Source: an optimization exercise on an open RTL-to-GDS flow (aim: small area). Production flows keep margins and buffers that such runs may drop. In this exercise RTL edits were held to simulation tests only and were not proved equivalent to the original. Not every run is shown, and edits may drop behaviour that the tests do not exercise.

File: design.v
module cpufinal (clk, rst, data, data_in, addr_out, out);
input clk, rst;
input [7:0] data_in, data;
output reg [7:0] addr_out, out;
localparam RA   = 3'b000;  
localparam RB   = 3'b001;  
localparam P    = 3'b010;  
localparam PALU = 3'b011;  
localparam F    = 3'b100;  
localparam X    = 3'b101;  
localparam W1   = 3'b110;  
localparam W2   = 3'b111;  
reg [2:0] s;
reg [7:0] ir;             
reg [7:0] a;              
reg [7:0] pc;             
reg [1:0] reg1, reg2;     
reg [8:0] temp;           
reg [7:0] result;         
reg op2;                  
reg clear;                
reg [7:0] datareg;
reg [7:0] rf0, rf1, rf2, rf3;
wire [3:0] op = ir[7:4];
wire is_alu = op <= 4'b1001;
wire is_clr = op == 4'b1010;
wire is_nop = ir == 8'hFF;
wire [8:0] temp_c = (op2 && temp[8]) ? temp + 9'd1 : temp;
wire carry = temp_c[8];
reg [7:0] rd1, rd2;
always @* begin
	case (reg1)
		2'd0: rd1 = rf0;
		2'd1: rd1 = rf1;
		2'd2: rd1 = rf2;
		default: rd1 = rf3;
	endcase
	case (reg2)
		2'd0: rd2 = rf0;
		2'd1: rd2 = rf1;
		2'd2: rd2 = rf2;
		default: rd2 = rf3;
	endcase
end
reg [8:0] alu;
always @* begin
	alu = temp;
	case (op)
		4'b0000 : alu = rd1 + rd2;
		4'b0001 : alu = rd1 - rd2;
		4'b0010 : alu = rd1 + ~rd2;
		4'b0011 : alu[7:0] = rd1 | rd2;
		4'b0100 : alu[7:0] = rd1 & rd2;
		4'b0101 : alu[7:0] = rd1 ^ rd2;
		4'b0110 : alu[7:0] = ~rd1;
		4'b0111 : alu[7:0] = rd1 << 1;
		4'b1000 : alu[7:0] = rd1 >> 1;
		4'b1001 : alu[7:0] = {rd1[6:0], rd1[7]};
		default : alu = temp;
	endcase
end
wire [1:0] wsel = (op <= 4'b0101) ? ir[1:0] : ir[3:2];
wire st_f = s == F;
wire st_x = s == X;
wire st_palu = s == PALU;
wire st_step = s == P || s == PALU || s == RB;
wire ld_en = st_x && op == 4'b1011;
wire wr_alu = st_palu;
wire wr_ld = ld_en;
always @(posedge clk) begin
	result <= temp_c[7:0];
	if (rst) begin
		s <= RA;
		ir <= 0;
		pc <= 0;
		addr_out <= 0;
		out <= 0;
		datareg <= 0;
		temp <= 0;
	end else begin
		case (s)
			RA: s <= RB;
			RB, P, PALU, W2: s <= F;
			W1: s <= W2;
			F: begin
				if (is_alu) s <= PALU;
				else if (is_clr || is_nop) s <= P;
				else s <= X;
			end
			X: begin
				if (op == 4'b1011) s <= P;
				else if (op == 4'b1100 || op == 4'b1101) s <= W1;
			end
		endcase
		if (s == P || s == PALU || s == W1 || s == W2) ir <= data_in;
		if (st_step) begin
			a <= pc;
			pc <= pc + 8'd1;
		end
		if (st_x && (op == 4'b1100 || op == 4'b1101)) begin
			a <= pc;
			pc <= (op == 4'b1100 || carry) ? data : pc + 8'd1;
		end
		if (st_f) addr_out <= a;
		if (st_f && is_alu) begin
			datareg <= result;
			out <= datareg;
		end
		if (ld_en) begin
			datareg <= data;
			out <= datareg;
		end
		if (st_palu) temp <= alu;
	end
	if (st_f && is_alu) op2 <= op == 4'b0010;
	if (st_f && is_alu) clear <= 0;
	if (st_f && is_clr) clear <= 1;
	if (st_palu) begin
		reg1 <= ir[3:2];
		reg2 <= ir[1:0];
	end
	if (rst || clear) begin
		rf0 <= 0; rf1 <= 0; rf2 <= 0; rf3 <= 0;
	end else begin
		if ((wr_alu && wsel == 2'd0) || (wr_ld && ir[1:0] == 2'd0)) rf0 <= wr_alu ? datareg : data;
		if ((wr_alu && wsel == 2'd1) || (wr_ld && ir[1:0] == 2'd1)) rf1 <= wr_alu ? datareg : data;
		if ((wr_alu && wsel == 2'd2) || (wr_ld && ir[1:0] == 2'd2)) rf2 <= wr_alu ? datareg : data;
		if ((wr_alu && wsel == 2'd3) || (wr_ld && ir[1:0] == 2'd3)) rf3 <= wr_alu ? datareg : data;
	end
end
endmodule
File: run.sh
#!/bin/bash
# synth_recipe.tcl (not shown) runs the flow's synth.tcl, then flattens the netlist and writes it again
# the make line also repeats each setting of config.mk as NAME=value (left out here)
make -C /OpenROAD-flow-scripts/flow DESIGN_CONFIG=/design/flow/config.mk WORK_HOME=/design/flow/orfs CLKGATE_MAP_FILE= SYNTH_SCRIPT=/design/flow/synth_recipe.tcl finish
File: config.mk
export PLATFORM = sky130hd
export DESIGN_NAME = cpufinal
export DESIGN_NICKNAME = cpufinal
export VERILOG_FILES = /design/flow/design.v
export SDC_FILE = /design/flow/constraint.sdc
export NUM_CORES = 4
export LEC_CHECK = 0
export CAP_MARGIN = 20
export CORE_MARGIN = 2
export CORE_UTILIZATION = 40
export SLEW_MARGIN = 20
File: constraint.sdc
create_clock -name core_clock -period 5.0 [get_ports {clk}]
set_input_delay 1.0000 -clock core_clock [delete_from_list [all_inputs] [get_ports {clk}]]
set_output_delay 1.0000 -clock core_clock [all_outputs]
set_load 0.01 [all_outputs]
==> metrics.yaml, run 1 <==
outcome: "timing/DRC/antenna clean"
core_um2: 15310
ys_top_cells_by_count: "115 x nor2_1, 93 x dfxtp_1, 83 x nand2_1"
synth.top_cells.by_area: "dfxtp_1 29%, nor2_1 6.8%, edfxtp_1 6.2%"
drc_errors: 0
cp-end-kind: "register"
ctsHoldBuffers: 0
cp_max_fo: 13
registers.top_by_ff_count: "temp"
grt_start_max_net_pins: 33
vias: 5586
fp.dieH_um: 129.6
grt_use_total_pct: 22.92
fp.dieArea_um2: 16810
io_pins: 34
cts_resized: 0
antenna_cells: 0
rows: 45
setup_violations: 0
start_util_pct: 41.23
root_buffer: "clkbuf_16"
critical_path_required_ns: 5.25
cts_setup_buffers: 0
cap_violations: 0
finalCritPeriodShare_pct: 68.08
hold_viol: 0
rr_endpoint: "temp[7]"
clk_path_buf_depth: 2
grt_overflow: 0
h-tree-depth: 3
drt-vias-per-instance: 5.819
grt_setup_unrepaired: "no"
area_growth_pct: 10.98
dp_hpwl_um: 13720
synth_nets: 789
r2r-start: "reg1[0]"
hold_ws_ns: 0.4567
clk_latency_ns: 0.36
cts_buffers: 9
layout-drive-gt1-share_pct: 8.011
hp-class: "reg -> reg"
numPortBuffers: 33
ys.flop_type: "dfxtp_1"
synthDistinctLibCells: 80
syn-mean-instance-area_um2: 8.520
reg2regPathDepth: 8
synthDominantCellAreaShare_pct: 29.49
cp.arrival_ns: 3.66
synth_cells: 741
synth.most_common_cell: "nor2_1"
antenna_found_initial: 0
synth_edf_count: 13
die_x_um: 129.6
period_minus_slack_ns: 3.404
first_pass_iters: 5
worst_slew_pin_slew_ns: 0.8395
clkTransAtPathRegs_ns: 0.07
grt_pass1_vias: 5148
synthArstFlopShare_pct: 0
clock_skew_ns: 0.01058
startpoint: "reg1[0]"
nNetsFinal: 792
grt_pass1_wl_um: 29350
r2r_setup_slack_ns: 1.60
cts_sinks: 106
yosys_warnings: 1
ys_seq_area_share_pct: 35.67
maxSlewHeadroom_pct: 44.04
start_kind: "register"
largest_reg_flops: 9
netlist_area_um2: 6314
critPathKind: "reg -> reg"
drt-initial-drc-count: 432
ant_nets: 0
cts_tree: "done"
routabilityCongestion: 0.9196
wl_per_cell_um: 19.34
final.setup.tns_ns: 0
yosysTopAreaCell: "dfxtp_1"
crit_end: "temp[7]"
timing.fmax_mhz: 293.8
routed_wirelength_um: 18560
synth-seq-cells: 106
drv_slew: 0
[run 1: worst max-delay path, stage by stage (launching register included)]
cell and delay, ns:
edfxtp_1 0.62, mux4_2 0.69, ha_1 0.58, nor2_1 0.16, a221o_1 0.37, a221oi_2 0.31
xor2_1 0.18, a221oi_1 0.10, a311oi_1 0.30
[run 1: logic make-up (layout without fill, tap and decap cells)]
family / after synthesis / after routing / share of synthesized area (%)
buf+inv: 77 / 85 / 5.371
xor+xnor: 16 / 16 / 2.220
simple gates: 291 / 291 / 21.17
mux: 40 / 40 / 9.612
fa+ha+maj: 30 / 30 / 6.302
flops: 106 / 106 / 35.67
compound gates: 181 / 181 / 19.66
[run 1: layer usage]
| metal | GRT usage [%] | wire length (µm) | vias up |
|---|---|---|---|
| li1 | - | - | 2661 |
| met4 | 8.476 | 430 | 0 |
| met5 | 0 | 0 | - |
| met1 | 34.09 | 8879 | 2721 |
| met3 | 3.633 | 960 | 30 |
| met2 | 33.42 | 8292 | 174 |
[run 1: how the worst min path moves through the flow]
stage / depth (start not counted) / end / start / slack [ns]
2_1_floorplan: 0 / a[7] / pc[7] / 0.44
3_3_place_gp: 2 / addr_out[3] / addr_out[3] / 0.44
3_5_place_dp: 2 / addr_out[7] / addr_out[7] / 0.45
4_1_cts: 2 / addr_out[1] / addr_out[1] / 0.46
5_1_grt: 2 / out[5] / out[5] / 0.48
6_report: 2 / addr_out[2] / addr_out[2] / 0.46
[run 1: cells in the final DEF (no fill, tap or decap), types with 6 or more instances in the layout]
cell             count
nand2_1             83
dfxtp_1             93
o21ai_0             22
xor2_1               6
xnor2_1             10
mux4_2              16
a211oi_1            11
clkdlybuf4s50_1     32
a31oi_1              7
nand3_1             20
buf_4                7
edfxtp_1            13
nor2_1             115
nor3_1              13
nor2b_1              9
ha_1                27
mux2i_1             19
a22oi_1              7
a21oi_1             64
clkbuf_16            9
inv_1               27
a311oi_1            12
[run 1: per-stage QoR]
step | instances | area [µm²] | worst slack [ns]
after detailed placement | 944 | 6725 | 1.632
final | 960 | 7007 | 1.596
after CTS | 960 | 7007 | 1.617
after floorplan | 741 | 6314 | 1.995
after global placement | 944 | 6725 | 1.731
after global routing | 960 | 7007 | 1.387
[run 1: area by class of cell]
class,instances,area [µm²]
clock inverter,4,35.03
clock buffer,12,246.5
timing repair buffer,40,377.9
multi-input combinational,558,3722
sequential,106,2252
tap,211,264.0
inverter,29,108.9
fill,1522,8308
### Metal 4, run 1

Supply wires on this layer in grey. Cells faint in the background.
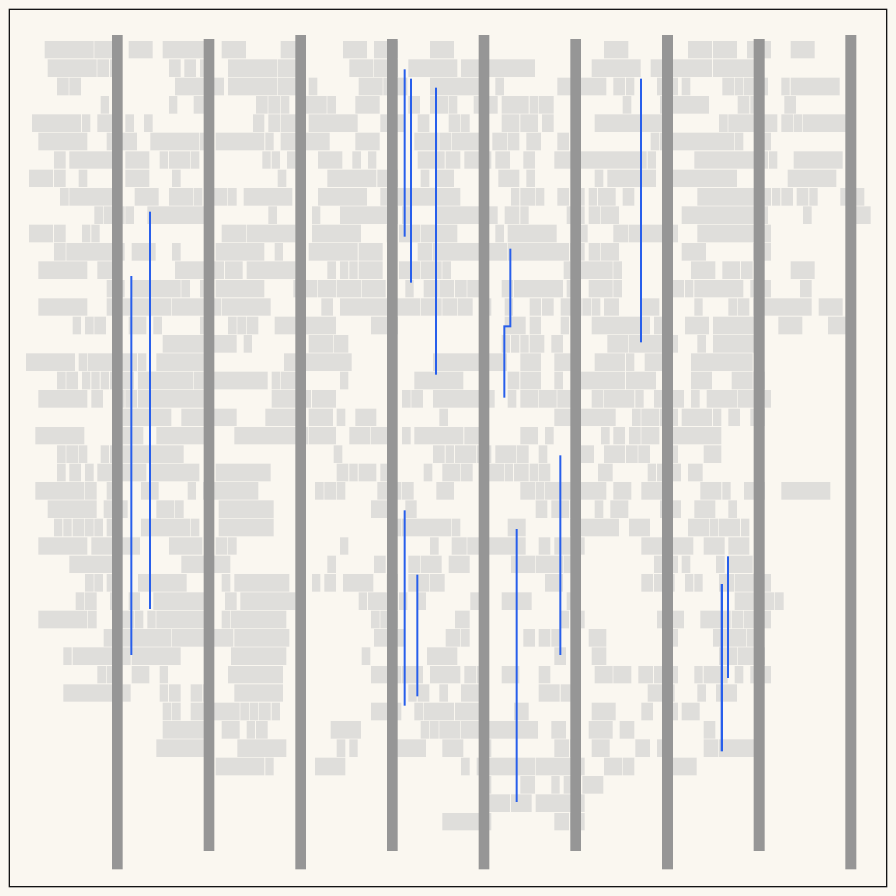
longest straight run: 58.5 µm
share of all routed wire: 2.3%
nets with wire on the layer: 11

### Clock distribution, run 1

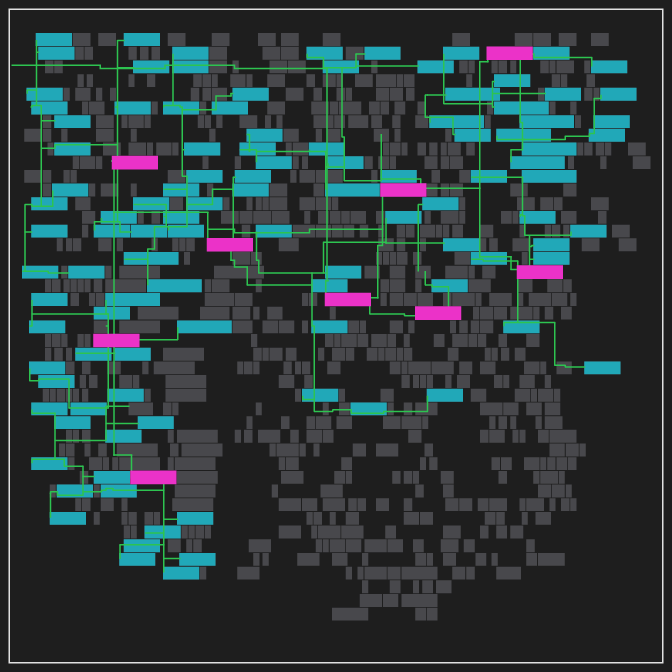
[flip-flops] cyan | count: 106
[cells driving clock nets] magenta | count: 9
[clock wires] green | length: 1340 µm
routed clock nets: 10

### Congestion heat map, run 1

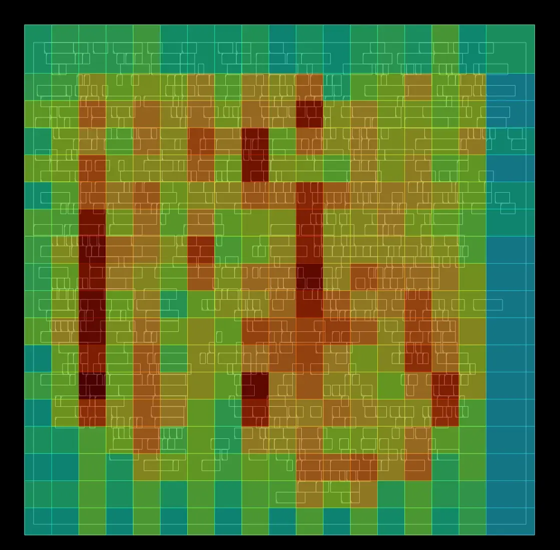
GR Util met2: 33.42%
grt met3 use: 3.633%
M1 GR Usage: 34.09%
Final Core Density: 45.75%

### Wires at chosen ports, followed through buffers, run 1

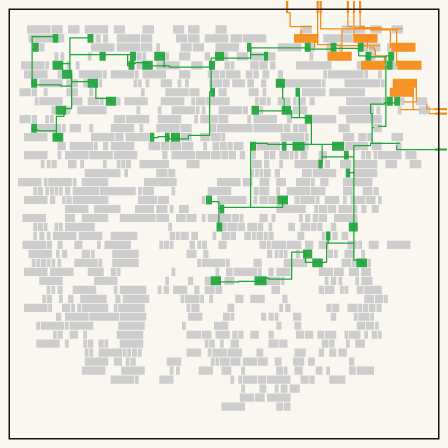

--- run 2 (diff from run 1) ---
==> design.v (replaced) <==
module cpufinal (clk, rst, data, data_in, addr_out, out);
input clk, rst;
input [7:0] data_in, data;
output reg [7:0] addr_out, out;
localparam RA = 3'b100;  
localparam RB = 3'b101;  
localparam P  = 3'b111;  
localparam W1 = 3'b010;  
localparam W2 = 3'b011;  
localparam F  = 3'b000;  
localparam X  = 3'b001;  
reg [2:0] s;
reg [7:0] ir;             
reg [7:0] a;              
reg [7:0] pc;             
reg [1:0] reg1, reg2;     
reg [8:0] temp;           
reg [7:0] result;         
reg op2;                  
reg clear;                
reg [7:0] datareg;
reg [7:0] rf0, rf1, rf2, rf3;
wire st_step = s[2];
wire st_latch = s[1];
wire st_f = s == F;
wire st_x = s == X;
wire [3:0] op = ir[7:4];
wire is_alu = op <= 4'b1001;
wire is_clr = op == 4'b1010;
wire is_ld = op == 4'b1011;
wire is_jmp = op == 4'b1100;
wire is_jc = op == 4'b1101;
wire is_nop = ir == 8'hFF;
wire inc = op2 & temp[8];
genvar gi;
wire [9:0] tc_c;
wire [8:0] temp_c;
assign tc_c[0] = inc;
generate for (gi = 0; gi < 9; gi = gi + 1) begin : g_tc
	assign temp_c[gi] = temp[gi] ^ tc_c[gi];
	assign tc_c[gi+1] = temp[gi] & tc_c[gi];
end endgenerate
wire [8:0] pc_c;
wire [7:0] pc_inc;
assign pc_c[0] = 1'b1;
generate for (gi = 0; gi < 8; gi = gi + 1) begin : g_pc
	assign pc_inc[gi] = pc[gi] ^ pc_c[gi];
	assign pc_c[gi+1] = pc[gi] & pc_c[gi];
end endgenerate
wire carry = temp_c[8];
reg [7:0] rd1, rd2;
always @* begin
	case (reg1)
		2'd0: rd1 = rf0;
		2'd1: rd1 = rf1;
		2'd2: rd1 = rf2;
		default: rd1 = rf3;
	endcase
	case (reg2)
		2'd0: rd2 = rf0;
		2'd1: rd2 = rf1;
		2'd2: rd2 = rf2;
		default: rd2 = rf3;
	endcase
end
wire arith = op[3:2] == 2'b00 && op[1:0] != 2'b11;   
wire inv = op == 4'b0001 || op == 4'b0010 || op == 4'b0110;
wire bmask = op != 4'b0110;
wire and_op = op == 4'b0100;
wire or_op = op == 4'b0011;
wire shift = op == 4'b0111 || op[3];
wire [7:0] bb = (rd2 & {8{bmask}}) ^ {8{inv}};
wire [7:0] pp = rd1 ^ bb;
wire [7:0] gg = rd1 & bb;
wire [8:0] cc;
assign cc[0] = op == 4'b0001;
generate for (gi = 0; gi < 8; gi = gi + 1) begin : g_add
	assign cc[gi+1] = gg[gi] | (pp[gi] & cc[gi]);
end endgenerate
wire [7:0] lo = (pp ^ (cc[7:0] & {8{arith}})) | (gg & {8{or_op}});
wire [7:0] shl = {rd1[6:0], op[3] & rd1[7]};
wire [7:0] shr = {1'b0, rd1[7:1]};
wire [7:0] res8 = shift ? ((op[3] & ~op[0]) ? shr : shl) : and_op ? gg : lo;
wire [8:0] alu = {arith ? (inv ^ cc[8]) : temp[8], res8};
wire [1:0] wsel = (op <= 4'b0101 || is_ld) ? ir[1:0] : ir[3:2];
wire we = st_step && (is_alu || is_ld);
always @(posedge clk) begin
	result <= temp_c[7:0];
	if (rst) begin
		s <= RA;
		ir <= 0;
		pc <= 8'hFF;
		addr_out <= 0;
		out <= 0;
		datareg <= 0;
	end else begin
		if (st_step || st_latch) begin
			if (s[0]) s <= F;
			else s <= {s[2:1], 1'b1};
		end else if (st_f) begin
			if (is_alu || is_clr || is_nop) s <= P;
			else s <= X;
		end else begin
			if (is_ld) s <= P;
			else if (is_jmp || is_jc) s <= W1;
		end
		if (st_latch) ir <= data_in;
		if (st_step) begin
			a <= pc;
			pc <= pc_inc;
		end
		if (st_x && (is_jmp || is_jc)) begin
			a <= pc;
			pc <= (is_jmp || carry) ? data : pc_inc;
		end
		if (st_f) addr_out <= a;
		if ((st_f && is_alu) || (st_x && is_ld)) begin
			datareg <= st_f ? result : data;
			out <= datareg;
		end
	end
	if (st_step && is_alu) begin
		temp <= alu;
		reg1 <= ir[3:2];
		reg2 <= ir[1:0];
	end
	if (st_f && is_alu) op2 <= op == 4'b0010;
	if (st_f && is_alu) clear <= 0;
	if (st_f && is_clr) clear <= 1;
	if (rst || clear) begin
		rf0 <= 0; rf1 <= 0; rf2 <= 0; rf3 <= 0;
	end else if (we) begin
		case (wsel)
			2'd0: rf0 <= datareg;
			2'd1: rf1 <= datareg;
			2'd2: rf2 <= datareg;
			default: rf3 <= datareg;
		endcase
	end
end
endmodule
--- a/config.mk
+++ b/config.mk
@@ -10,2 +10,3 @@
 export CORE_UTILIZATION = 40
+export CTS_BUF_LIST = sky130_fd_sc_hd__clkbuf_8
 export SLEW_MARGIN = 20
### Wires at chosen ports, followed through buffers, run 2

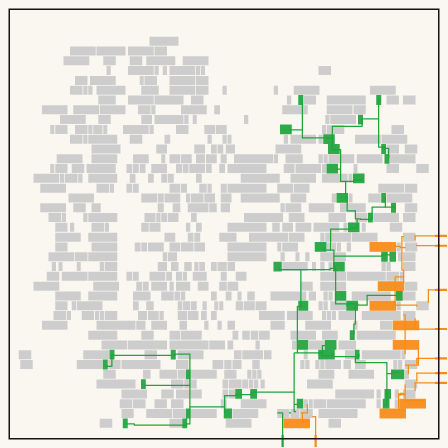
[addr_out] orange | direction: output | edge: 7 right, 1 bottom | end cells: 8 | wire: 144 µm
[rst] green | direction: input | edge: bottom | end cells: 46 | wire: 426 µm
Port-buffer cells: 33
I/O Pins: 34

### Metal 4, run 2

Supply wires on this layer in grey. Cells faint in the background.
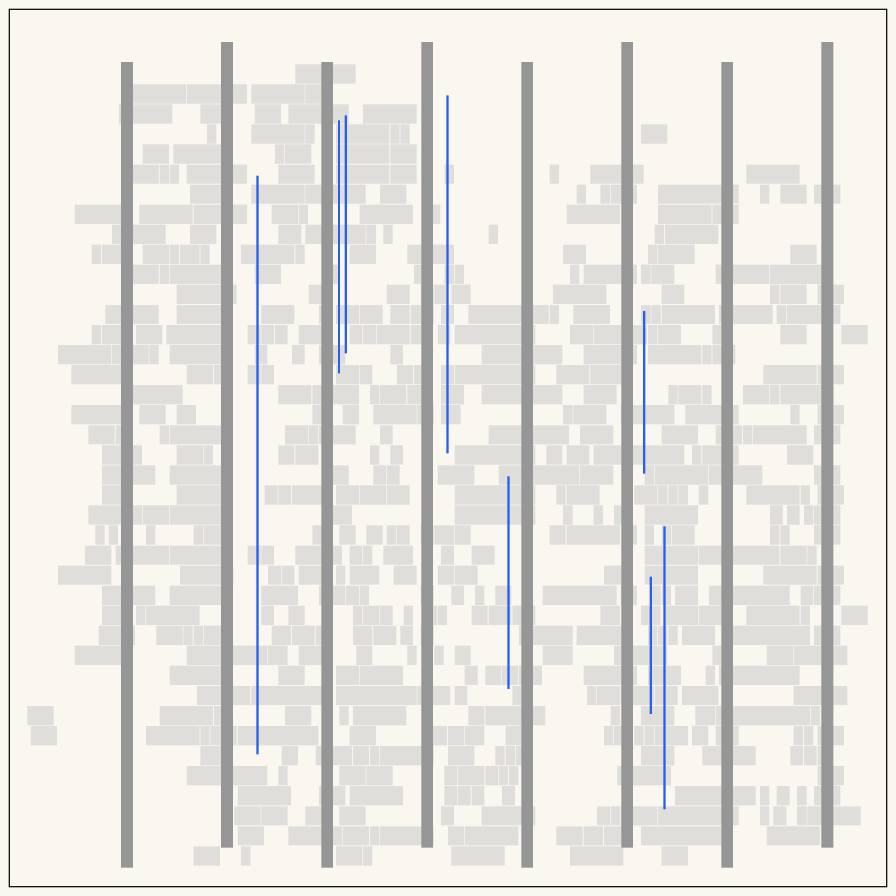
share of all routed wire: 2.5%
longest straight run: 78.2 µm
wire length on this layer: 299 µm
main direction: vertical
nets with wire on the layer: 6

==> metrics.yaml, run 2 <==
layout_common_cells: "92 x nand2_1, 84 x dfxtp_1, 51 x mux2i_1"
cts_sinks: 106  # unchanged
area_growth_pct: 12.08
synth.most_common_cell: "nand2_1"
clk_latency_ns: 0.39  # +0.03 ns
rr_endpoint: "pc[0]"
worstHoldStart: "result[6]"
drv_slew: 0  # unchanged
start_kind: "register"
antenna_found_initial: 0  # unchanged
nNetsFinal: 577  # -27%
registers.top_by_ff_count: "temp"
largest_reg_flops: 9  # unchanged
fp.dieH_um: 118.8  # -8.3%
outcome: "timing/DRC/antenna clean"
ys_seq_area_share_pct: 44.41  # +8.7 points
clock_skew_ns: 0.01438  # +0.003795 ns
drt-initial-drc-count: 360  # -17%
worstHoldPathCells: 2  # unchanged
cts_tree: "done"
drc_errors: 0  # unchanged
cts_setup_buffers: 0  # unchanged
drt-vias-per-instance: 5.471  # -6.0%
worst_slew_pin_slew_ns: 0.8712  # +0.03172 ns
setup_violations: 0  # unchanged
r2r_setup_slack_ns: 1.58  # -0.02 ns
r2r-start: "temp[8]"
hp-class: "reg -> reg"
timing.fmax_mhz: 292.3  # -0.51%
rows: 41  # -8.9%
yosysTopAreaCell: "dfxtp_1"
cap_violations: 0  # unchanged
critPathKind: "reg -> reg"
synthDistinctLibCells: 64  # -20%
grt_setup_unrepaired: "no"
min_to: "datareg[6]"
final_area_um2: 5911  # -16%
maxSlewHeadroom_pct: 41.86  # -2.2 points
ys.flop_type: "dfxtp_1"
vias: 3906  # -30%
multiInputGateArea_um2: 2756  # -26%
synth-seq-cells: 106  # unchanged
ant_nets: 0  # unchanged
reg2regPathDepth: 14  # +6
grt_pass1_wl_um: 19790  # -33%
critical_path_required_ns: 5.35  # +0.10 ns
grt_use_total_pct: 17.79  # -5.1 points
netlist_area_um2: 5274  # -16%
yosys_warnings: 1  # unchanged
layout-drive-gt1-share_pct: 9.225  # +1.2 points
synthArstFlopShare_pct: 0  # unchanged
ys_top_cells_by_count: "92 x nand2_1, 84 x dfxtp_1, 51 x mux2i_1"
final.setup.tns_ns: 0  # unchanged
grt_pass1_vias: 3823  # -26%
-- run 2: cell count changes in the layout (fill, tap and decap cells not counted), moves of 11 or more --
cell	change
a21oi_1	-42
mux2i_1	+32
a211oi_1	-11
nand3_1	-15
inv_1	-21
nor2_1	-75
-- run 2: layer usage --
metal  share of wire, %  track usage [%]
met5                  0                0
met4                2.5            6.473
met3                3.7            4.406
met2                 47            28.63
met1                 47            23.22
-- run 2: layout make-up --
type	count	share of cell area (%)
Timing Repair Buffer	36	5.970
Inverter	7	0.4445
Clock inverter	7	1.588
Tap cell	172	3.641
Sequential cell	106	39.63
Clock buffer	9	2.096
Multi-Input combinational cell	377	46.63
-- run 2: worst max-delay path by stage --
| stage | from | to | slack [ns] | cells past startpoint |
|---|---|---|---|---|
| final | temp[8] | pc[0] | 1.58 | 14 |
| after global routing | temp[8] | pc[0] | 1.32 | 14 |
| after global placement | temp[8] | pc[0] | 1.64 | 14 |
| after CTS | temp[8] | pc[0] | 1.54 | 14 |
| after floorplan | temp[8] | pc[0] | 1.89 | 14 |
| after detailed placement | temp[8] | pc[0] | 1.56 | 14 |
-- run 2: logic make-up after synthesis --
family | Yosys count | synth area share, %
DFF | 106 | 44.41
muxes | 68 | 16.73
AOI/OAI and AO/OA | 102 | 13.86
and+or+nand+nor | 178 | 15.16
xor gates and xnor gates | 7 | 1.163
adders and majority gates | 22 | 5.219
buffers and inverters | 39 | 3.464
-- run 2: worst max-delay path: stages, from the launching register on --
cell and delay (ns):
edfxtp_1 0.41, and2_1 0.16, ha_1 0.17, ha_1 0.18, ha_1 0.17, ha_1 0.18
ha_1 0.18, ha_1 0.18, ha_1 0.18, ha_1 0.19, xnor2_1 0.17, a2111oi_4 0.65
nor2_1 0.24, mux2i_1 0.20, a21o_1 0.13
-- run 2: per-stage QoR --
| stage | utilization, % | setup slack [ns] | cells | hold WS [ns] |
|---|---|---|---|---|
| 6_report | 46.46 | 1.578 | 714 | 0.4595 |
| 5_1_grt | 46.46 | 1.317 | 714 | 0.4758 |
| 4_1_cts | 46.42 | 1.535 | 714 | 0.4614 |
| 3_5_place_dp | 44.71 | 1.564 | 698 | 0.4423 |
| 3_3_place_gp | 44.71 | 1.640 | 698 | 0.4385 |
| 2_1_floorplan | - | 1.891 | 522 | 0.4292 |
### Cell density map, run 2

The die is cut into 12 by 12 equal tiles; black is low, pale yellow is high, 0 to 100% covered.
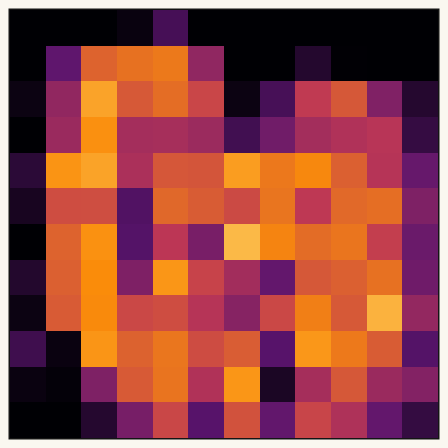

--- run 3 (diff from run 2) ---
--- a/config.mk
+++ b/config.mk
@@ -10,3 +10,2 @@
 export CORE_UTILIZATION = 40
-export CTS_BUF_LIST = sky130_fd_sc_hd__clkbuf_8
 export SLEW_MARGIN = 20
### Cell density map, run 3

The die is cut into 12 by 12 equal tiles; black is low, pale yellow is high, 0 to 100% covered.
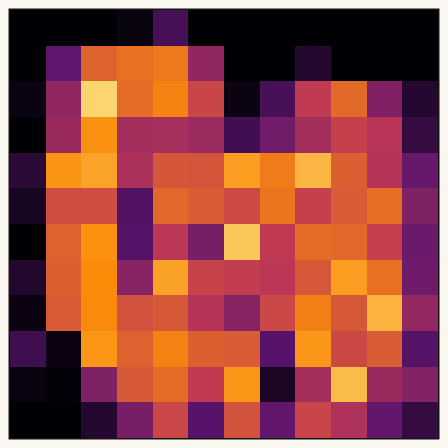
nearly empty tiles: 15%
emptiest ninth of the die: top right
densest ninth of the die: middle
fullest tile: 91%
tiles over 75% full: 10%
Final Core Density: 47.26%
core area: 12720 µm²
Initial Utilization: 41.45%

==> metrics.yaml, run 3 <==
largest_reg_flops: 9  # unchanged
ys.flop_type: "dfxtp_1"
cts_sinks: 106  # unchanged
final_area_um2: 6012  # +1.7%
crit_family: "adder cells"
grt_pass1_vias: 3839  # +0.42%
vias: 3894  # -0.31%
clk_latency_ns: 0.35  # -0.04 ns
drc_errors: 0  # unchanged
reg2regPathDepth: 14  # unchanged
synth.most_common_cell: "nand2_1"
cap_violations: 0  # unchanged
timing.fmax_mhz: 288.4  # -1.3%
numPortBuffers: 33  # unchanged
registers.top_by_ff_count: "temp"
grt_use_total_pct: 17.77  # -0.024 points
fp.dieH_um: 118.8  # unchanged
r2r_setup_slack_ns: 1.53  # -0.05 ns
worst_slew_pin_slew_ns: 0.8622  # -0.008974 ns
worst_slack_ns: 1.532  # -0.04619 ns
cpPeakStageDelay_ns: 0.68  # +0.03 ns
cts_setup_buffers: 0  # unchanged
worstHoldPathCells: 2  # unchanged
drt-vias-per-instance: 5.454  # -0.31%
critical_path_required_ns: 5.30  # -0.05 ns
cpMostUsedCell: "ha_1"
layout-drive-gt1-share_pct: 9.225  # unchanged
multiInputGateArea_um2: 2756  # unchanged
grt_pass1_wl_um: 19760  # -0.14%
clock_skew_ns: 0.007174  # -0.007203 ns
rows: 41  # unchanged
hp-class: "reg -> reg"
netlist_area_um2: 5274  # unchanged
area_growth_pct: 14.00
maxSlewHeadroom_pct: 42.46  # +0.60 points
ant_nets: 0  # unchanged
drt-initial-drc-count: 426  # +18%
cp_num_buf_inv: 0  # unchanged
dp_worst_setup_slack_ns: 1.564  # unchanged
cp_slowest_cell: "a2111oi_4"
critPathKind: "reg -> reg"
ys_top_cells_by_count: "92 x nand2_1, 84 x dfxtp_1, 51 x mux2i_1"
outcome: "timing/DRC/antenna clean"
grt_setup_unrepaired: "no"
rr_endpoint: "pc[0]"
synthDistinctLibCells: 64  # unchanged
synth-seq-cells: 106  # unchanged
### Wires at chosen ports, followed through buffers, run 3

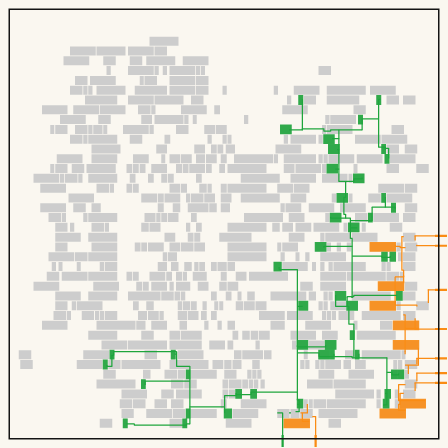
[addr_out] orange | direction: output | edge: 7 right, 1 bottom | end cells: 8 | wire: 145 µm
[rst] green | direction: input | edge: bottom | end cells: 46 | wire: 430 µm

==> run 3: cell counts after synthesis <==
Identical to the previous run, type by type.
==> run 3: logic make-up (layout without fill, tap and decap cells) <==
kind of cell | count (synthesis) | count (layout) | share of synthesized area (%)
compound gates | 102 | 102 | 13.86
flops | 106 | 106 | 44.41
mux | 68 | 68 | 16.73
buf+inv | 39 | 59 | 3.464
xor+xnor | 7 | 7 | 1.163
fa+ha+maj | 22 | 22 | 5.219
simple gates | 178 | 178 | 15.16
==> run 3: metal layers <==
layer | track usage, % | share of wire [%] | vias up
met5 | 0 | 0 | -
met4 | 7.292 | 2.1 | 0
met3 | 4.215 | 3.6 | 17
met2 | 28.48 | 48 | 74
met1 | 23.05 | 46 | 1876
li1 | - | - | 1927
==> run 3: worst max-delay path by stage <==
stage	endpoint	start	depth (start not counted)
floorplan	pc[0]	temp[8]	14
global placement	pc[0]	temp[8]	14
detailed placement	pc[0]	temp[8]	14
CTS	pc[0]	temp[8]	14
global route	pc[0]	temp[8]	14
finish	pc[0]	temp[8]	14
==> run 3: final cells by class <==
type	instances	share of cell area, %
Clock inverter	7	1.561
Inverter	7	0.4370
Clock buffer	9	3.746
Timing Repair Buffer	36	5.869
Tap cell	172	3.580
Multi-Input combinational cell	377	45.85
Sequential cell	106	38.96
==> run 3: metrics by stage <==
stage          hold slack (ns)  instances
5_1_grt                 0.4702        714
6_report                0.4555        714
2_1_floorplan           0.4292        522
3_3_place_gp            0.4385        698
4_1_cts                 0.4593        714
3_5_place_dp            0.4423        698
==> run 3: worst min-delay path: cells and delay by family (launching register included) <==
family | cells | cell delay (ns)
DFF | 1 | 0.30
and+or+nand+nor | 1 | 0.05
AOI/OAI and AO/OA | 1 | 0.07
### Metal 4, run 3

Supply wires on this layer in grey. Cells faint in the background.
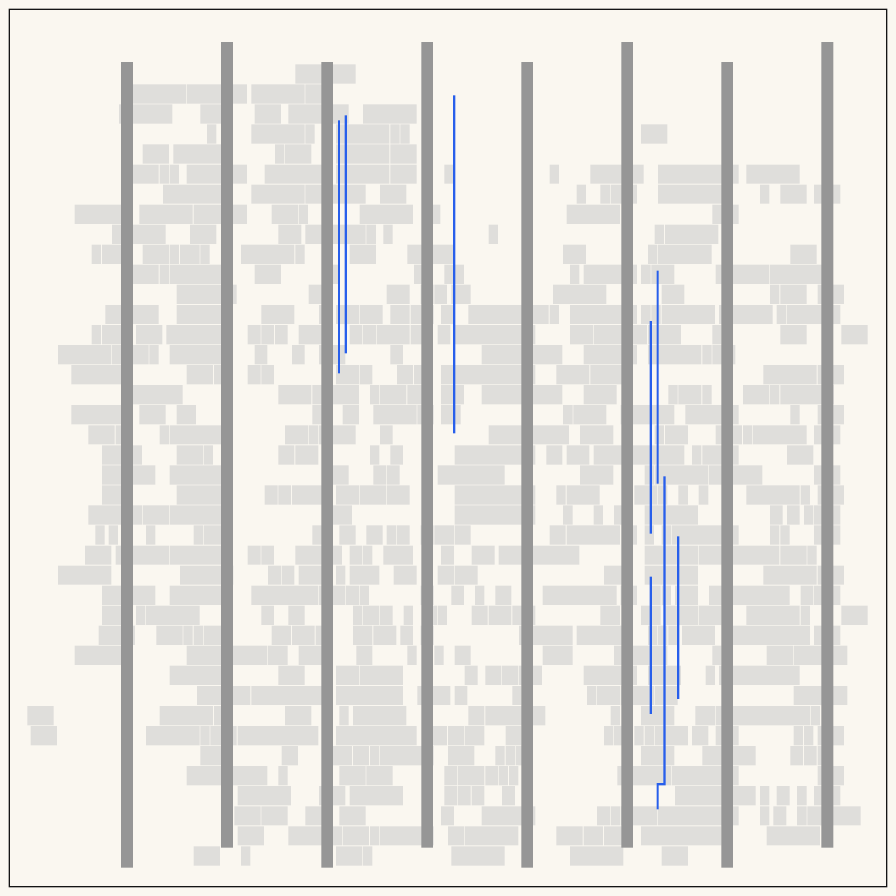

--- run 4 (diff from run 3) ---
==> flow/run.sh (new file) <==
#!/bin/bash
# The standard layout, with the port buffers made from the smallest buffer cell.
set -euo pipefail
bash standard.sh 'BUFFER_PORTS_ARGS=-buffer_cell sky130_fd_sc_hd__buf_1' finish > flow_make.log 2>&1
==> standard.sh (new file) <==
#!/bin/bash
# synth_recipe.tcl (not shown) runs the flow's synth.tcl, then flattens the netlist and writes it again
# the make line also repeats each setting of config.mk as NAME=value (left out here)
make -C /OpenROAD-flow-scripts/flow DESIGN_CONFIG=/design/flow/config.mk WORK_HOME=/design/flow/orfs CLKGATE_MAP_FILE= SYNTH_SCRIPT=/design/flow/synth_recipe.tcl "${@:-finish}"
--- a/config.mk
+++ b/config.mk
@@ -10,2 +10,3 @@
 export CORE_UTILIZATION = 40
+export CTS_BUF_LIST = sky130_fd_sc_hd__clkbuf_8
 export SLEW_MARGIN = 20
removed: run.sh
### Metal 4, run 4

Supply wires on this layer in grey. Cells faint in the background.
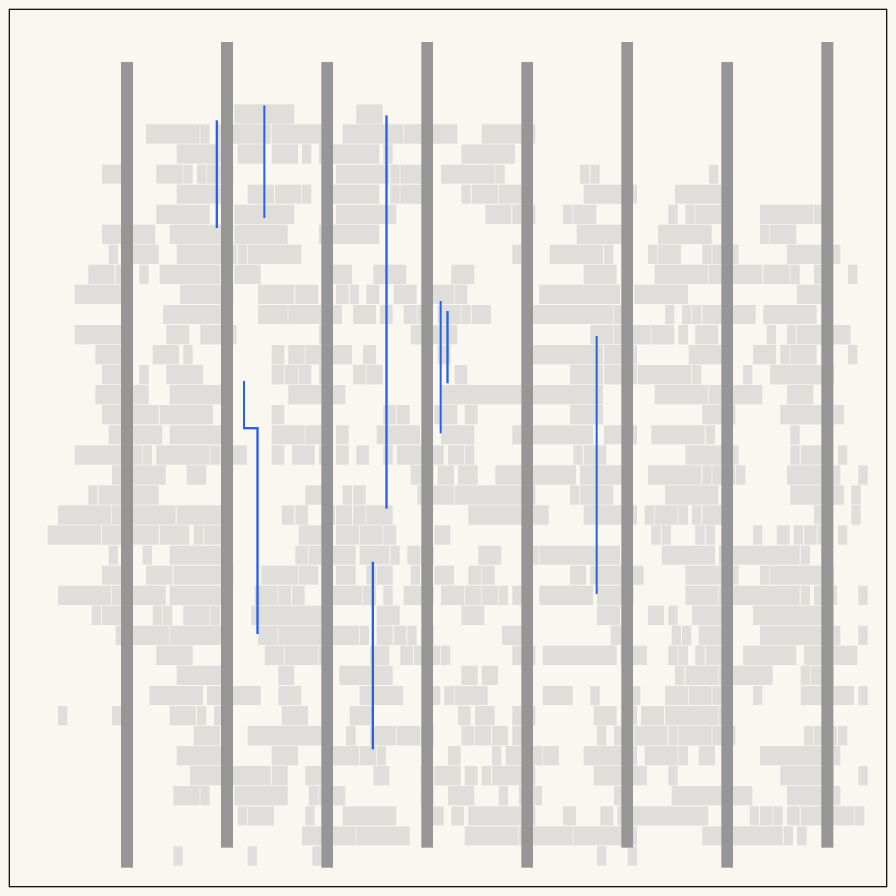
final WL: 12320 µm
via count: 3940

==> metrics.yaml, run 4 <==
dp_worst_setup_slack_ns: 1.558  # -0.005380 ns
maxSlewHeadroom_pct: 36.91  # -5.5 points
setup_violations: 0
mostFrequentLayoutCell: "nand2_1"
nNetsFinal: 576
startpoint: "temp[8]"
synth_top_family_by_area: "multiplexers"
outcome: "timing/DRC/antenna clean"
rows: 41  # unchanged
worst_slack_ns: 1.496  # -0.03663 ns
drt-initial-drc-count: 370  # -13%
synthSimpleGateAreaFrac_pct: 15.16  # unchanged
hp-class: "reg -> reg"
die_x_um: 118.8
finalCritPeriodShare_pct: 70.09
synthAdderAreaFrac_pct: 5.219  # unchanged
ant_nets: 0  # unchanged
timing.fmax_mhz: 285.4  # -1.0%
largest_reg_flops: 9  # unchanged
numPortBuffers: 33  # unchanged
antenna_found_initial: 0
synthDistinctLibCells: 64  # unchanged
netlist_area_um2: 5274  # unchanged
core_um2: 12720  # unchanged
fp.dieH_um: 118.8  # unchanged
grt_pass1_wl_um: 20120  # +1.8%
clock_skew_ns: 0.01300  # +0.005829 ns
h-tree-depth: 3
final.setup.tns_ns: 0
root_buffer: "clkbuf_8"
clk_latency_ns: 0.38  # +0.03 ns
area_growth_pct: 7.426
cts_tree: "done"
synth_compound_area_share_pct: 13.86  # unchanged
synthMuxAreaShare_pct: 16.73  # unchanged
cap_violations: 0  # unchanged
drt-vias-per-instance: 5.526  # +1.3%
cts_setup_buffers: 0  # unchanged
grt_pass1_vias: 3891  # +1.4%
cts_sinks: 106  # unchanged
worst_slew_pin_slew_ns: 0.9463  # +0.08414 ns
ys_top_cells_by_count: "92 x nand2_1, 84 x dfxtp_1, 51 x mux2i_1"
cp_max_fo: 10
layout-drive-gt1-share_pct: 9.242  # +0.017 points
start_util_pct: 41.45  # unchanged
drc_errors: 0  # unchanged
synth-seq-cells: 106  # unchanged
registers.top_by_ff_count: "temp"
layout_common_cells: "92 x nand2_1, 84 x dfxtp_1, 51 x mux2i_1"
synth_xor_area_share_pct: 1.163  # unchanged
critical_path_required_ns: 5.32  # +0.02 ns
grt_setup_unrepaired: "no"
critPathKind: "reg -> reg"
ys.flop_type: "dfxtp_1"
synth.most_common_cell: "nand2_1"
hold_viol: 0
### Congestion heat map, run 4

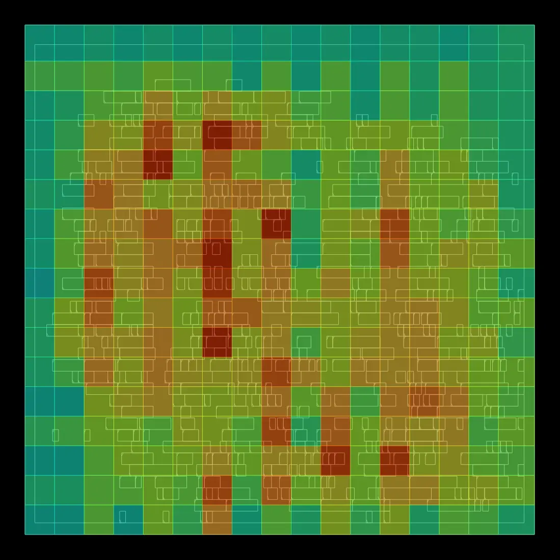
GR peak layer: met2
GRT Util Overall: 18.01%

run 4: critical path: stages, from the launching register on:
cell and delay (ns):
edfxtp_1 0.43, and2_1 0.16, ha_1 0.17, ha_1 0.18, ha_1 0.18, ha_1 0.18
ha_1 0.18, ha_1 0.19, ha_1 0.18, ha_1 0.19, xnor2_1 0.17, a2111oi_4 0.66
nor2_1 0.25, mux2i_1 0.19, a21o_1 0.14
run 4: final timing paths:
path,end,slack (ns),cells after the start
max,pc[0],1.50,14
min,addr_out[1],0.46,2
max reg2reg,pc[0],1.50,14
min reg2reg,addr_out[1],0.46,2
run 4: layout make-up:
type,instances,area (µm²),share of cell area (%)
clock buffers,9,123.9,2.186
clock inverters,7,61.31,1.082
inverters,7,26.28,0.4638
multi-input cells,377,2756,48.65
flip-flops and latches,106,2342,41.34
well taps,172,215.2,3.799
repair buffers,35,140.1,2.473
run 4: cell families (layout without fill, tap and decap cells):
logic type | count (synthesis) | in the layout
adders and majority gates | 22 | 22
AOI/OAI and AO/OA | 102 | 102
xor gates and xnor gates | 7 | 7
and+or+nand+nor | 178 | 178
muxes | 68 | 68
buffers and inverters | 39 | 58
DFF | 106 | 106
run 4: layer usage:
layer	vias to the layer above	GRT usage [%]	wire [µm]
li1	1924	-	-
met1	1908	22.81	5681
met2	89	30.53	5973
met3	19	3.975	456
met4	0	5.804	205
met5	-	0	0
run 4: stage by stage:
step / std cells / hold slack [ns] / cell area (µm²) / util [%]
detailed placement: 697 / 0.4473 / 5475 / 43.04
global placement: 697 / 0.4399 / 5475 / 43.04
floorplan: 522 / 0.4292 / 5274 / -
finish: 713 / 0.4578 / 5665 / 44.53
CTS: 713 / 0.4599 / 5660 / 44.49
global route: 713 / 0.4869 / 5665 / 44.53
### Cell density map, run 4

The die is cut into 12 by 12 equal tiles; black is low, pale yellow is high, 0 to 100% covered.
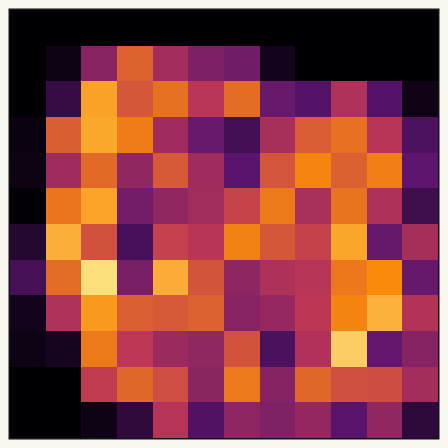

--- run 5 (diff from run 4) ---
==> flow/run.sh (replaced) <==
#!/bin/bash
# The standard layout with two changes:
#  - synthesis maps the logic with an area-oriented ABC script (flow/area.abc)
#    instead of ORFS's speed script; everything else in the synthesis,
#    including the flip-flop mapping, is the standard synthesis;
#  - the port buffers are made from the smallest buffer cell.
set -euo pipefail
here=$(pwd)
sed "s|^  log_cmd abc {\*}\$abc_args|  log_cmd abc {*}[lreplace \$abc_args 1 1 $here/flow/area.abc]|" \
  "$FLOW_HOME/scripts/synth.tcl" > "$here/my_synth.tcl"
grep -q "flow/area.abc" "$here/my_synth.tcl"
sed "s|^source \$::env(SCRIPTS_DIR)/synth.tcl|source $here/my_synth.tcl|" \
  "$here/synth_recipe.tcl" > "$here/my_synth_recipe.tcl"
grep -q "my_synth.tcl" "$here/my_synth_recipe.tcl"
bash standard.sh "SYNTH_SCRIPT=$here/my_synth_recipe.tcl" \
  'BUFFER_PORTS_ARGS=-buffer_cell sky130_fd_sc_hd__buf_1' finish > flow_make.log 2>&1
==> flow/area.abc (new file) <==
&get -n
&st
&deepsyn -J 200 -T 120
&dch -f
&nf -R 1000
&put
### Cell density map, run 5

The die is cut into 11 by 11 equal tiles; black is low, pale yellow is high, 0 to 100% covered.
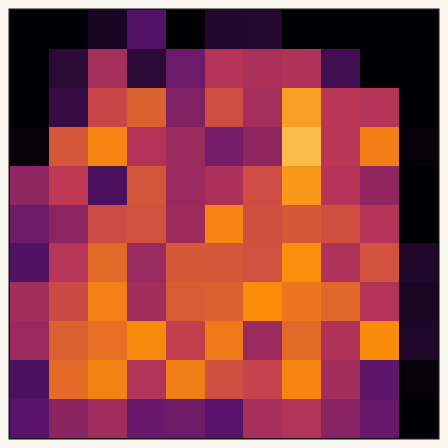
nearly empty tiles: 15%
tiles over 75% full: 3.3%
mean over tiles: 40%
fullest tile: 85%
Final Core Density: 46.25%
Initial Utilization: 41.35%

==> metrics.yaml, run 5 <==
outcome: "timing/DRC/antenna clean"
h-tree-depth: 3  # unchanged
rr_endpoint: "temp[8]"
reg2regPathDepth: 15  # +1
nNetsFinal: 503  # -13%
ys_top_cells_by_count: "84 x dfxtp_1, 57 x a22o_1, 41 x nand2_1"
cp_max_fo: 13  # +3
critical_path_required_ns: 5.15  # -0.17 ns
clock_skew_ns: 0.01196  # -0.001044 ns
worstHoldPathCells: 0  # -2
synthDistinctLibCells: 36  # -44%
numPortBuffers: 33  # unchanged
r2r_setup_slack_ns: 0.88  # -0.61 ns
synth-seq-cells: 106  # unchanged
core_um2: 10940  # -14%
clk_latency_ns: 0.39  # about the same
antenna_found_initial: 0  # unchanged
rows: 38  # -7.3%
cpMostUsedCell: "a21o_1"
root_buffer: "clkbuf_8"
mostFrequentLayoutCell: "dfxtp_1"
maxSlewHeadroom_pct: 31.74  # -5.2 points
cpPeakStageDelay_ns: 0.76  # +0.10 ns
cts_tree: "done"
ys.flop_type: "dfxtp_1"
cts_setup_buffers: 0  # unchanged
finalCritPeriodShare_pct: 82.31  # +12 points
multiInputGateArea_um2: 2130  # -23%
hp-class: "reg -> reg"
path_cells: "and2_0 > nor3_1 > a21oi_1 > a21oi_1 > ha_1 > and3_1 > or2_0 > a21o_1 > a21o_1 > a21o_1 > a21o_1 > a21o_1 > a21oi_1 > o21bai_1 > xnor2_1"
setup_violations: 0  # unchanged
grt_pass1_vias: 3338  # -14%
grt_use_total_pct: 20.70  # +2.7 points
final.setup.tns_ns: 0  # unchanged
drt-vias-per-instance: 5.903  # +6.8%
min_to: "a[7]"
registers.top_by_ff_count: "temp"
netlist_area_um2: 4522  # -14%
grt_pass1_wl_um: 18290  # -9.1%
routed_wirelength_um: 11680  # -5.2%
critPathKind: "reg -> reg"
layout-drive-gt1-share_pct: 5.769  # -3.5 points
area_growth_pct: 11.84
layout.area.seq_um2: 2342  # unchanged
drc_errors: 0  # unchanged
worst_slew_pin_slew_ns: 1.015  # +0.06881 ns
vias: 3589  # -8.9%
ant_nets: 0  # unchanged
timing.fmax_mhz: 243.0  # -15%
layout_common_cells: "84 x dfxtp_1, 57 x a22o_1, 41 x nand2_1"
### Wires at chosen ports, followed through buffers, run 5

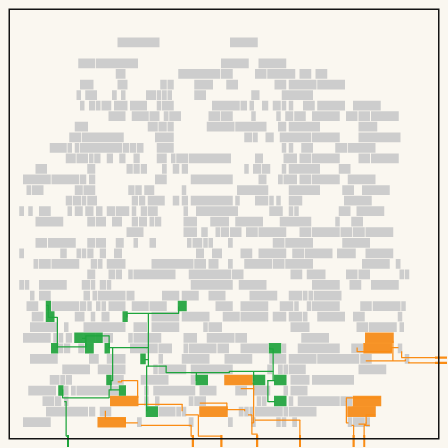
[addr_out] orange | direction: output | edge: 6 bottom, 2 right | end cells: 8 | wire: 193 µm
[rst] green | direction: input | edge: bottom | end cells: 20 | wire: 184 µm

run 5: worst max-delay path: cells and delay by family (launching register included):
kind,cells,cell delay (ns)
simple gates,4,1.43
flops,1,0.43
xor+xnor,1,0.12
fa+ha+maj,1,0.26
compound gates,9,1.62
run 5: cell type report:
| type | instances | share of cell area (%) |
|---|---|---|
| Clock buffer | 10 | 2.721 |
| Clock inverter | 6 | 1.163 |
| Inverter | 14 | 1.039 |
| Multi-Input combinational cell | 294 | 42.11 |
| Sequential cell | 106 | 46.31 |
| Tap cell | 140 | 3.464 |
| Timing Repair Buffer | 38 | 3.191 |
run 5: routing by layer:
layer  wire (µm)  vias up  GRT usage [%]
met5           0        -              0
met4         186        0          6.339
met3         830       15          4.350
met2        5195      134          30.76
met1        5469     1717          30.22
li1            -     1723              -
run 5: how the worst max path moves through the flow:
stage,endpoint,slack (ns),startpoint,depth (start not counted)
floorplan,temp[8],1.45,ir[4],15
global placement,temp[8],1.11,ir[4],15
detailed placement,temp[8],0.98,ir[4],15
CTS,temp[8],0.96,ir[4],15
global route,temp[8],0.66,ir[4],15
finish,temp[8],0.88,ir[4],15
run 5: kinds of logic after synthesis:
family,synth area share (%)
flops,51.80
fa+ha+maj,6.087
simple gates,12.15
compound gates,23.60
mux,4.427
xor+xnor,0.7749
buf+inv,1.162
run 5: metrics by stage:
stage / instances / area [µm²] / worst slack, ns / utilization (%) / hold slack [ns]
after detailed placement: 592 / 4858 / 0.9777 / 44.43 / 0.4384
after global placement: 592 / 4858 / 1.115 / 44.43 / 0.4313
final: 608 / 5057 / 0.8844 / 46.25 / 0.4597
after global routing: 608 / 5057 / 0.6616 / 46.25 / 0.4734
after CTS: 608 / 5055 / 0.9612 / 46.22 / 0.4610
after floorplan: 414 / 4522 / 1.447 / - / 0.4156
### Clock distribution, run 5

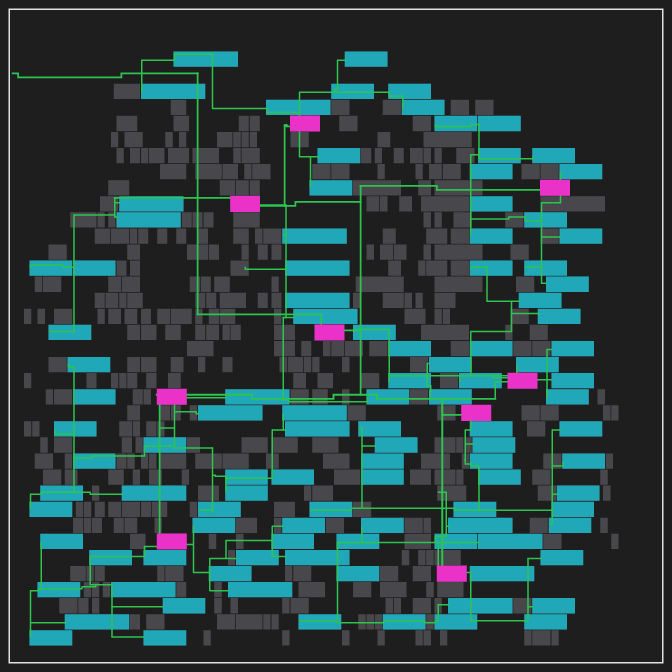

--- run 6 (diff from run 5) ---
--- a/flow/run.sh
+++ b/flow/run.sh
@@ -1,3 +1,3 @@
 #!/bin/bash
-# The standard layout with two changes:
+# The standard layout with three changes:
 #  - synthesis maps the logic with an area-oriented ABC script (flow/area.abc)
@@ -5,3 +5,4 @@
 #    including the flip-flop mapping, is the standard synthesis;
-#  - the port buffers are made from the smallest buffer cell.
+#  - the port buffers are made from the smallest buffer cell;
+#  - clock-tree synthesis uses clkbuf_8 and adds no dummy loads.
 set -euo pipefail
@@ -15,2 +16,4 @@
 bash standard.sh "SYNTH_SCRIPT=$here/my_synth_recipe.tcl" \
-  'BUFFER_PORTS_ARGS=-buffer_cell sky130_fd_sc_hd__buf_1' finish > flow_make.log 2>&1
+  'BUFFER_PORTS_ARGS=-buffer_cell sky130_fd_sc_hd__buf_1' \
+  'CTS_ARGS=-sink_clustering_enable -repair_clock_nets -buf_list sky130_fd_sc_hd__clkbuf_8 -dont_use_dummy_load' \
+  finish > flow_make.log 2>&1
--- a/config.mk
+++ b/config.mk
@@ -10,3 +10,3 @@
 export CORE_UTILIZATION = 40
-export CTS_BUF_LIST = sky130_fd_sc_hd__clkbuf_8
+export GPL_TIMING_DRIVEN = 0
 export SLEW_MARGIN = 20
### Clock distribution, run 6

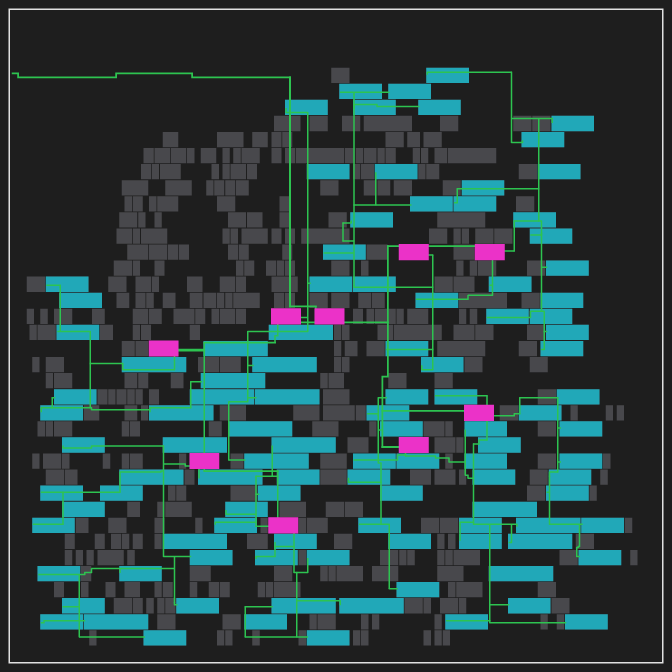

### Cell density map, run 6

The die is cut into 11 by 11 equal tiles; black is low, pale yellow is high, 0 to 100% covered.
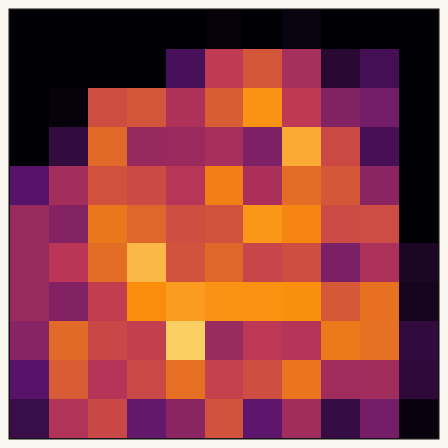
mean over tiles: 40%
tiles over 75% full: 8.3%
fullest tile: 89%

==> metrics.yaml, run 6 <==
outcome: "timing/DRC/antenna clean"
registers.top_by_ff_count: "temp"
mostFrequentLayoutCell: "dfxtp_1"
cp_num_buf_inv: 0  # unchanged
synth-seq-cells: 106  # unchanged
netlist_area_um2: 4522  # unchanged
grt_pass1_vias: 3313  # -0.75%
grt_pass1_wl_um: 18110  # -0.95%
cpPeakStageDelay_ns: 0.47  # -0.29 ns
met2_length_um: 5013  # -3.5%
clock_skew_ns: 0.03457  # +0.02261 ns
rr_endpoint: "temp[8]"
routed_wirelength_um: 11290  # -3.4%
cts_setup_buffers: 0  # unchanged
dr.max_layer_used: "met4"
layout-drive-gt1-share_pct: 5.640  # -0.13 points
h-tree-depth: 3  # unchanged
drt-vias-per-instance: 5.913  # +0.18%
worst_slew_pin_slew_ns: 1.017  # +0.001979 ns
crit_end: "temp[8]"
worstHoldPathCells: 2  # +2
reg2regPathDepth: 15  # unchanged
grt_use_total_pct: 19.96  # -0.74 points
startpoint: "ir[4]"
drc_errors: 0  # unchanged
cp_max_fo: 13  # unchanged
wl_met3_um: 733  # -12%
r2r_setup_slack_ns: 0.84  # -0.04 ns
maxSlewHeadroom_pct: 31.67  # -0.075 points
nNetsFinal: 503  # unchanged
rows: 38  # unchanged
critical_path_required_ns: 5.08  # -0.07 ns
start_util_pct: 41.35  # unchanged
clk_latency_ns: 0.36  # -0.03 ns
numPortBuffers: 33  # unchanged
root_buffer: "clkbuf_8"
met1Wirelength_um: 5306  # -3.0%
cpMostUsedCell: "a21o_1"
crit_family: "simple AND/OR/NAND/NOR gates"
antenna_found_initial: 0  # unchanged
setup_violations: 0  # unchanged
timing.fmax_mhz: 240.4  # -1.1%
hp-class: "reg -> reg"
ant_nets: 0  # unchanged
critPathKind: "reg -> reg"
crit_cells: 15  # unchanged
==> run 6: cell counts after synthesis <==
No cell type changed its count.
==> run 6: worst min-delay path, stage by stage (launching register included) <==
cell and delay (ns):
dfxtp_1 0.31, a222oi_1 0.08, clkinv_1 0.05
==> run 6: logic make-up (layout without fill, tap and decap cells) <==
family          Yosys count  count (layout)  synth area share [%]
xor+xnor                  4               4                0.7749
buf+inv                  14              61                 1.162
flops                   106             106                 51.80
compound gates          138             138                 23.60
fa+ha+maj                22              22                 6.087
mux                      10              10                 4.427
simple gates            120             120                 12.15
==> run 6: routing by layer <==
layer | GRT usage (%) | vias to the layer above
met3 | 4.292 | 16
met5 | 0 | -
met4 | 7.143 | 0
li1 | - | 1718
met2 | 29.23 | 121
met1 | 29.02 | 1699
==> run 6: final cells by class <==
class	count	area, µm²
Tap cell	140	175.2
Timing Repair Buffer	38	151.4
Sequential cell	106	2342
Multi-Input combinational cell	294	2148
Fill cell	1039	5942
Clock buffer	9	123.9
Inverter	14	52.55
==> run 6: how the worst min path moves through the flow <==
stage	start	slack (ns)	end
2_1_floorplan	clear	0.42	clear
3_3_place_gp	pc[7]	0.43	a[7]
3_5_place_dp	pc[7]	0.44	a[7]
4_1_cts	result[3]	0.43	datareg[3]
5_1_grt	result[3]	0.46	datareg[3]
6_report	result[3]	0.44	datareg[3]
==> run 6: through the flow <==
stage          hold slack, ns  std cells  setup slack (ns)  instance area [µm²]  util [%]
2_1_floorplan          0.4156        414             1.447                 4522         -
6_report               0.4360        601            0.8398                 4994     45.66
3_3_place_gp           0.4321        587            0.7402                 4821     44.08
3_5_place_dp           0.4381        591            0.8031                 4862     44.46
5_1_grt                0.4560        601            0.6127                 4994     45.66
4_1_cts                0.4333        600            0.7458                 4986     45.60
### Congestion heat map, run 6

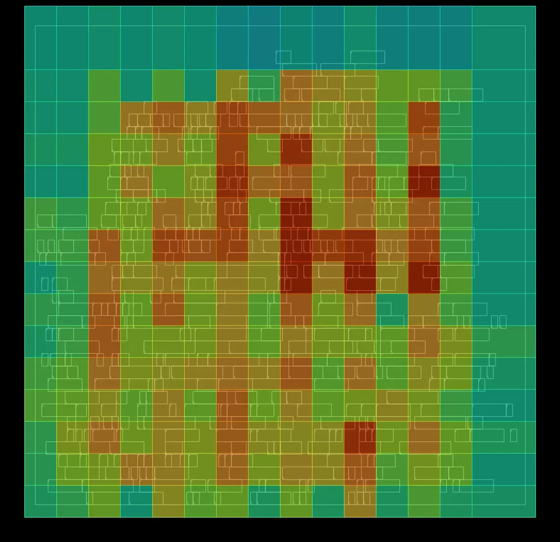

--- run 7 (diff from run 6) ---
--- a/config.mk
+++ b/config.mk
@@ -9,4 +9,5 @@
 export CORE_MARGIN = 2
-export CORE_UTILIZATION = 40
+export CORE_UTILIZATION = 65
 export GPL_TIMING_DRIVEN = 0
+export PLACE_DENSITY = 0.8
 export SLEW_MARGIN = 20
### Congestion heat map, run 7

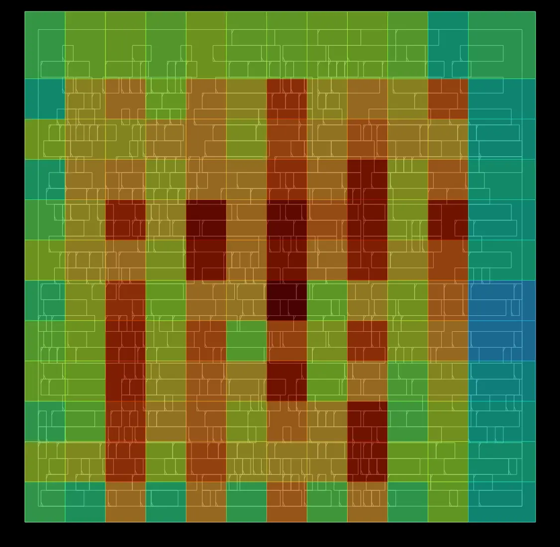
grt met3 use: 6.919%
Final Core Density: 72.72%
GRT Util Overall: 29.87%
M1 GR Usage: 42.52%
mean routed wirelength per cell: 20.18 µm

### Metal 4, run 7

Supply wires on this layer in grey. Cells faint in the background.
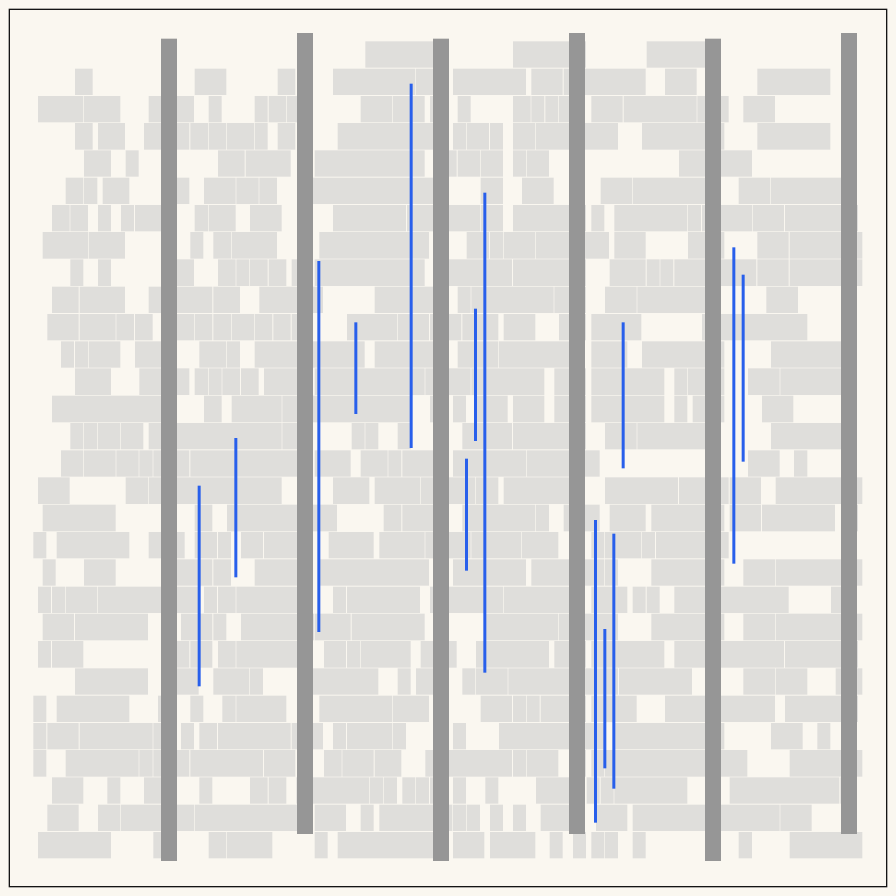
nets with wire on the layer: 11
wire length on this layer: 319 µm
longest straight run: 47.6 µm
main direction: vertical
share of all routed wire: 2.9%
via count: 3634
final WL: 10860 µm

==> metrics.yaml, run 7 <==
netlist_area_um2: 4522  # unchanged
yosys_warnings: 1
ys_top_cells_by_count: "84 x dfxtp_1, 57 x a22o_1, 41 x nand2_1"
synthDominantCellAreaShare_pct: 37.19
area_growth_pct: 8.661
clk_latency_ns: 0.37  # about the same
hold_ws_ns: 0.4407  # +0.004733 ns
ctsHoldBuffers: 0
clkTransAtPathRegs_ns: 0.11
h-tree-depth: 3  # unchanged
ant_nets: 0  # unchanged
synthArstFlopShare_pct: 0
cts_buffers: 9
ys.flop_type: "dfxtp_1"
critical_path_required_ns: 5.07  # about the same
layout_common_cells: "84 x dfxtp_1, 57 x a22o_1, 41 x nand2_1"
maxSlewHeadroom_pct: 35.17  # +3.5 points
critPathKind: "reg -> reg"
worstHoldStart: "a[1]"
drt-initial-drc-count: 486
cp_max_fo: 13  # unchanged
placed_area_um2: 4777  # -1.7%
core_um2: 6756
grt_overflow: 0
final.setup.tns_ns: 0
cap_violations: 0
synth_edf_count: 22
rows: 30  # -21%
drc_errors: 0  # unchanged
dp_hpwl_um: 7862
io_pins: 34
cts_sinks: 106
cts_tree: "done"
dp_worst_setup_slack_ns: 0.7772  # -0.02590 ns
worstHoldPathCells: 1  # -1
finalCritPeriodShare_pct: 83.09
setup_violations: 0  # unchanged
grt_pass1_vias: 3335  # +0.66%
final_cells: 538  # -10%
fp.dieArea_um2: 7640
hold_viol: 0
layout-drive-gt1-share_pct: 5.459  # -0.18 points
synth.most_common_cell: "dfxtp_1"
fp.dieH_um: 87.41
die_x_um: 87.41
clock_skew_ns: 0.03571  # +0.001139 ns
registers.top_by_ff_count: "temp"
start_util_pct: 66.93  # +26 points
start_kind: "register"
numPortBuffers: 33  # unchanged
worst_slew_pin_slew_ns: 0.9651  # -0.05207 ns
nNetsFinal: 500  # -0.60%
timing.fmax_mhz: 240.7  # +0.14%
drv_slew: 0
synth_nets: 454
grt_pass1_wl_um: 17330  # -4.3%
cts_resized: 0
yosysTopAreaCell: "dfxtp_1"
root_buffer: "clkbuf_8"
largest_reg_flops: 9
worst_slack_ns: 0.8456  # +0.005754 ns
mostFrequentLayoutCell: "dfxtp_1"
period_minus_slack_ns: 4.154
syn-mean-instance-area_um2: 10.92
cp-end-kind: "register"
drt-vias-per-instance: 6.755  # +14%
clk_path_buf_depth: 2
grt_start_max_net_pins: 21
min_to: "addr_out[1]"
reg2regPathDepth: 15  # unchanged
r2r-start: "ir[4]"
place_inst: 529  # -10%
first_pass_iters: 7
final_area_um2: 4913  # -1.6%
rr_endpoint: "temp[7]"
grt_setup_unrepaired: "no"
cts_setup_buffers: 0  # unchanged
hp-class: "reg -> reg"
synth.top_cells.by_area: "dfxtp_1 37%, edfxtp_1 15%, a22o_1 11%"
synthDistinctLibCells: 36
r2r_setup_slack_ns: 0.85  # about the same
ys_seq_area_share_pct: 51.80
cp.arrival_ns: 4.23
routabilityCongestion: 0.9230
antenna_found_initial: 0  # unchanged
outcome: "timing/DRC/antenna clean"
antenna_cells: 0
synth_cells: 414
synth-seq-cells: 106  # unchanged
run 7: cell counts after synthesis:
No cell type changed its count.
run 7: per-layer routing:
metal,global-route usage (%),wire (µm)
met2,44.42,4899
met4,11.19,318
met3,6.919,811
met1,42.52,4829
met5,0,0
run 7: cell type report:
cell class	count	area [µm²]
clock buffers	9	123.9
flip-flops and latches	106	2342
multi-input cells	294	2158
repair buffers	35	136.4
inverters	14	52.55
well taps	80	100.1
fillers	477	1843
run 7: critical path, stage by stage, from the launching register on:
cell,delay [ns]
dfxtp_1,0.44
and2_0,0.30
or3_1,0.38
nor2_1,0.49
a21oi_1,0.14
ha_1,0.32
and3_1,0.18
or2_0,0.22
a21o_1,0.21
a21o_1,0.20
a21o_1,0.20
a21o_1,0.19
a21o_1,0.19
a21oi_1,0.20
nor2_1,0.08
xnor2_1,0.14
run 7: cell families after synthesis:
family / count (synthesis) / share of synthesized area (%)
AO/OA/AOI/OAI: 138 / 23.60
XOR/XNOR: 4 / 0.7749
adder cells (fa/ha/maj): 22 / 6.087
buffers and inverters: 14 / 1.162
flip-flops: 106 / 51.80
multiplexers: 10 / 4.427
AND/OR/NAND/NOR: 120 / 12.15
run 7: how the worst max path moves through the flow:
stage	startpoint	end	cells past startpoint
after floorplan	ir[4]	temp[8]	15
after global placement	ir[4]	temp[8]	15
after detailed placement	ir[4]	temp[8]	15
after CTS	ir[4]	temp[7]	15
after global routing	ir[4]	temp[8]	15
final	ir[4]	temp[7]	15
### Wires at chosen ports, followed through buffers, run 7

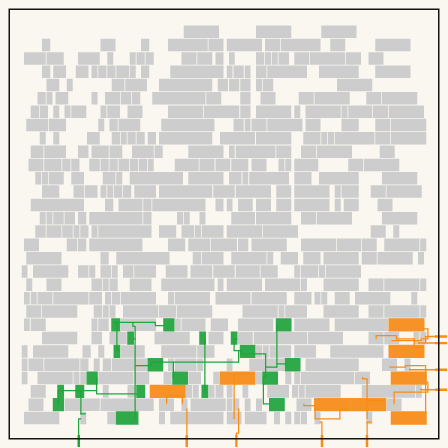

--- run 8 (diff from run 7) ---
--- a/config.mk
+++ b/config.mk
@@ -7,3 +7,3 @@
 export LEC_CHECK = 0
-export CAP_MARGIN = 20
+export CAP_MARGIN = 0
 export CORE_MARGIN = 2
@@ -12,2 +12,2 @@
 export PLACE_DENSITY = 0.8
-export SLEW_MARGIN = 20
+export SLEW_MARGIN = 0
### Wires at chosen ports, followed through buffers, run 8

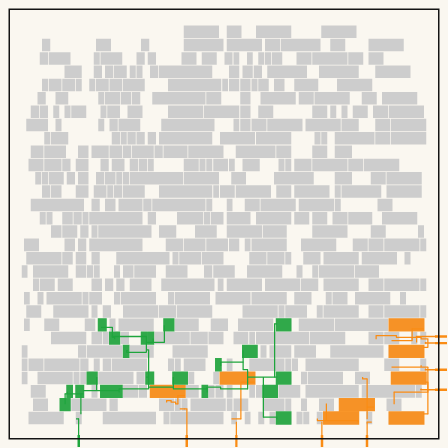
[addr_out] orange | direction: output | edge: 4 bottom, 4 right | end cells: 8 | wire: 124 µm
[rst] green | direction: input | edge: bottom | end cells: 20 | wire: 134 µm

### Congestion heat map, run 8

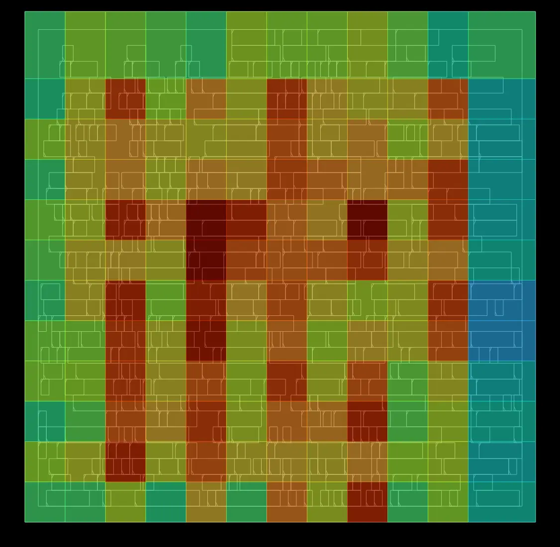
mean routed wirelength per cell: 20.12 µm
M1 GR Usage: 41.06%

==> metrics.yaml, run 8 <==
grt_setup_unrepaired: "no"
clkTransAtPathRegs_ns: 0.10  # about the same
clock_skew_ns: 0.03536  # -0.0003547 ns
core_um2: 6756  # unchanged
first_pass_iters: 7  # unchanged
yosys_warnings: 1  # unchanged
timing.fmax_mhz: 229.4  # -4.7%
nNetsFinal: 498  # -0.40%
clk_path_buf_depth: 2  # unchanged
hp-class: "reg -> reg"
cts_resized: 0  # unchanged
cts_sinks: 106  # unchanged
synth_nets: 454  # unchanged
ys_seq_area_share_pct: 51.80  # unchanged
mostFrequentLayoutCell: "dfxtp_1"
cap_violations: 0  # unchanged
cpPeakStageDelay_ns: 0.98  # +0.49 ns
clk_latency_ns: 0.37  # about the same
io_pins: 34  # unchanged
root_buffer: "clkbuf_8"
area_growth_pct: 8.107
worst_slew_pin_slew_ns: 1.235  # +0.2696 ns
final.setup.tns_ns: 0  # unchanged
path_cells: "and2_0 > nor3_1 > a21oi_1 > a21oi_1 > ha_1 > and3_1 > or2_0 > a21o_1 > a21o_1 > a21o_1 > a21o_1 > a21o_1 > a21oi_1 > nor2_1 > xnor2_1"
synthDominantCellAreaShare_pct: 37.19  # unchanged
antenna_cells: 0  # unchanged
cpMostUsedCell: "a21o_1"
grt_pass1_vias: 3325  # -0.30%
ys.flop_type: "dfxtp_1"
synth.most_common_cell: "dfxtp_1"
outcome: "timing/DRC/antenna clean"
cp_max_fo: 13  # unchanged
registers.top_by_ff_count: "temp"
drt-vias-per-instance: 6.812  # +0.84%
period_minus_slack_ns: 4.359  # +0.2045 ns
cts_tree: "done"
rows: 30  # unchanged
ys_top_cells_by_count: "84 x dfxtp_1, 57 x a22o_1, 41 x nand2_1"
==> run 8: cell type report <==
| type | instances | area (µm²) |
|---|---|---|
| repair buffers | 33 | 123.9 |
| fillers | 507 | 1868 |
| well taps | 80 | 100.1 |
| flip-flops and latches | 106 | 2342 |
| multi-input cells | 294 | 2146 |
| clock buffers | 9 | 123.9 |
| inverters | 14 | 52.55 |
==> run 8: worst min-delay path: cells and delay by family, from the launching register on <==
| kind | cells | cell delay (ns) |
|---|---|---|
| flops | 1 | 0.32 |
| buf+inv | 1 | 0.04 |
| compound gates | 1 | 0.08 |
==> run 8: metal layers <==
layer | track usage [%] | part of all wire [%] | wire, µm | up-vias
met5 | 0 | 0 | 0 | -
met4 | 9.790 | 1.2 | 131 | 0
met3 | 6.066 | 7.5 | 810 | 12
met2 | 46.01 | 47 | 5035 | 156
met1 | 41.06 | 45 | 4809 | 1772
li1 | - | - | - | 1711
==> run 8: final timing paths <==
path | from | end | slack [ns] | cells after the start
hold reg to reg | result[2] | datareg[2] | 0.45 | 2
setup / recovery | ir[4] | temp[7] | 0.64 | 15
setup reg to reg | ir[4] | temp[7] | 0.64 | 15
hold / removal | result[2] | datareg[2] | 0.45 | 2
==> run 8: metrics by stage <==
step	cell area, µm²	setup WS (ns)
2_1_floorplan	4522	1.447
3_3_place_gp	4746	0.8833
3_5_place_dp	4758	0.8098
4_1_cts	4882	0.7509
5_1_grt	4888	0.4271
6_report	4888	0.6411
==> run 8: cell families after synthesis <==
group | Yosys count
mux | 10
xor+xnor | 4
compound gates | 138
buf+inv | 14
flops | 106
fa+ha+maj | 22
simple gates | 120
### Cell density map, run 8

The die is cut into 9 by 9 equal tiles; black is low, pale yellow is high, 0 to 100% covered.
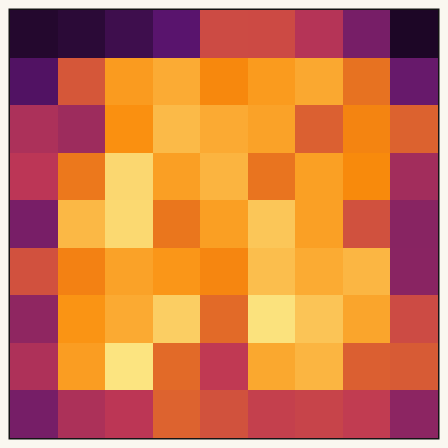

--- run 9 (diff from run 8) ---
--- a/flow/run.sh
+++ b/flow/run.sh
@@ -17,3 +17,3 @@
   'BUFFER_PORTS_ARGS=-buffer_cell sky130_fd_sc_hd__buf_1' \
-  'CTS_ARGS=-sink_clustering_enable -repair_clock_nets -buf_list sky130_fd_sc_hd__clkbuf_8 -dont_use_dummy_load' \
+  'CTS_ARGS=-sink_clustering_enable -repair_clock_nets -buf_list {sky130_fd_sc_hd__clkbuf_8 sky130_fd_sc_hd__clkbuf_16} -dont_use_dummy_load -sink_clustering_size 40 -sink_clustering_max_diameter 200' \
   finish > flow_make.log 2>&1
--- a/config.mk
+++ b/config.mk
@@ -7,7 +7,6 @@
 export LEC_CHECK = 0
-export CAP_MARGIN = 0
+export CAP_MARGIN = 20
 export CORE_MARGIN = 2
-export CORE_UTILIZATION = 65
+export CORE_UTILIZATION = 40
 export GPL_TIMING_DRIVEN = 0
-export PLACE_DENSITY = 0.8
-export SLEW_MARGIN = 0
+export SLEW_MARGIN = 20
### Cell density map, run 9

The die is cut into 11 by 11 equal tiles; black is low, pale yellow is high, 0 to 100% covered.
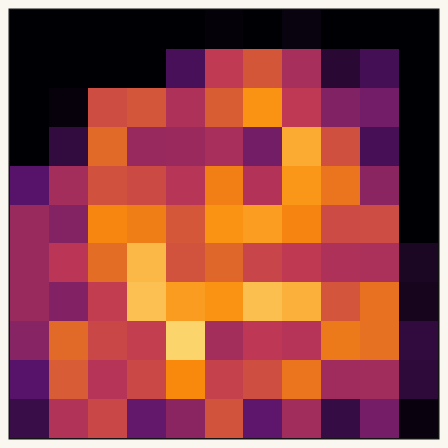
tiles over 75% full: 9.9%
nearly empty tiles: 18%
mean over tiles: 40%
fullest tile: 91%
emptiest ninth of the die: top left
core area: 10940 µm²
Final Core Density: 46.59%

### Clock distribution, run 9

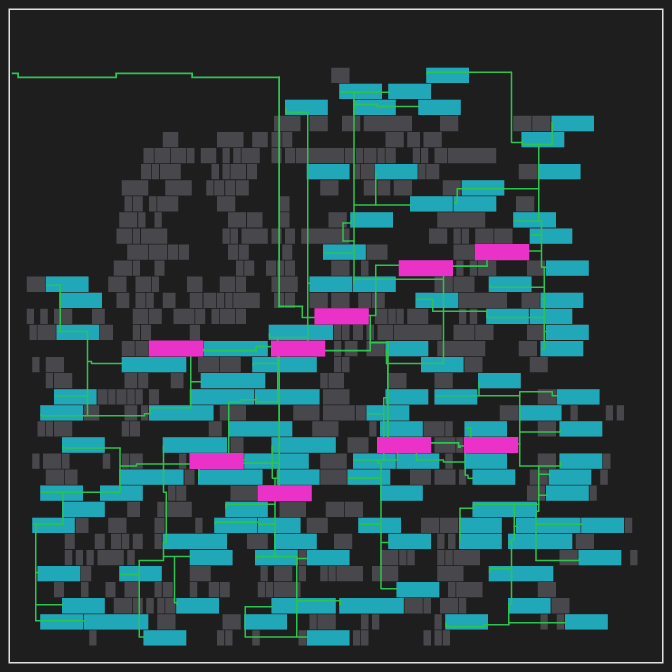
[clock wires] green | length: 1160 µm
[flip-flops] cyan | count: 106
[cells driving clock nets] magenta | count: 9
flops lie: widely spread
routed clock nets: 10
Post-Route Skew: 0.02385 ns

==> metrics.yaml, run 9 <==
outcome: "timing/DRC/antenna clean"
yosysTopAreaCell: "dfxtp_1"
met2_length_um: 5069  # +0.68%
netlist_area_um2: 4522
cp.arrival_ns: 4.21
area_growth_pct: 12.67
cap_violations: 0  # unchanged
antenna_found_initial: 0
setup_violations: 0
worst_slew_pin_slew_ns: 0.9964  # -0.2382 ns
largest_reg_flops: 9
ys_seq_area_share_pct: 51.80  # unchanged
dr.max_layer_used: "met4"
place_inst: 591
hp-class: "reg -> reg"
drc_errors: 0
synth_edf_count: 22
nNetsFinal: 503  # +1.0%
fill_cells: 1022  # +100%
wl_per_cell_um: 18.84  # -6.4%
cp_max_fo: 13  # unchanged
drv_slew: 0
drt-vias-per-instance: 5.890  # -14%
ant_nets: 0
cp-end-kind: "register"
synth-seq-cells: 106
syn-mean-instance-area_um2: 10.92
synthArstFlopShare_pct: 0
startpoint: "ir[4]"
timing.fmax_mhz: 241.4  # +5.2%
antenna_cells: 0  # unchanged
die_x_um: 110.3
synth.most_common_cell: "dfxtp_1"
mostFrequentLayoutCell: "dfxtp_1"
synthDominantCellAreaShare_pct: 37.19  # unchanged
registers.top_by_ff_count: "temp"
ys.flop_type: "dfxtp_1"
start_util_pct: 41.35
r2r_setup_slack_ns: 0.86  # +0.22 ns
period_minus_slack_ns: 4.142  # -0.2165 ns
fp.dieArea_um2: 12170
worstHoldStart: "result[3]"
numPortBuffers: 33
synth_nets: 454  # unchanged
h-tree-depth: 3
grt_pass1_wl_um: 18140
cts_tree: "done"
worst_slack_ns: 0.8576  # +0.2165 ns
vias: 3540
cts_setup_buffers: 0
clkTransAtPathRegs_ns: 0.08  # -0.02 ns
maxSlewHeadroom_pct: 33.06
critPathKind: "reg -> reg"
rows: 38  # +27%
final_cells: 601
fp.dieH_um: 110.3
r2r-start: "ir[4]"
cpPeakStageDelay_ns: 0.47  # -0.51 ns
layout_common_cells: "84 x dfxtp_1, 57 x a22o_1, 41 x nand2_1"
layout.area.seq_um2: 2342  # unchanged
layout-drive-gt1-share_pct: 5.640
met1Wirelength_um: 5338  # +11%
first_pass_iters: 5  # -2
worstHoldPathCells: 2  # unchanged
final.setup.tns_ns: 0  # unchanged
synth_cells: 414
rr_endpoint: "temp[8]"
cpMostUsedCell: "a21o_1"
dp_worst_setup_slack_ns: 0.8031  # -0.006753 ns
drt-initial-drc-count: 244
ys_top_cells_by_count: "84 x dfxtp_1, 57 x a22o_1, 41 x nand2_1"
clk_path_buf_depth: 2  # unchanged
cts_buffers: 9
io_pins: 34  # unchanged
routabilityCongestion: 0.8933
path_cells: "and2_0 > or3_1 > nor2_1 > a21oi_1 > ha_1 > and3_1 > or2_0 > a21o_1 > a21o_1 > a21o_1 > a21o_1 > a21o_1 > a21oi_1 > o21bai_1 > xnor2_1"
grt_start_max_net_pins: 21
clk_latency_ns: 0.34  # -0.03 ns
finalCritPeriodShare_pct: 82.85
min_to: "datareg[3]"
wl_met3_um: 720  # -11%
yosys_warnings: 1  # unchanged
hold_viol: 0
grt_setup_unrepaired: "no"
cts_resized: 0  # unchanged
multiInputGateArea_um2: 2148  # +0.12%
synthDistinctLibCells: 36
grt_pass1_vias: 3320  # -0.15%
grt_overflow: 0
routed_wirelength_um: 11330
synth.top_cells.by_area: "dfxtp_1 37%, edfxtp_1 15%, a22o_1 11%"
cts_sinks: 106  # unchanged
reg2regPathDepth: 15  # unchanged
root_buffer: "clkbuf_16"
## run 9: kinds of logic (layout without fill, tap and decap cells)
family	after synthesis	count (layout)	synth area share [%]
flip-flops	106	106	51.80
XOR/XNOR	4	4	0.7749
AND/OR/NAND/NOR	120	120	12.15
AO/OA/AOI/OAI	138	138	23.60
buffers and inverters	14	61	1.162
multiplexers	10	10	4.427
adder cells (fa/ha/maj)	22	22	6.087
## run 9: layout make-up
| cell class | count | share of cell area [%] |
|---|---|---|
| flip-flops and latches | 106 | 45.97 |
| repair buffers | 38 | 2.972 |
| clock buffers | 9 | 4.420 |
| inverters | 14 | 1.031 |
| multi-input cells | 294 | 42.17 |
| well taps | 140 | 3.438 |
## run 9: routing by layer
| metal | vias up | GRT usage (%) |
|---|---|---|
| met5 | - | 0 |
| met4 | 0 | 6.250 |
| met3 | 15 | 4.644 |
| met2 | 103 | 29.49 |
| met1 | 1707 | 29.02 |
| li1 | 1715 | - |
## run 9: worst max path at each step
stage / endpoint / slack (ns) / depth (start not counted)
6_report: temp[8] / 0.86 / 15
2_1_floorplan: temp[8] / 1.45 / 15
3_5_place_dp: temp[8] / 0.80 / 15
4_1_cts: temp[8] / 0.77 / 15
5_1_grt: temp[8] / 0.63 / 15
3_3_place_gp: rf3[6] / 0.74 / 5
## run 9: critical path, delay by kind of cell, from the launching register on
| kind | cells | cell delay (ns) |
|---|---|---|
| AND/OR/NAND/NOR | 5 | 1.53 |
| XOR/XNOR | 1 | 0.14 |
| flip-flops | 1 | 0.44 |
| AO/OA/AOI/OAI | 8 | 1.42 |
| adder cells (fa/ha/maj) | 1 | 0.32 |
## run 9: per-stage QoR
stage | cell area [µm²]
after floorplan | 4522
after global placement | 4821
after detailed placement | 4862
after CTS | 5087
after global routing | 5095
final | 5095
### Metal 4, run 9

Supply wires on this layer in grey. Cells faint in the background.
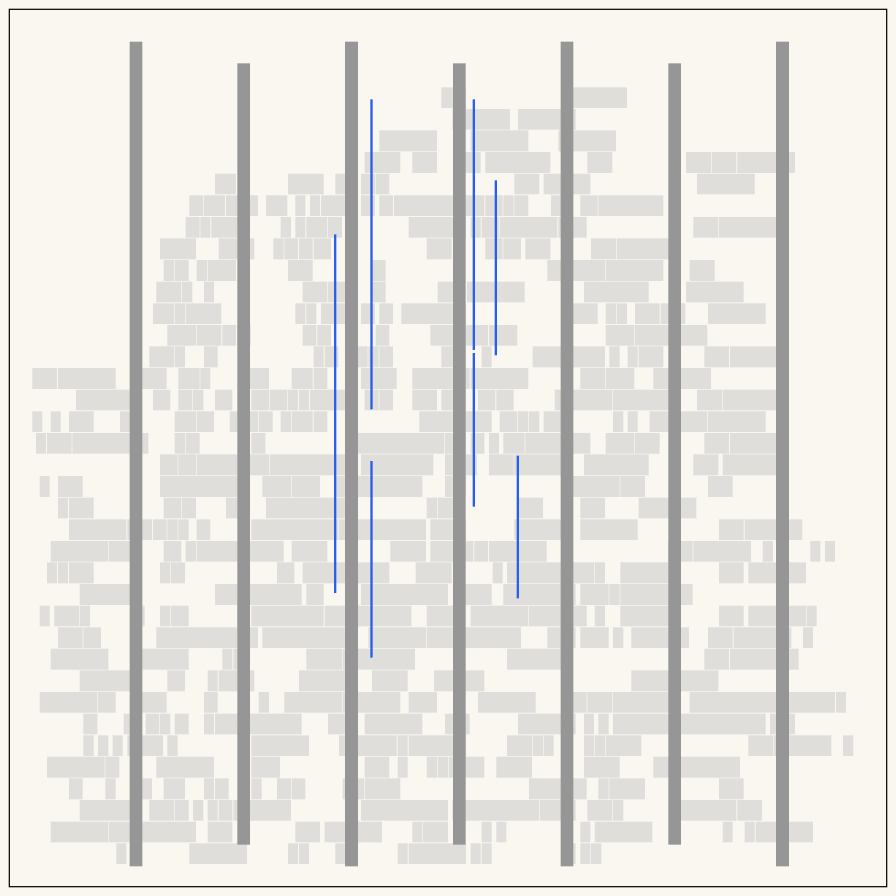

--- run 10 (diff from run 9) ---
--- a/flow/run.sh
+++ b/flow/run.sh
@@ -17,3 +17,3 @@
   'BUFFER_PORTS_ARGS=-buffer_cell sky130_fd_sc_hd__buf_1' \
-  'CTS_ARGS=-sink_clustering_enable -repair_clock_nets -buf_list {sky130_fd_sc_hd__clkbuf_8 sky130_fd_sc_hd__clkbuf_16} -dont_use_dummy_load -sink_clustering_size 40 -sink_clustering_max_diameter 200' \
+  'CTS_ARGS=-sink_clustering_enable -repair_clock_nets -buf_list sky130_fd_sc_hd__clkbuf_8 -dont_use_dummy_load -sink_clustering_size 30 -sink_clustering_max_diameter 200' \
   finish > flow_make.log 2>&1
### Metal 4, run 10

Supply wires on this layer in grey. Cells faint in the background.
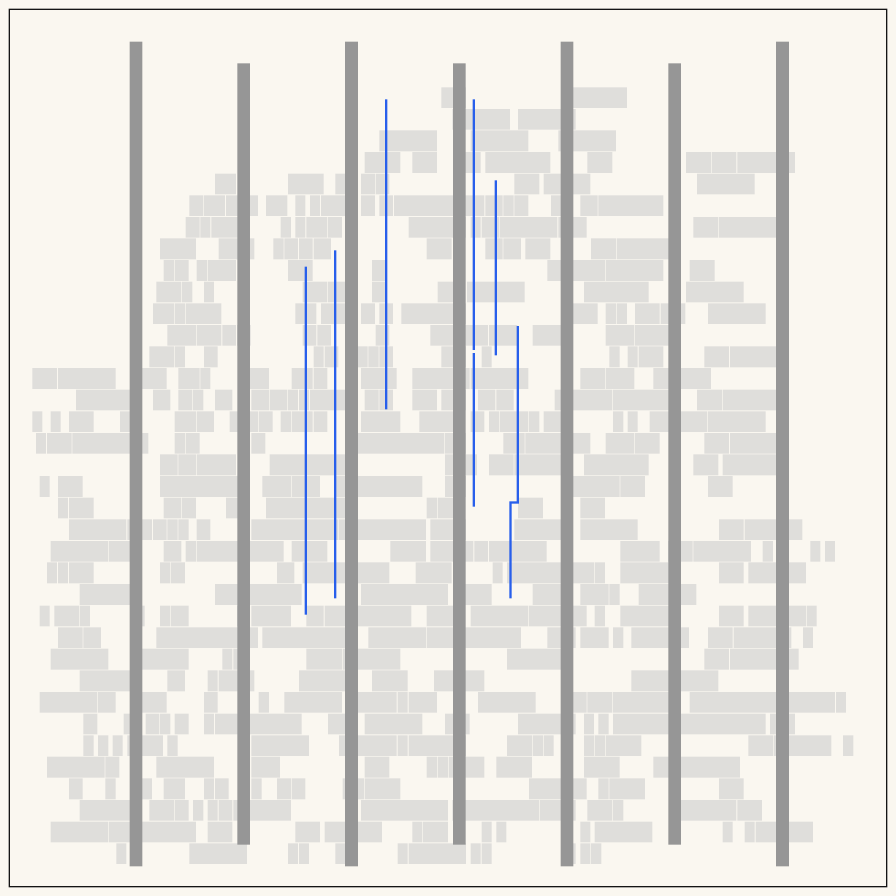
share of all routed wire: 2.1%
wire length on this layer: 233 µm
longest straight run: 43.5 µm
final WL: 11290 µm
via count: 3554

==> metrics.yaml, run 10 <==
outcome: "timing/DRC/antenna clean"
synthArstFlopShare_pct: 0  # unchanged
critical_path_required_ns: 5.08
path_cells: "and2_0 > or3_1 > nor2_1 > a21oi_1 > ha_1 > and3_1 > or2_0 > a21o_1 > a21o_1 > a21o_1 > a21o_1 > a21o_1 > a21oi_1 > o21bai_1 > xnor2_1"
place_inst: 591  # unchanged
start_kind: "register"
finalCritPeriodShare_pct: 83.20  # +0.36 points
yosysTopAreaCell: "dfxtp_1"
clk_path_buf_depth: 2  # unchanged
grt_pass1_wl_um: 18110  # -0.15%
setup_violations: 0  # unchanged
fp.dieArea_um2: 12170  # unchanged
worst_slack_ns: 0.8398  # -0.01777 ns
clk_latency_ns: 0.36  # +0.02 ns
worst_slew_pin_slew_ns: 1.017  # +0.02070 ns
synth.top_cells.by_area: "dfxtp_1 37%, edfxtp_1 15%, a22o_1 11%"
cp_max_fo: 13  # unchanged
cts_setup_buffers: 0  # unchanged
hp-class: "reg -> reg"
grt_overflow: 0  # unchanged
synth.most_common_cell: "dfxtp_1"
cp.arrival_ns: 4.24  # +0.03 ns
synth_top_family_by_area: "compound AO/OA/AOI/OAI gates"
cts_buffers: 9  # unchanged
synthDominantCellAreaShare_pct: 37.19  # unchanged
registers.top_by_ff_count: "temp"
cts_sinks: 106  # unchanged
mostFrequentLayoutCell: "dfxtp_1"
synth_edf_count: 22  # unchanged
drc_errors: 0  # unchanged
synthDistinctLibCells: 36  # unchanged
root_buffer: "clkbuf_8"
start_util_pct: 41.35  # unchanged
layout_common_cells: "84 x dfxtp_1, 57 x a22o_1, 41 x nand2_1"
grt_start_max_net_pins: 21  # unchanged
ctsHoldBuffers: 0
cp_slowest_cell: "nor2_1"
fp.dieH_um: 110.3  # unchanged
core_um2: 10940  # unchanged
nNetsFinal: 503  # unchanged
dp_worst_setup_slack_ns: 0.8031  # unchanged
grt_setup_unrepaired: "no"
cap_violations: 0  # unchanged
finish.utilization_pct: 45.66  # -0.93 points
clkTransAtPathRegs_ns: 0.10  # +0.02 ns
cpPeakStageDelay_ns: 0.47  # about the same
antenna_cells: 0  # unchanged
hold_ws_ns: 0.4360
drt-initial-drc-count: 253  # +3.7%
cpMostUsedCell: "a21o_1"
timing.fmax_mhz: 240.4  # -0.43%
ys_top_cells_by_count: "84 x dfxtp_1, 57 x a22o_1, 41 x nand2_1"
largest_reg_flops: 9  # unchanged
placed_area_um2: 4862  # unchanged
critPathKind: "reg -> reg"
synth-seq-cells: 106  # unchanged
dp_hpwl_um: 8288
first_pass_iters: 6  # +1
grt_use_total_pct: 19.96
synth_nets: 454  # unchanged
synthSimpleGateAreaFrac_pct: 12.15  # unchanged
clock_skew_ns: 0.03457  # +0.01073 ns
io_pins: 34  # unchanged
maxSlewHeadroom_pct: 31.67  # -1.4 points
final_cells: 601  # unchanged
final.setup.tns_ns: 0  # unchanged
grt_pass1_vias: 3313  # -0.21%
synth_xor_area_share_pct: 0.7748  # unchanged
drv_slew: 0  # unchanged
synth_compound_area_share_pct: 23.60  # unchanged
drt-vias-per-instance: 5.913  # +0.40%
period_minus_slack_ns: 4.160  # +0.01777 ns
h-tree-depth: 3  # unchanged
cts_tree: "done"
numPortBuffers: 33  # unchanged
synth_cells: 414  # unchanged
hold_viol: 0  # unchanged
die_x_um: 110.3  # unchanged
yosys_warnings: 1  # unchanged
netlist_area_um2: 4522  # unchanged
final_area_um2: 4994  # -2.0%
cts_resized: 0  # unchanged
antenna_found_initial: 0  # unchanged
ys.flop_type: "dfxtp_1"
wl_per_cell_um: 18.78  # -0.35%
syn-mean-instance-area_um2: 10.92  # unchanged
synthAdderAreaFrac_pct: 6.087  # unchanged
area_growth_pct: 10.43
ant_nets: 0  # unchanged
synthMuxAreaShare_pct: 4.427  # unchanged
routabilityCongestion: 0.8933  # unchanged
ys_seq_area_share_pct: 51.80  # unchanged
rows: 38  # unchanged
cp-end-kind: "register"
layout-drive-gt1-share_pct: 5.640  # unchanged
### Wires at chosen ports, followed through buffers, run 10

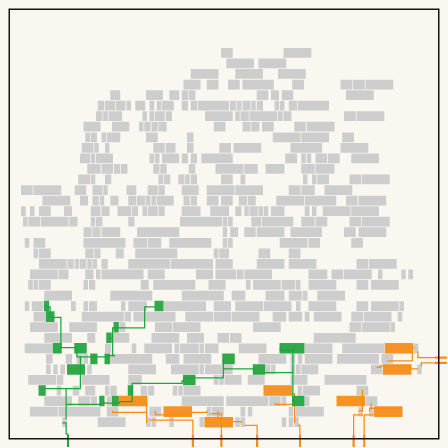
[addr_out] orange | direction: output | edge: 6 bottom, 2 right | end cells: 8 | wire: 152 µm
[rst] green | direction: input | edge: bottom | end cells: 20 | wire: 177 µm

-- run 10: path summary, 6_finish.rpt --
path | from | to | slack, ns | cells past startpoint
hold reg to reg | result[3] | datareg[3] | 0.44 | 2
setup reg to reg | ir[4] | temp[8] | 0.84 | 15
setup / recovery | ir[4] | temp[8] | 0.84 | 15
hold / removal | result[3] | datareg[3] | 0.44 | 2
-- run 10: logic make-up after synthesis --
family	count (synthesis)
buffers and inverters	14
multiplexers	10
adder cells (fa/ha/maj)	22
AND/OR/NAND/NOR	120
AO/OA/AOI/OAI	138
XOR/XNOR	4
flip-flops	106
-- run 10: area by class of cell --
cell class | count | area [µm²]
sequential | 106 | 2342
inverter | 14 | 52.55
fill | 1039 | 5942
clock buffer | 9 | 123.9
timing repair buffer | 38 | 151.4
tap | 140 | 175.2
multi-input combinational | 294 | 2148
-- run 10: critical path: cells and delay by family, from the launching register on --
family | cells | cell delay [ns]
AO/OA/AOI/OAI | 8 | 1.42
XOR/XNOR | 1 | 0.14
adder cells (fa/ha/maj) | 1 | 0.32
flip-flops | 1 | 0.46
AND/OR/NAND/NOR | 5 | 1.53
-- run 10: layer usage --
metal,vias to the layer above,wire length [µm],global-route usage [%]
met2,121,5013,29.23
met4,0,232,7.143
li1,1718,-,-
met1,1699,5306,29.02
met5,-,0,0
met3,16,733,4.292
--- run 11 (diff from run 10) ---
--- a/design.v
+++ b/design.v
@@ -50,17 +50,14 @@
 wire carry = temp_c[8];
-reg [7:0] rd1, rd2;
+wire [1:0] rsel = st_f ? reg2 : reg1;
+reg [7:0] rd;
 always @* begin
-	case (reg1)
-		2'd0: rd1 = rf0;
-		2'd1: rd1 = rf1;
-		2'd2: rd1 = rf2;
-		default: rd1 = rf3;
-	endcase
-	case (reg2)
-		2'd0: rd2 = rf0;
-		2'd1: rd2 = rf1;
-		2'd2: rd2 = rf2;
-		default: rd2 = rf3;
+	case (rsel)
+		2'd0: rd = rf0;
+		2'd1: rd = rf1;
+		2'd2: rd = rf2;
+		default: rd = rf3;
 	endcase
 end
+wire [7:0] rd1 = rd;
+wire [7:0] rd2 = result;
 wire arith = op[3:2] == 2'b00 && op[1:0] != 2'b11;   
@@ -87,3 +84,3 @@
 always @(posedge clk) begin
-	result <= temp_c[7:0];
+	result <= (st_f && is_alu) ? rd : temp_c[7:0];
 	if (rst) begin
@@ -95,2 +92,3 @@
 		datareg <= 0;
+		temp <= 0;
 	end else begin
@@ -120,5 +118,5 @@
 		end
+		if (s == P && is_alu) temp <= alu;
 	end
-	if (st_step && is_alu) begin
-		temp <= alu;
+	if (s == P && is_alu) begin
 		reg1 <= ir[3:2];
--- a/flow/run.sh
+++ b/flow/run.sh
@@ -17,3 +17,3 @@
   'BUFFER_PORTS_ARGS=-buffer_cell sky130_fd_sc_hd__buf_1' \
-  'CTS_ARGS=-sink_clustering_enable -repair_clock_nets -buf_list sky130_fd_sc_hd__clkbuf_8 -dont_use_dummy_load -sink_clustering_size 30 -sink_clustering_max_diameter 200' \
+  'CTS_ARGS=-sink_clustering_enable -repair_clock_nets -buf_list sky130_fd_sc_hd__clkbuf_8 -dont_use_dummy_load' \
   finish > flow_make.log 2>&1
==> flow/area.abc (replaced) <==
&get -n
&st
&deepsyn -J 1000 -T 1500
&dch -f
&nf -R 1000
&put
--- a/config.mk
+++ b/config.mk
@@ -7,6 +7,7 @@
 export LEC_CHECK = 0
-export CAP_MARGIN = 20
+export CAP_MARGIN = 0
 export CORE_MARGIN = 2
-export CORE_UTILIZATION = 40
+export CORE_UTILIZATION = 65
 export GPL_TIMING_DRIVEN = 0
-export SLEW_MARGIN = 20
+export PLACE_DENSITY = 0.8
+export SLEW_MARGIN = 0
### Clock distribution, run 11

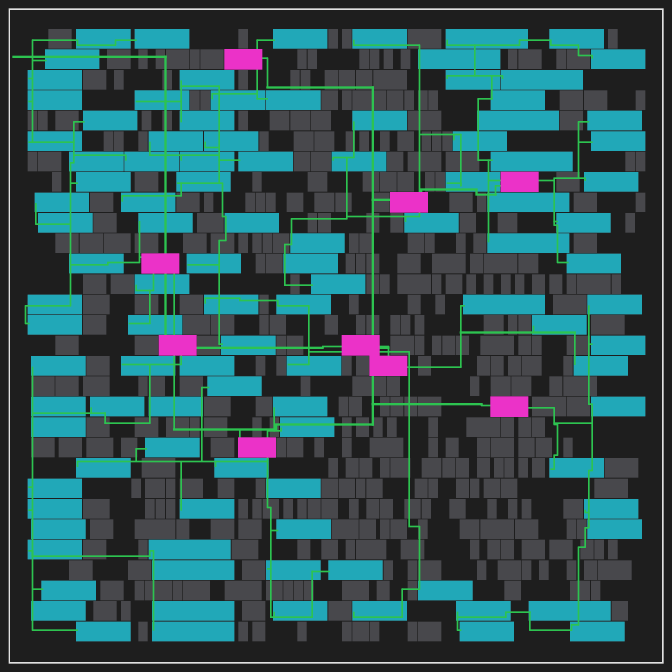
[flip-flops] cyan | count: 106
[cells driving clock nets] magenta | count: 9
[clock wires] green | length: 1090 µm
flops lie: widely spread
routed clock nets: 10
Post-Route Skew: 0.02662 ns
worst skew pair latency: 0.37 ns

==> metrics.yaml, run 11 <==
ys.flop_type: "dfxtp_1"
routed_wirelength_um: 11020  # -2.4%
fp.dieArea_um2: 7535  # -38%
final_cells: 581  # -3.3%
synthDistinctLibCells: 37  # +2.8%
setup_violations: 0  # unchanged
start_kind: "register"
synth_nets: 499  # +9.9%
cts_sinks: 106  # unchanged
ys_seq_area_share_pct: 50.53  # -1.3 points
cp_slowest_cell: "nor2b_2"
outcome: "timing/DRC/antenna clean"
layout_common_cells: "93 x dfxtp_1, 69 x nand2_1, 58 x a22o_1"
cp-end-kind: "register"
synth_edf_count: 13  # -41%
cts_buffers: 9  # unchanged
antenna_cells: 0  # unchanged
clkTransAtPathRegs_ns: 0.08  # -0.02 ns
routabilityCongestion: 0.9368  # +4.9%
fp.dieH_um: 86.81  # -21%
yosysTopAreaCell: "dfxtp_1"
root_buffer: "clkbuf_8"
synthDominantCellAreaShare_pct: 41.77  # +4.6 points
mostFrequentLayoutCell: "dfxtp_1"
timing.fmax_mhz: 215.2  # -10%
maxSlewHeadroom_pct: 24.78  # -6.9 points
die_x_um: 86.81  # -21%
yosys_warnings: 1  # unchanged
ys_top_cells_by_count: "93 x dfxtp_1, 69 x nand2_1, 58 x a22o_1"
worst_slack_ns: 0.3535  # -0.4864 ns
fill_cells: 533  # -49%
dp_hpwl_um: 8021  # -3.2%
start_util_pct: 66.33  # +25 points
synthSimpleGateAreaFrac_pct: 16.23  # +4.1 points
synth-seq-cells: 106  # unchanged
vias: 3694  # +3.9%
antenna_found_initial: 0  # unchanged
synthAdderAreaFrac_pct: 6.176  # +0.089 points
path_cells: "nor3_2 > mux2i_1 > nor2b_2 > a222oi_1 > nand2_1 > ha_1 > a21o_1 > a21oi_1 > clkinv_1 > a21oi_1 > nor2b_1 > o21a_1 > o21a_1 > o21ai_0 > nand2b_1 > a21oi_1 > xor2_1 > a211oi_1"
largest_reg_flops: 9  # unchanged
cp_max_fo: 10  # -3
hold_viol: 0  # unchanged
drc_errors: 0  # unchanged
area_growth_pct: 8.507
io_pins: 34  # unchanged
cap_violations: 0  # unchanged
synth.top_cells.by_area: "dfxtp_1 42%, a22o_1 11%, edfxtp_1 8.8%"
first_pass_iters: 5  # -1
h-tree-depth: 3  # unchanged
### Congestion heat map, run 11

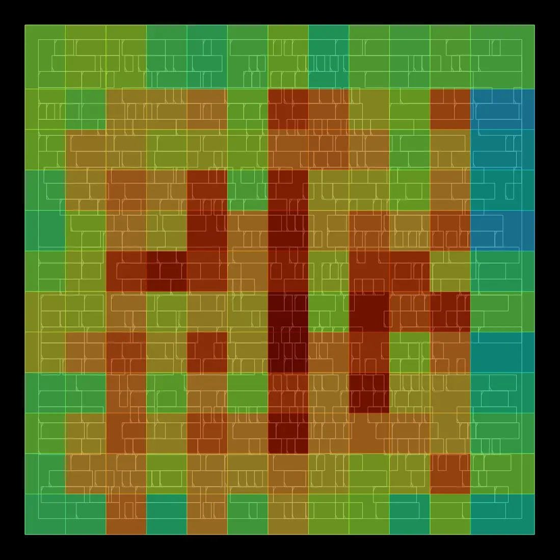
GRT Util Overall: 30.79%
mean routed wirelength per cell: 18.96 µm
Final Core Density: 71.97%
GR Util met2: 46.70%
M1 GR Usage: 43.77%

==> run 11: worst max-delay path, delay by kind of cell, from the launching register on <==
family                   cells  cell delay [ns]
flip-flops                   1             0.43
adder cells (fa/ha/maj)      1             0.28
buffers and inverters        1             0.09
AO/OA/AOI/OAI                9             1.93
multiplexers                 1             0.38
XOR/XNOR                     1             0.09
AND/OR/NAND/NOR              5             1.33
==> run 11: final timing paths <==
| path | from | end | slack, ns | cells past startpoint |
|---|---|---|---|---|
| worst max-delay path | s[0] | temp[8] | 0.35 | 18 |
| worst min-delay path | pc[7] | a[7] | 0.45 | 0 |
| worst max register to register | s[0] | temp[8] | 0.35 | 18 |
| worst min register to register | pc[7] | a[7] | 0.45 | 0 |
==> run 11: through the flow <==
step | utilization, % | area (µm²)
after floorplan | - | 4457
after global placement | 69.66 | 4681
after detailed placement | 69.85 | 4693
after CTS | 71.69 | 4817
after global routing | 71.97 | 4836
final | 71.97 | 4836
==> run 11: timing repair <==
item                       4_1_cts  5_1_grt
resized for setup                0        6
hold buffers                     0        0
setup endpoints to repair        0        2
==> run 11: cells by family after synthesis <==
group	after synthesis
multiplexers	5
adder cells (fa/ha/maj)	22
buffers and inverters	7
AND/OR/NAND/NOR	166
XOR/XNOR	5
AO/OA/AOI/OAI	148
flip-flops	106
==> run 11: area by class of cell <==
class / count / area share (%)
Clock buffer: 9 / 2.561
Sequential cell: 106 / 46.57
Multi-Input combinational cell: 346 / 45.69
Timing Repair Buffer: 33 / 2.561
Inverter: 7 / 0.5433
Tap cell: 80 / 2.070
==> run 11: routing by layer <==
metal  vias up  track usage, %  share of wire (%)
li1       1810               -                  -
met1      1731           43.77                 46
met2       131           46.70                 46
met3        22           6.571                5.1
met4         0           10.37                2.7
met5         -               0                  0
### Wires at chosen ports, followed through buffers, run 11

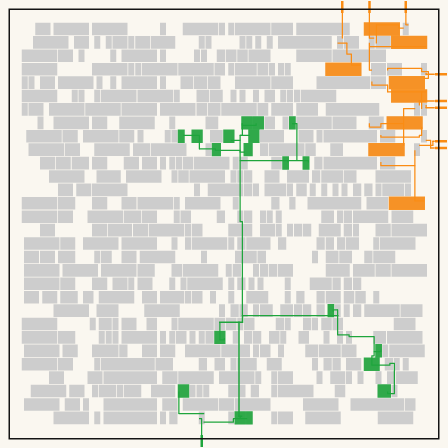

--- run 12 (diff from run 11) ---
==> flow/area.abc (replaced) <==
&get -n
&st
&deepsyn -J 200 -T 120
&dch -f
&nf -R 1000
&put
### Wires at chosen ports, followed through buffers, run 12

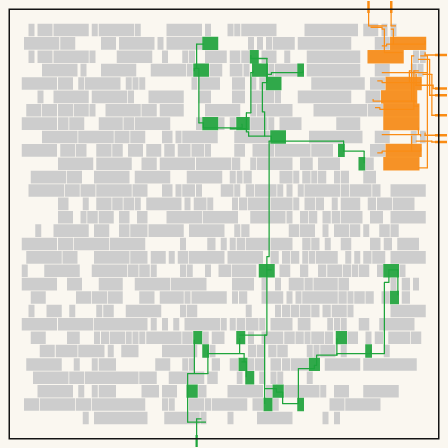
[rst] green | direction: input | edge: bottom | end cells: 26 | wire: 283 µm
[addr_out] orange | direction: output | edge: 6 right, 2 top | end cells: 8 | wire: 180 µm

### Congestion heat map, run 12

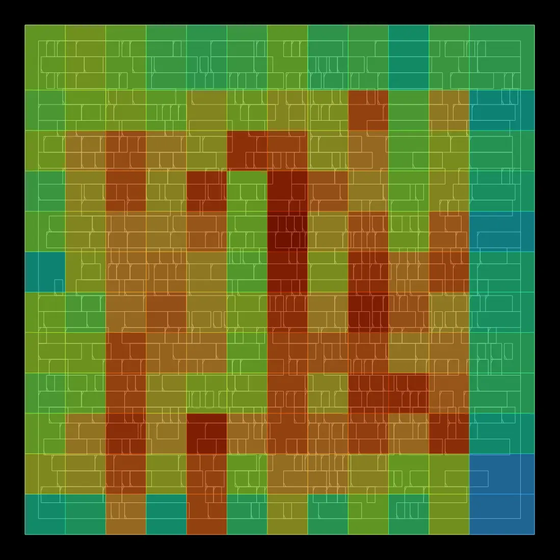
GRT Util Overall: 29.34%
M1 GR Usage: 41.43%
Final Core Density: 72.12%
mean routed wirelength per cell: 18.59 µm
grt met3 use: 5.687%

==> metrics.yaml, run 12 <==
outcome: "timing/DRC/antenna clean"
cts_buffers: 9  # unchanged
cp-end-kind: "register"
cts_sinks: 106  # unchanged
routed_wirelength_um: 10880  # -1.3%
path_cells: "nor3_2 > mux2i_1 > nor2b_1 > a222oi_1 > nand2_1 > ha_1 > a21oi_1 > o21bai_1 > a21oi_1 > nor2b_1 > o21a_1 > o21a_1 > o21a_1 > nor2_1 > nor2b_1 > nor2_1 > o21ai_0 > a21oi_1 > nor3_1"
hold_viol: 0  # unchanged
start_kind: "register"
clock_skew_ns: 0.03288  # +0.006264 ns
ys_top_cells_by_count: "93 x dfxtp_1, 72 x nand2_1, 57 x a22o_1"
rr_endpoint: "temp[8]"
h-tree-depth: 3  # unchanged
r2r-start: "s[0]"
ctsHoldBuffers: 0  # unchanged
routabilityCongestion: 0.9434  # +0.70%
wl_met3_um: 751  # +33%
r2r_setup_slack_ns: 0.37  # +0.02 ns
maxSlewHeadroom_pct: 17.42  # -7.4 points
startpoint: "s[0]"
cts_resized: 0  # unchanged
clkTransAtPathRegs_ns: 0.08  # about the same
yosysTopAreaCell: "dfxtp_1"
worstHoldStart: "a[0]"
timing.fmax_mhz: 216.0  # +0.38%
antenna_cells: 0  # unchanged
met1Wirelength_um: 4880  # -3.8%
cp_slowest_cell: "mux2i_1"
fp.dieH_um: 87.03  # +0.25%
reg2regPathDepth: 19  # +1
area_growth_pct: 8.154
dr.max_layer_used: "met4"
root_buffer: "clkbuf_8"
yosys_warnings: 1  # unchanged
synthSimpleGateAreaFrac_pct: 16.22  # about the same
worst_slack_ns: 0.3713  # +0.01777 ns
io_pins: 34  # unchanged
first_pass_iters: 6  # +1
synth_nets: 503  # +0.80%
setup_violations: 0  # unchanged
crit_end: "temp[8]"
fp.dieArea_um2: 7573  # +0.51%
run 12: cell count changes in the layout (fill, tap and decap cells not counted), sizes merged, moves of 5 or more:
| cell | previous run | this run |
|---|---|---|
| nor2 | 52 | 44 |
| a21oi | 15 | 20 |
| o31ai | 0 | 5 |
| a222oi | 8 | 3 |
| a221oi | 1 | 7 |
run 12: worst min-delay path by stage:
| stage | slack (ns) | to | depth (start not counted) |
|---|---|---|---|
| 2_1_floorplan | 0.43 | a[7] | 0 |
| 3_3_place_gp | 0.44 | addr_out[3] | 1 |
| 3_5_place_dp | 0.44 | addr_out[2] | 1 |
| 4_1_cts | 0.45 | addr_out[0] | 1 |
| 5_1_grt | 0.46 | a[7] | 0 |
| 6_report | 0.46 | addr_out[0] | 1 |
run 12: cell type report:
type | instances | area [µm²] | share of cell area (%)
Inverter | 7 | 26.28 | 0.5422
Tap cell | 80 | 100.1 | 2.066
Multi-Input combinational cell | 350 | 2220 | 45.80
Timing Repair Buffer | 33 | 123.9 | 2.556
Sequential cell | 106 | 2252 | 46.48
Clock buffer | 9 | 123.9 | 2.556
run 12: routing by layer:
layer	global-route usage (%)	up-vias
met5	0	-
met1	41.43	1795
li1	-	1835
met4	8.523	0
met2	45.94	179
met3	5.687	14
run 12: cells by family (layout without fill, tap and decap cells):
kind of cell / Yosys count / after routing
AND/OR/NAND/NOR: 165 / 165
multiplexers: 5 / 5
AO/OA/AOI/OAI: 156 / 156
buffers and inverters: 7 / 49
XOR/XNOR: 2 / 2
flip-flops: 106 / 106
adder cells (fa/ha/maj): 22 / 22
run 12: per-stage QoR:
step                      area (µm²)  cells
final                           4846    585
after global routing            4846    585
after CTS                       4828    585
after detailed placement        4705    576
after global placement          4705    576
after floorplan                 4481    463
run 12: critical path, delay by kind of cell, from the launching register on:
family          cells  cell delay [ns]
simple gates        8             1.34
compound gates      9             1.83
mux                 1             0.56
flops               1             0.38
fa+ha+maj           1             0.36
### Cell density map, run 12

The die is cut into 9 by 9 equal tiles; black is low, pale yellow is high, 0 to 100% covered.
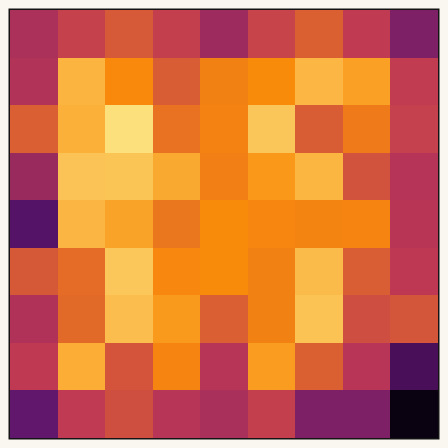

--- run 13 (diff from run 12) ---
--- a/flow/run.sh
+++ b/flow/run.sh
@@ -17,3 +17,3 @@
   'BUFFER_PORTS_ARGS=-buffer_cell sky130_fd_sc_hd__buf_1' \
-  'CTS_ARGS=-sink_clustering_enable -repair_clock_nets -buf_list sky130_fd_sc_hd__clkbuf_8 -dont_use_dummy_load' \
+  'CTS_ARGS=-sink_clustering_enable -repair_clock_nets -buf_list {sky130_fd_sc_hd__clkbuf_4 sky130_fd_sc_hd__clkbuf_8} -dont_use_dummy_load' \
   finish > flow_make.log 2>&1
==> flow/area.abc (replaced) <==
&get -n
&st
&deepsyn -J 1000 -T 1500
&dch -f
&nf -R 1000
&put
### Cell density map, run 13

The die is cut into 9 by 9 equal tiles; black is low, pale yellow is high, 0 to 100% covered.
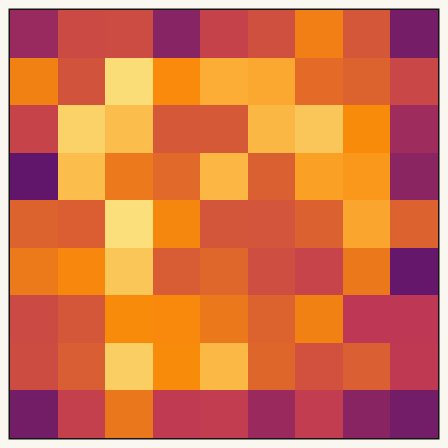
mean over tiles: 63%
fullest tile: 93%
emptiest ninth of the die: bottom right

### Metal 4, run 13

Supply wires on this layer in grey. Cells faint in the background.
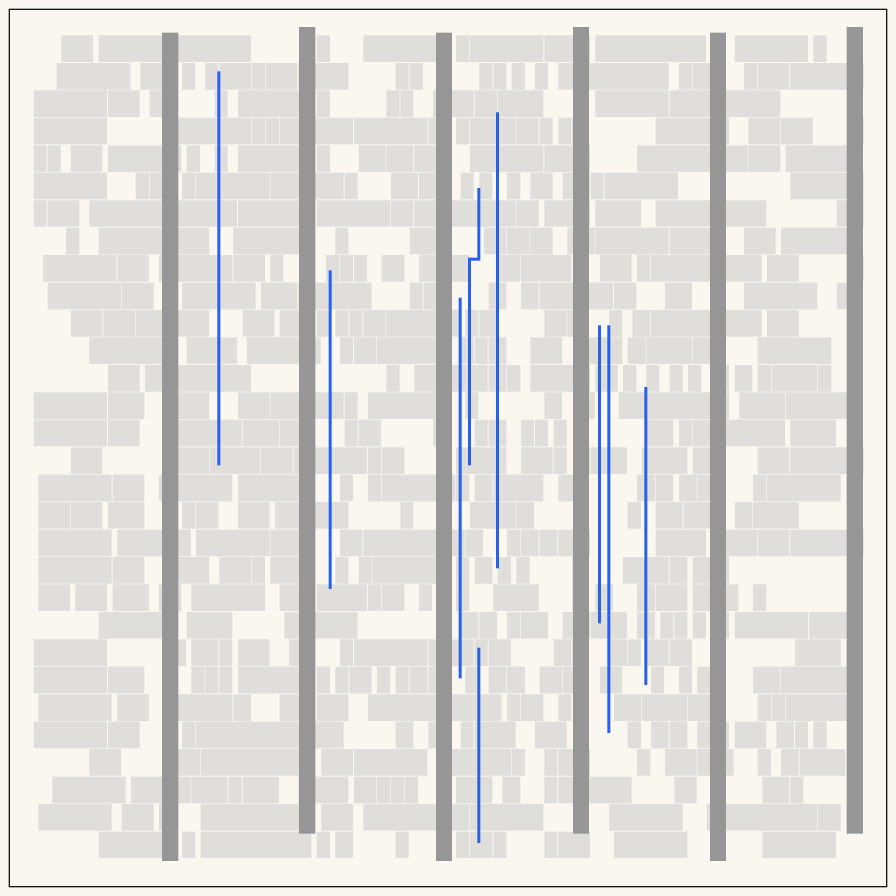
main direction: vertical
wire length on this layer: 298 µm
final WL: 11020 µm
via count: 3694

==> metrics.yaml, run 13 <==
fp.dieH_um: 86.81  # -0.25%
nNetsFinal: 543
hold_viol: 0  # unchanged
crit_end: "temp[8]"
startpoint: "s[0]"
start_util_pct: 66.33
setup_violations: 0  # unchanged
cp_slowest_cell: "nor2b_2"
antenna_cells: 0  # unchanged
grt_setup_unrepaired: "no"
yosys_warnings: 1  # unchanged
r2r_setup_slack_ns: 0.35  # -0.02 ns
synth_nets: 499  # -0.80%
finish.utilization_pct: 71.97  # -0.15 points
drt-vias-per-instance: 6.358
root_buffer: "clkbuf_8"
synth.top_cells.by_area: "dfxtp_1 42%, a22o_1 11%, edfxtp_1 8.8%"
start_kind: "register"
layout_common_cells: "93 x dfxtp_1, 69 x nand2_1, 58 x a22o_1"
synthSimpleGateAreaFrac_pct: 16.23  # about the same
yosysTopAreaCell: "dfxtp_1"
period_minus_slack_ns: 4.647
fp.dieArea_um2: 7535  # -0.50%
r2r-start: "s[0]"
outcome: "timing/DRC/antenna clean"
drt-initial-drc-count: 324
clk_latency_ns: 0.37
cp-end-kind: "register"
reg2regPathDepth: 18  # -1
clkTransAtPathRegs_ns: 0.08  # about the same
cts_resized: 0  # unchanged
first_pass_iters: 5  # -1
wl_per_cell_um: 18.96  # +2.0%
routabilityCongestion: 0.9368  # -0.70%
ys_top_cells_by_count: "93 x dfxtp_1, 69 x nand2_1, 58 x a22o_1"
area_growth_pct: 8.507
timing.fmax_mhz: 215.2  # -0.38%
maxSlewHeadroom_pct: 24.78  # +7.4 points
h-tree-depth: 3  # unchanged
worst_slack_ns: 0.3535  # -0.01777 ns
fill_cells: 533
cts_buffers: 9  # unchanged
cts_sinks: 106  # unchanged
ctsHoldBuffers: 0  # unchanged
io_pins: 34  # unchanged
antenna_found_initial: 0
syn-mean-instance-area_um2: 9.710
rr_endpoint: "temp[8]"
==> run 13: per-stage QoR <==
step	hold WS (ns)	area (µm²)	cells
floorplan	0.4292	4457	459
global placement	0.4414	4681	572
detailed placement	0.4425	4693	572
CTS	0.4464	4817	581
global route	0.4489	4836	581
finish	0.4486	4836	581
==> run 13: final cells by class <==
cell class                 instances  area, µm²  share of cell area [%]
clock buffer                       9      123.9                   2.561
tap                               80      100.1                   2.070
sequential                       106       2252                   46.57
multi-input combinational        346       2210                   45.69
timing repair buffer              33      123.9                   2.561
inverter                           7      26.28                  0.5433
==> run 13: logic make-up (layout without fill, tap and decap cells) <==
| group | after synthesis | after routing |
|---|---|---|
| and+or+nand+nor | 166 | 166 |
| AOI/OAI and AO/OA | 148 | 148 |
| DFF | 106 | 106 |
| adders and majority gates | 22 | 22 |
| buffers and inverters | 7 | 49 |
| xor gates and xnor gates | 5 | 5 |
| muxes | 5 | 5 |
==> run 13: worst max-delay path, delay by kind of cell, from the launching register on <==
kind                       cells  cell delay (ns)
adders and majority gates      1             0.28
xor gates and xnor gates       1             0.09
muxes                          1             0.38
AOI/OAI and AO/OA              9             1.93
and+or+nand+nor                5             1.33
buffers and inverters          1             0.09
DFF                            1             0.43
==> run 13: per-layer routing <==
| metal | up-vias | wire (µm) | track usage (%) |
|---|---|---|---|
| met4 | 0 | 298 | 10.37 |
| met5 | - | 0 | 0 |
| met2 | 131 | 5076 | 46.70 |
| li1 | 1810 | - | - |
| met3 | 22 | 565 | 6.571 |
| met1 | 1731 | 5075 | 43.77 |
==> run 13: worst min-delay path by stage <==
stage | slack (ns) | end | cells past startpoint | from
floorplan | 0.43 | a[7] | 0 | pc[7]
global route | 0.45 | a[7] | 0 | pc[7]
finish | 0.45 | a[7] | 0 | pc[7]
global placement | 0.44 | a[7] | 0 | pc[7]
detailed placement | 0.44 | a[7] | 0 | pc[7]
CTS | 0.45 | a[7] | 0 | pc[7]

==> gallery <==
Clock distribution.
Plate I
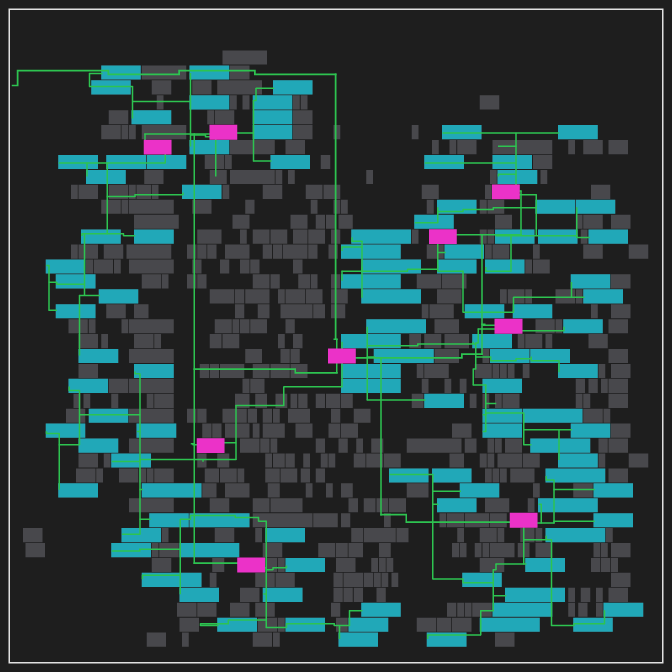
Plate II
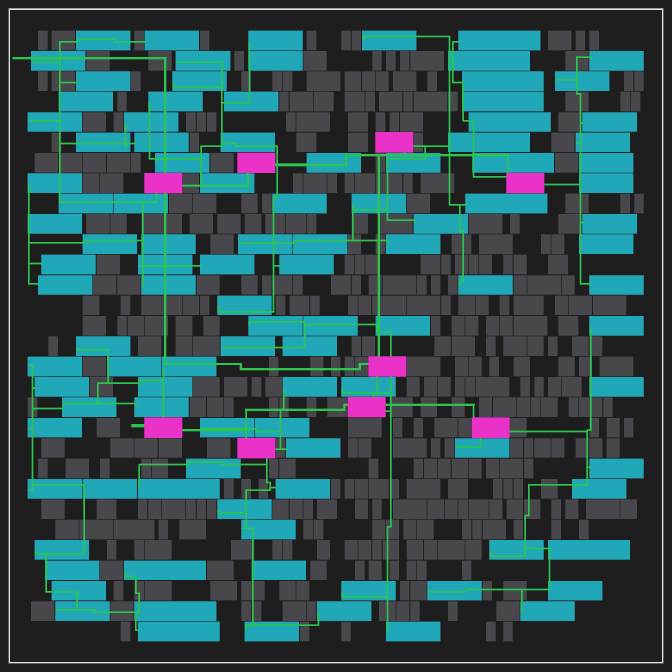
Plate III
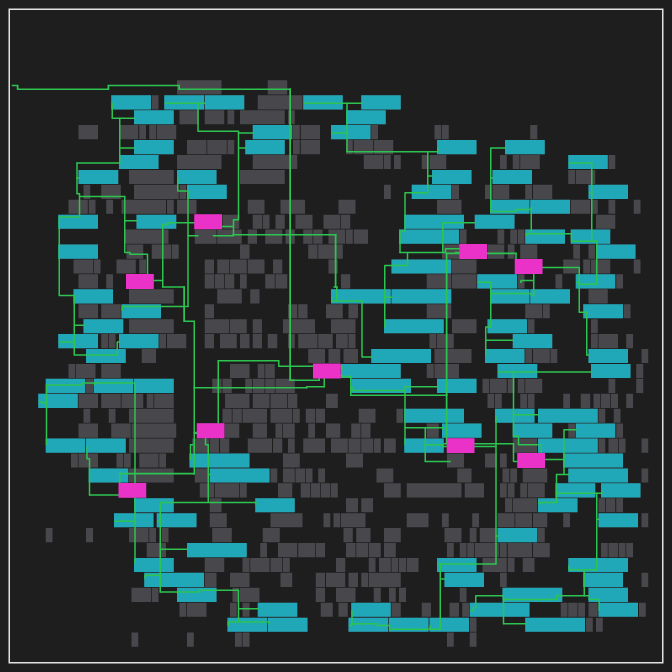
Plate IV
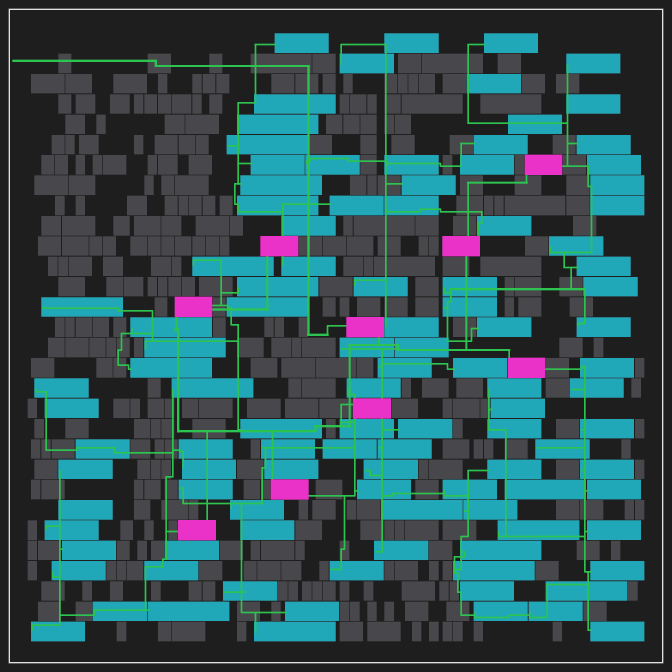
Plate III comes from run 4.
Plate II comes from run 12.
Plate I comes from run 2.
Plate IV comes from run 7.

==> afterwards: timing with drivers on the ports <==
The flow's constraints put no driver on any port. The routed layouts listed below were extracted and timed again, unchanged, in two steps.
Step 1: set_driving_cell puts a clkbuf_16 on clk and a buf_2 on each other input, an assumption about the parent block.
Step 2 adds t to the input delays and takes it off the output delays; t is the mean of the earliest and latest rising clock arrival at the registers after step 1. Input paths then give back, and output paths get back, about the clock's delay inside the block.
Three values: ideal, step 1, step 2; two values: the first two.
run | shift t [ns] | setup slack, ns | worst setup path at the end
run 1 | 0.392 | 1.596 / 1.596 / 1.596 | register to register
run 2 | 0.421 | 1.578 / 1.578 / 1.578 | register to register
run 3 | 0.390 | 1.532 / 1.532 / 1.532 | register to register
run 4 | 0.406 | 1.496 / 1.496 / 1.496 | register to register
run 5 | 0.414 | 0.884 / 0.884 / 0.884 | register to register
run 6 | 0.378 | 0.840 / 0.840 / 0.840 | register to register
run 7 | 0.381 | 0.846 / 0.846 / 0.846 | register to register
run 8 | 0.381 | 0.641 / 0.641 / 0.641 | register to register
run 9 | 0.367 | 0.858 / 0.858 / 0.858 | register to register
run 10 | 0.378 | 0.840 / 0.840 / 0.840 | register to register
run 11 | 0.387 | 0.353 / 0.354 / 0.354 | register to register
run 12 | 0.386 | 0.371 / 0.371 / 0.371 | register to register
run 13 | 0.387 | 0.353 / 0.354 / 0.354 | register to register
After both steps every run listed still meets setup and hold.
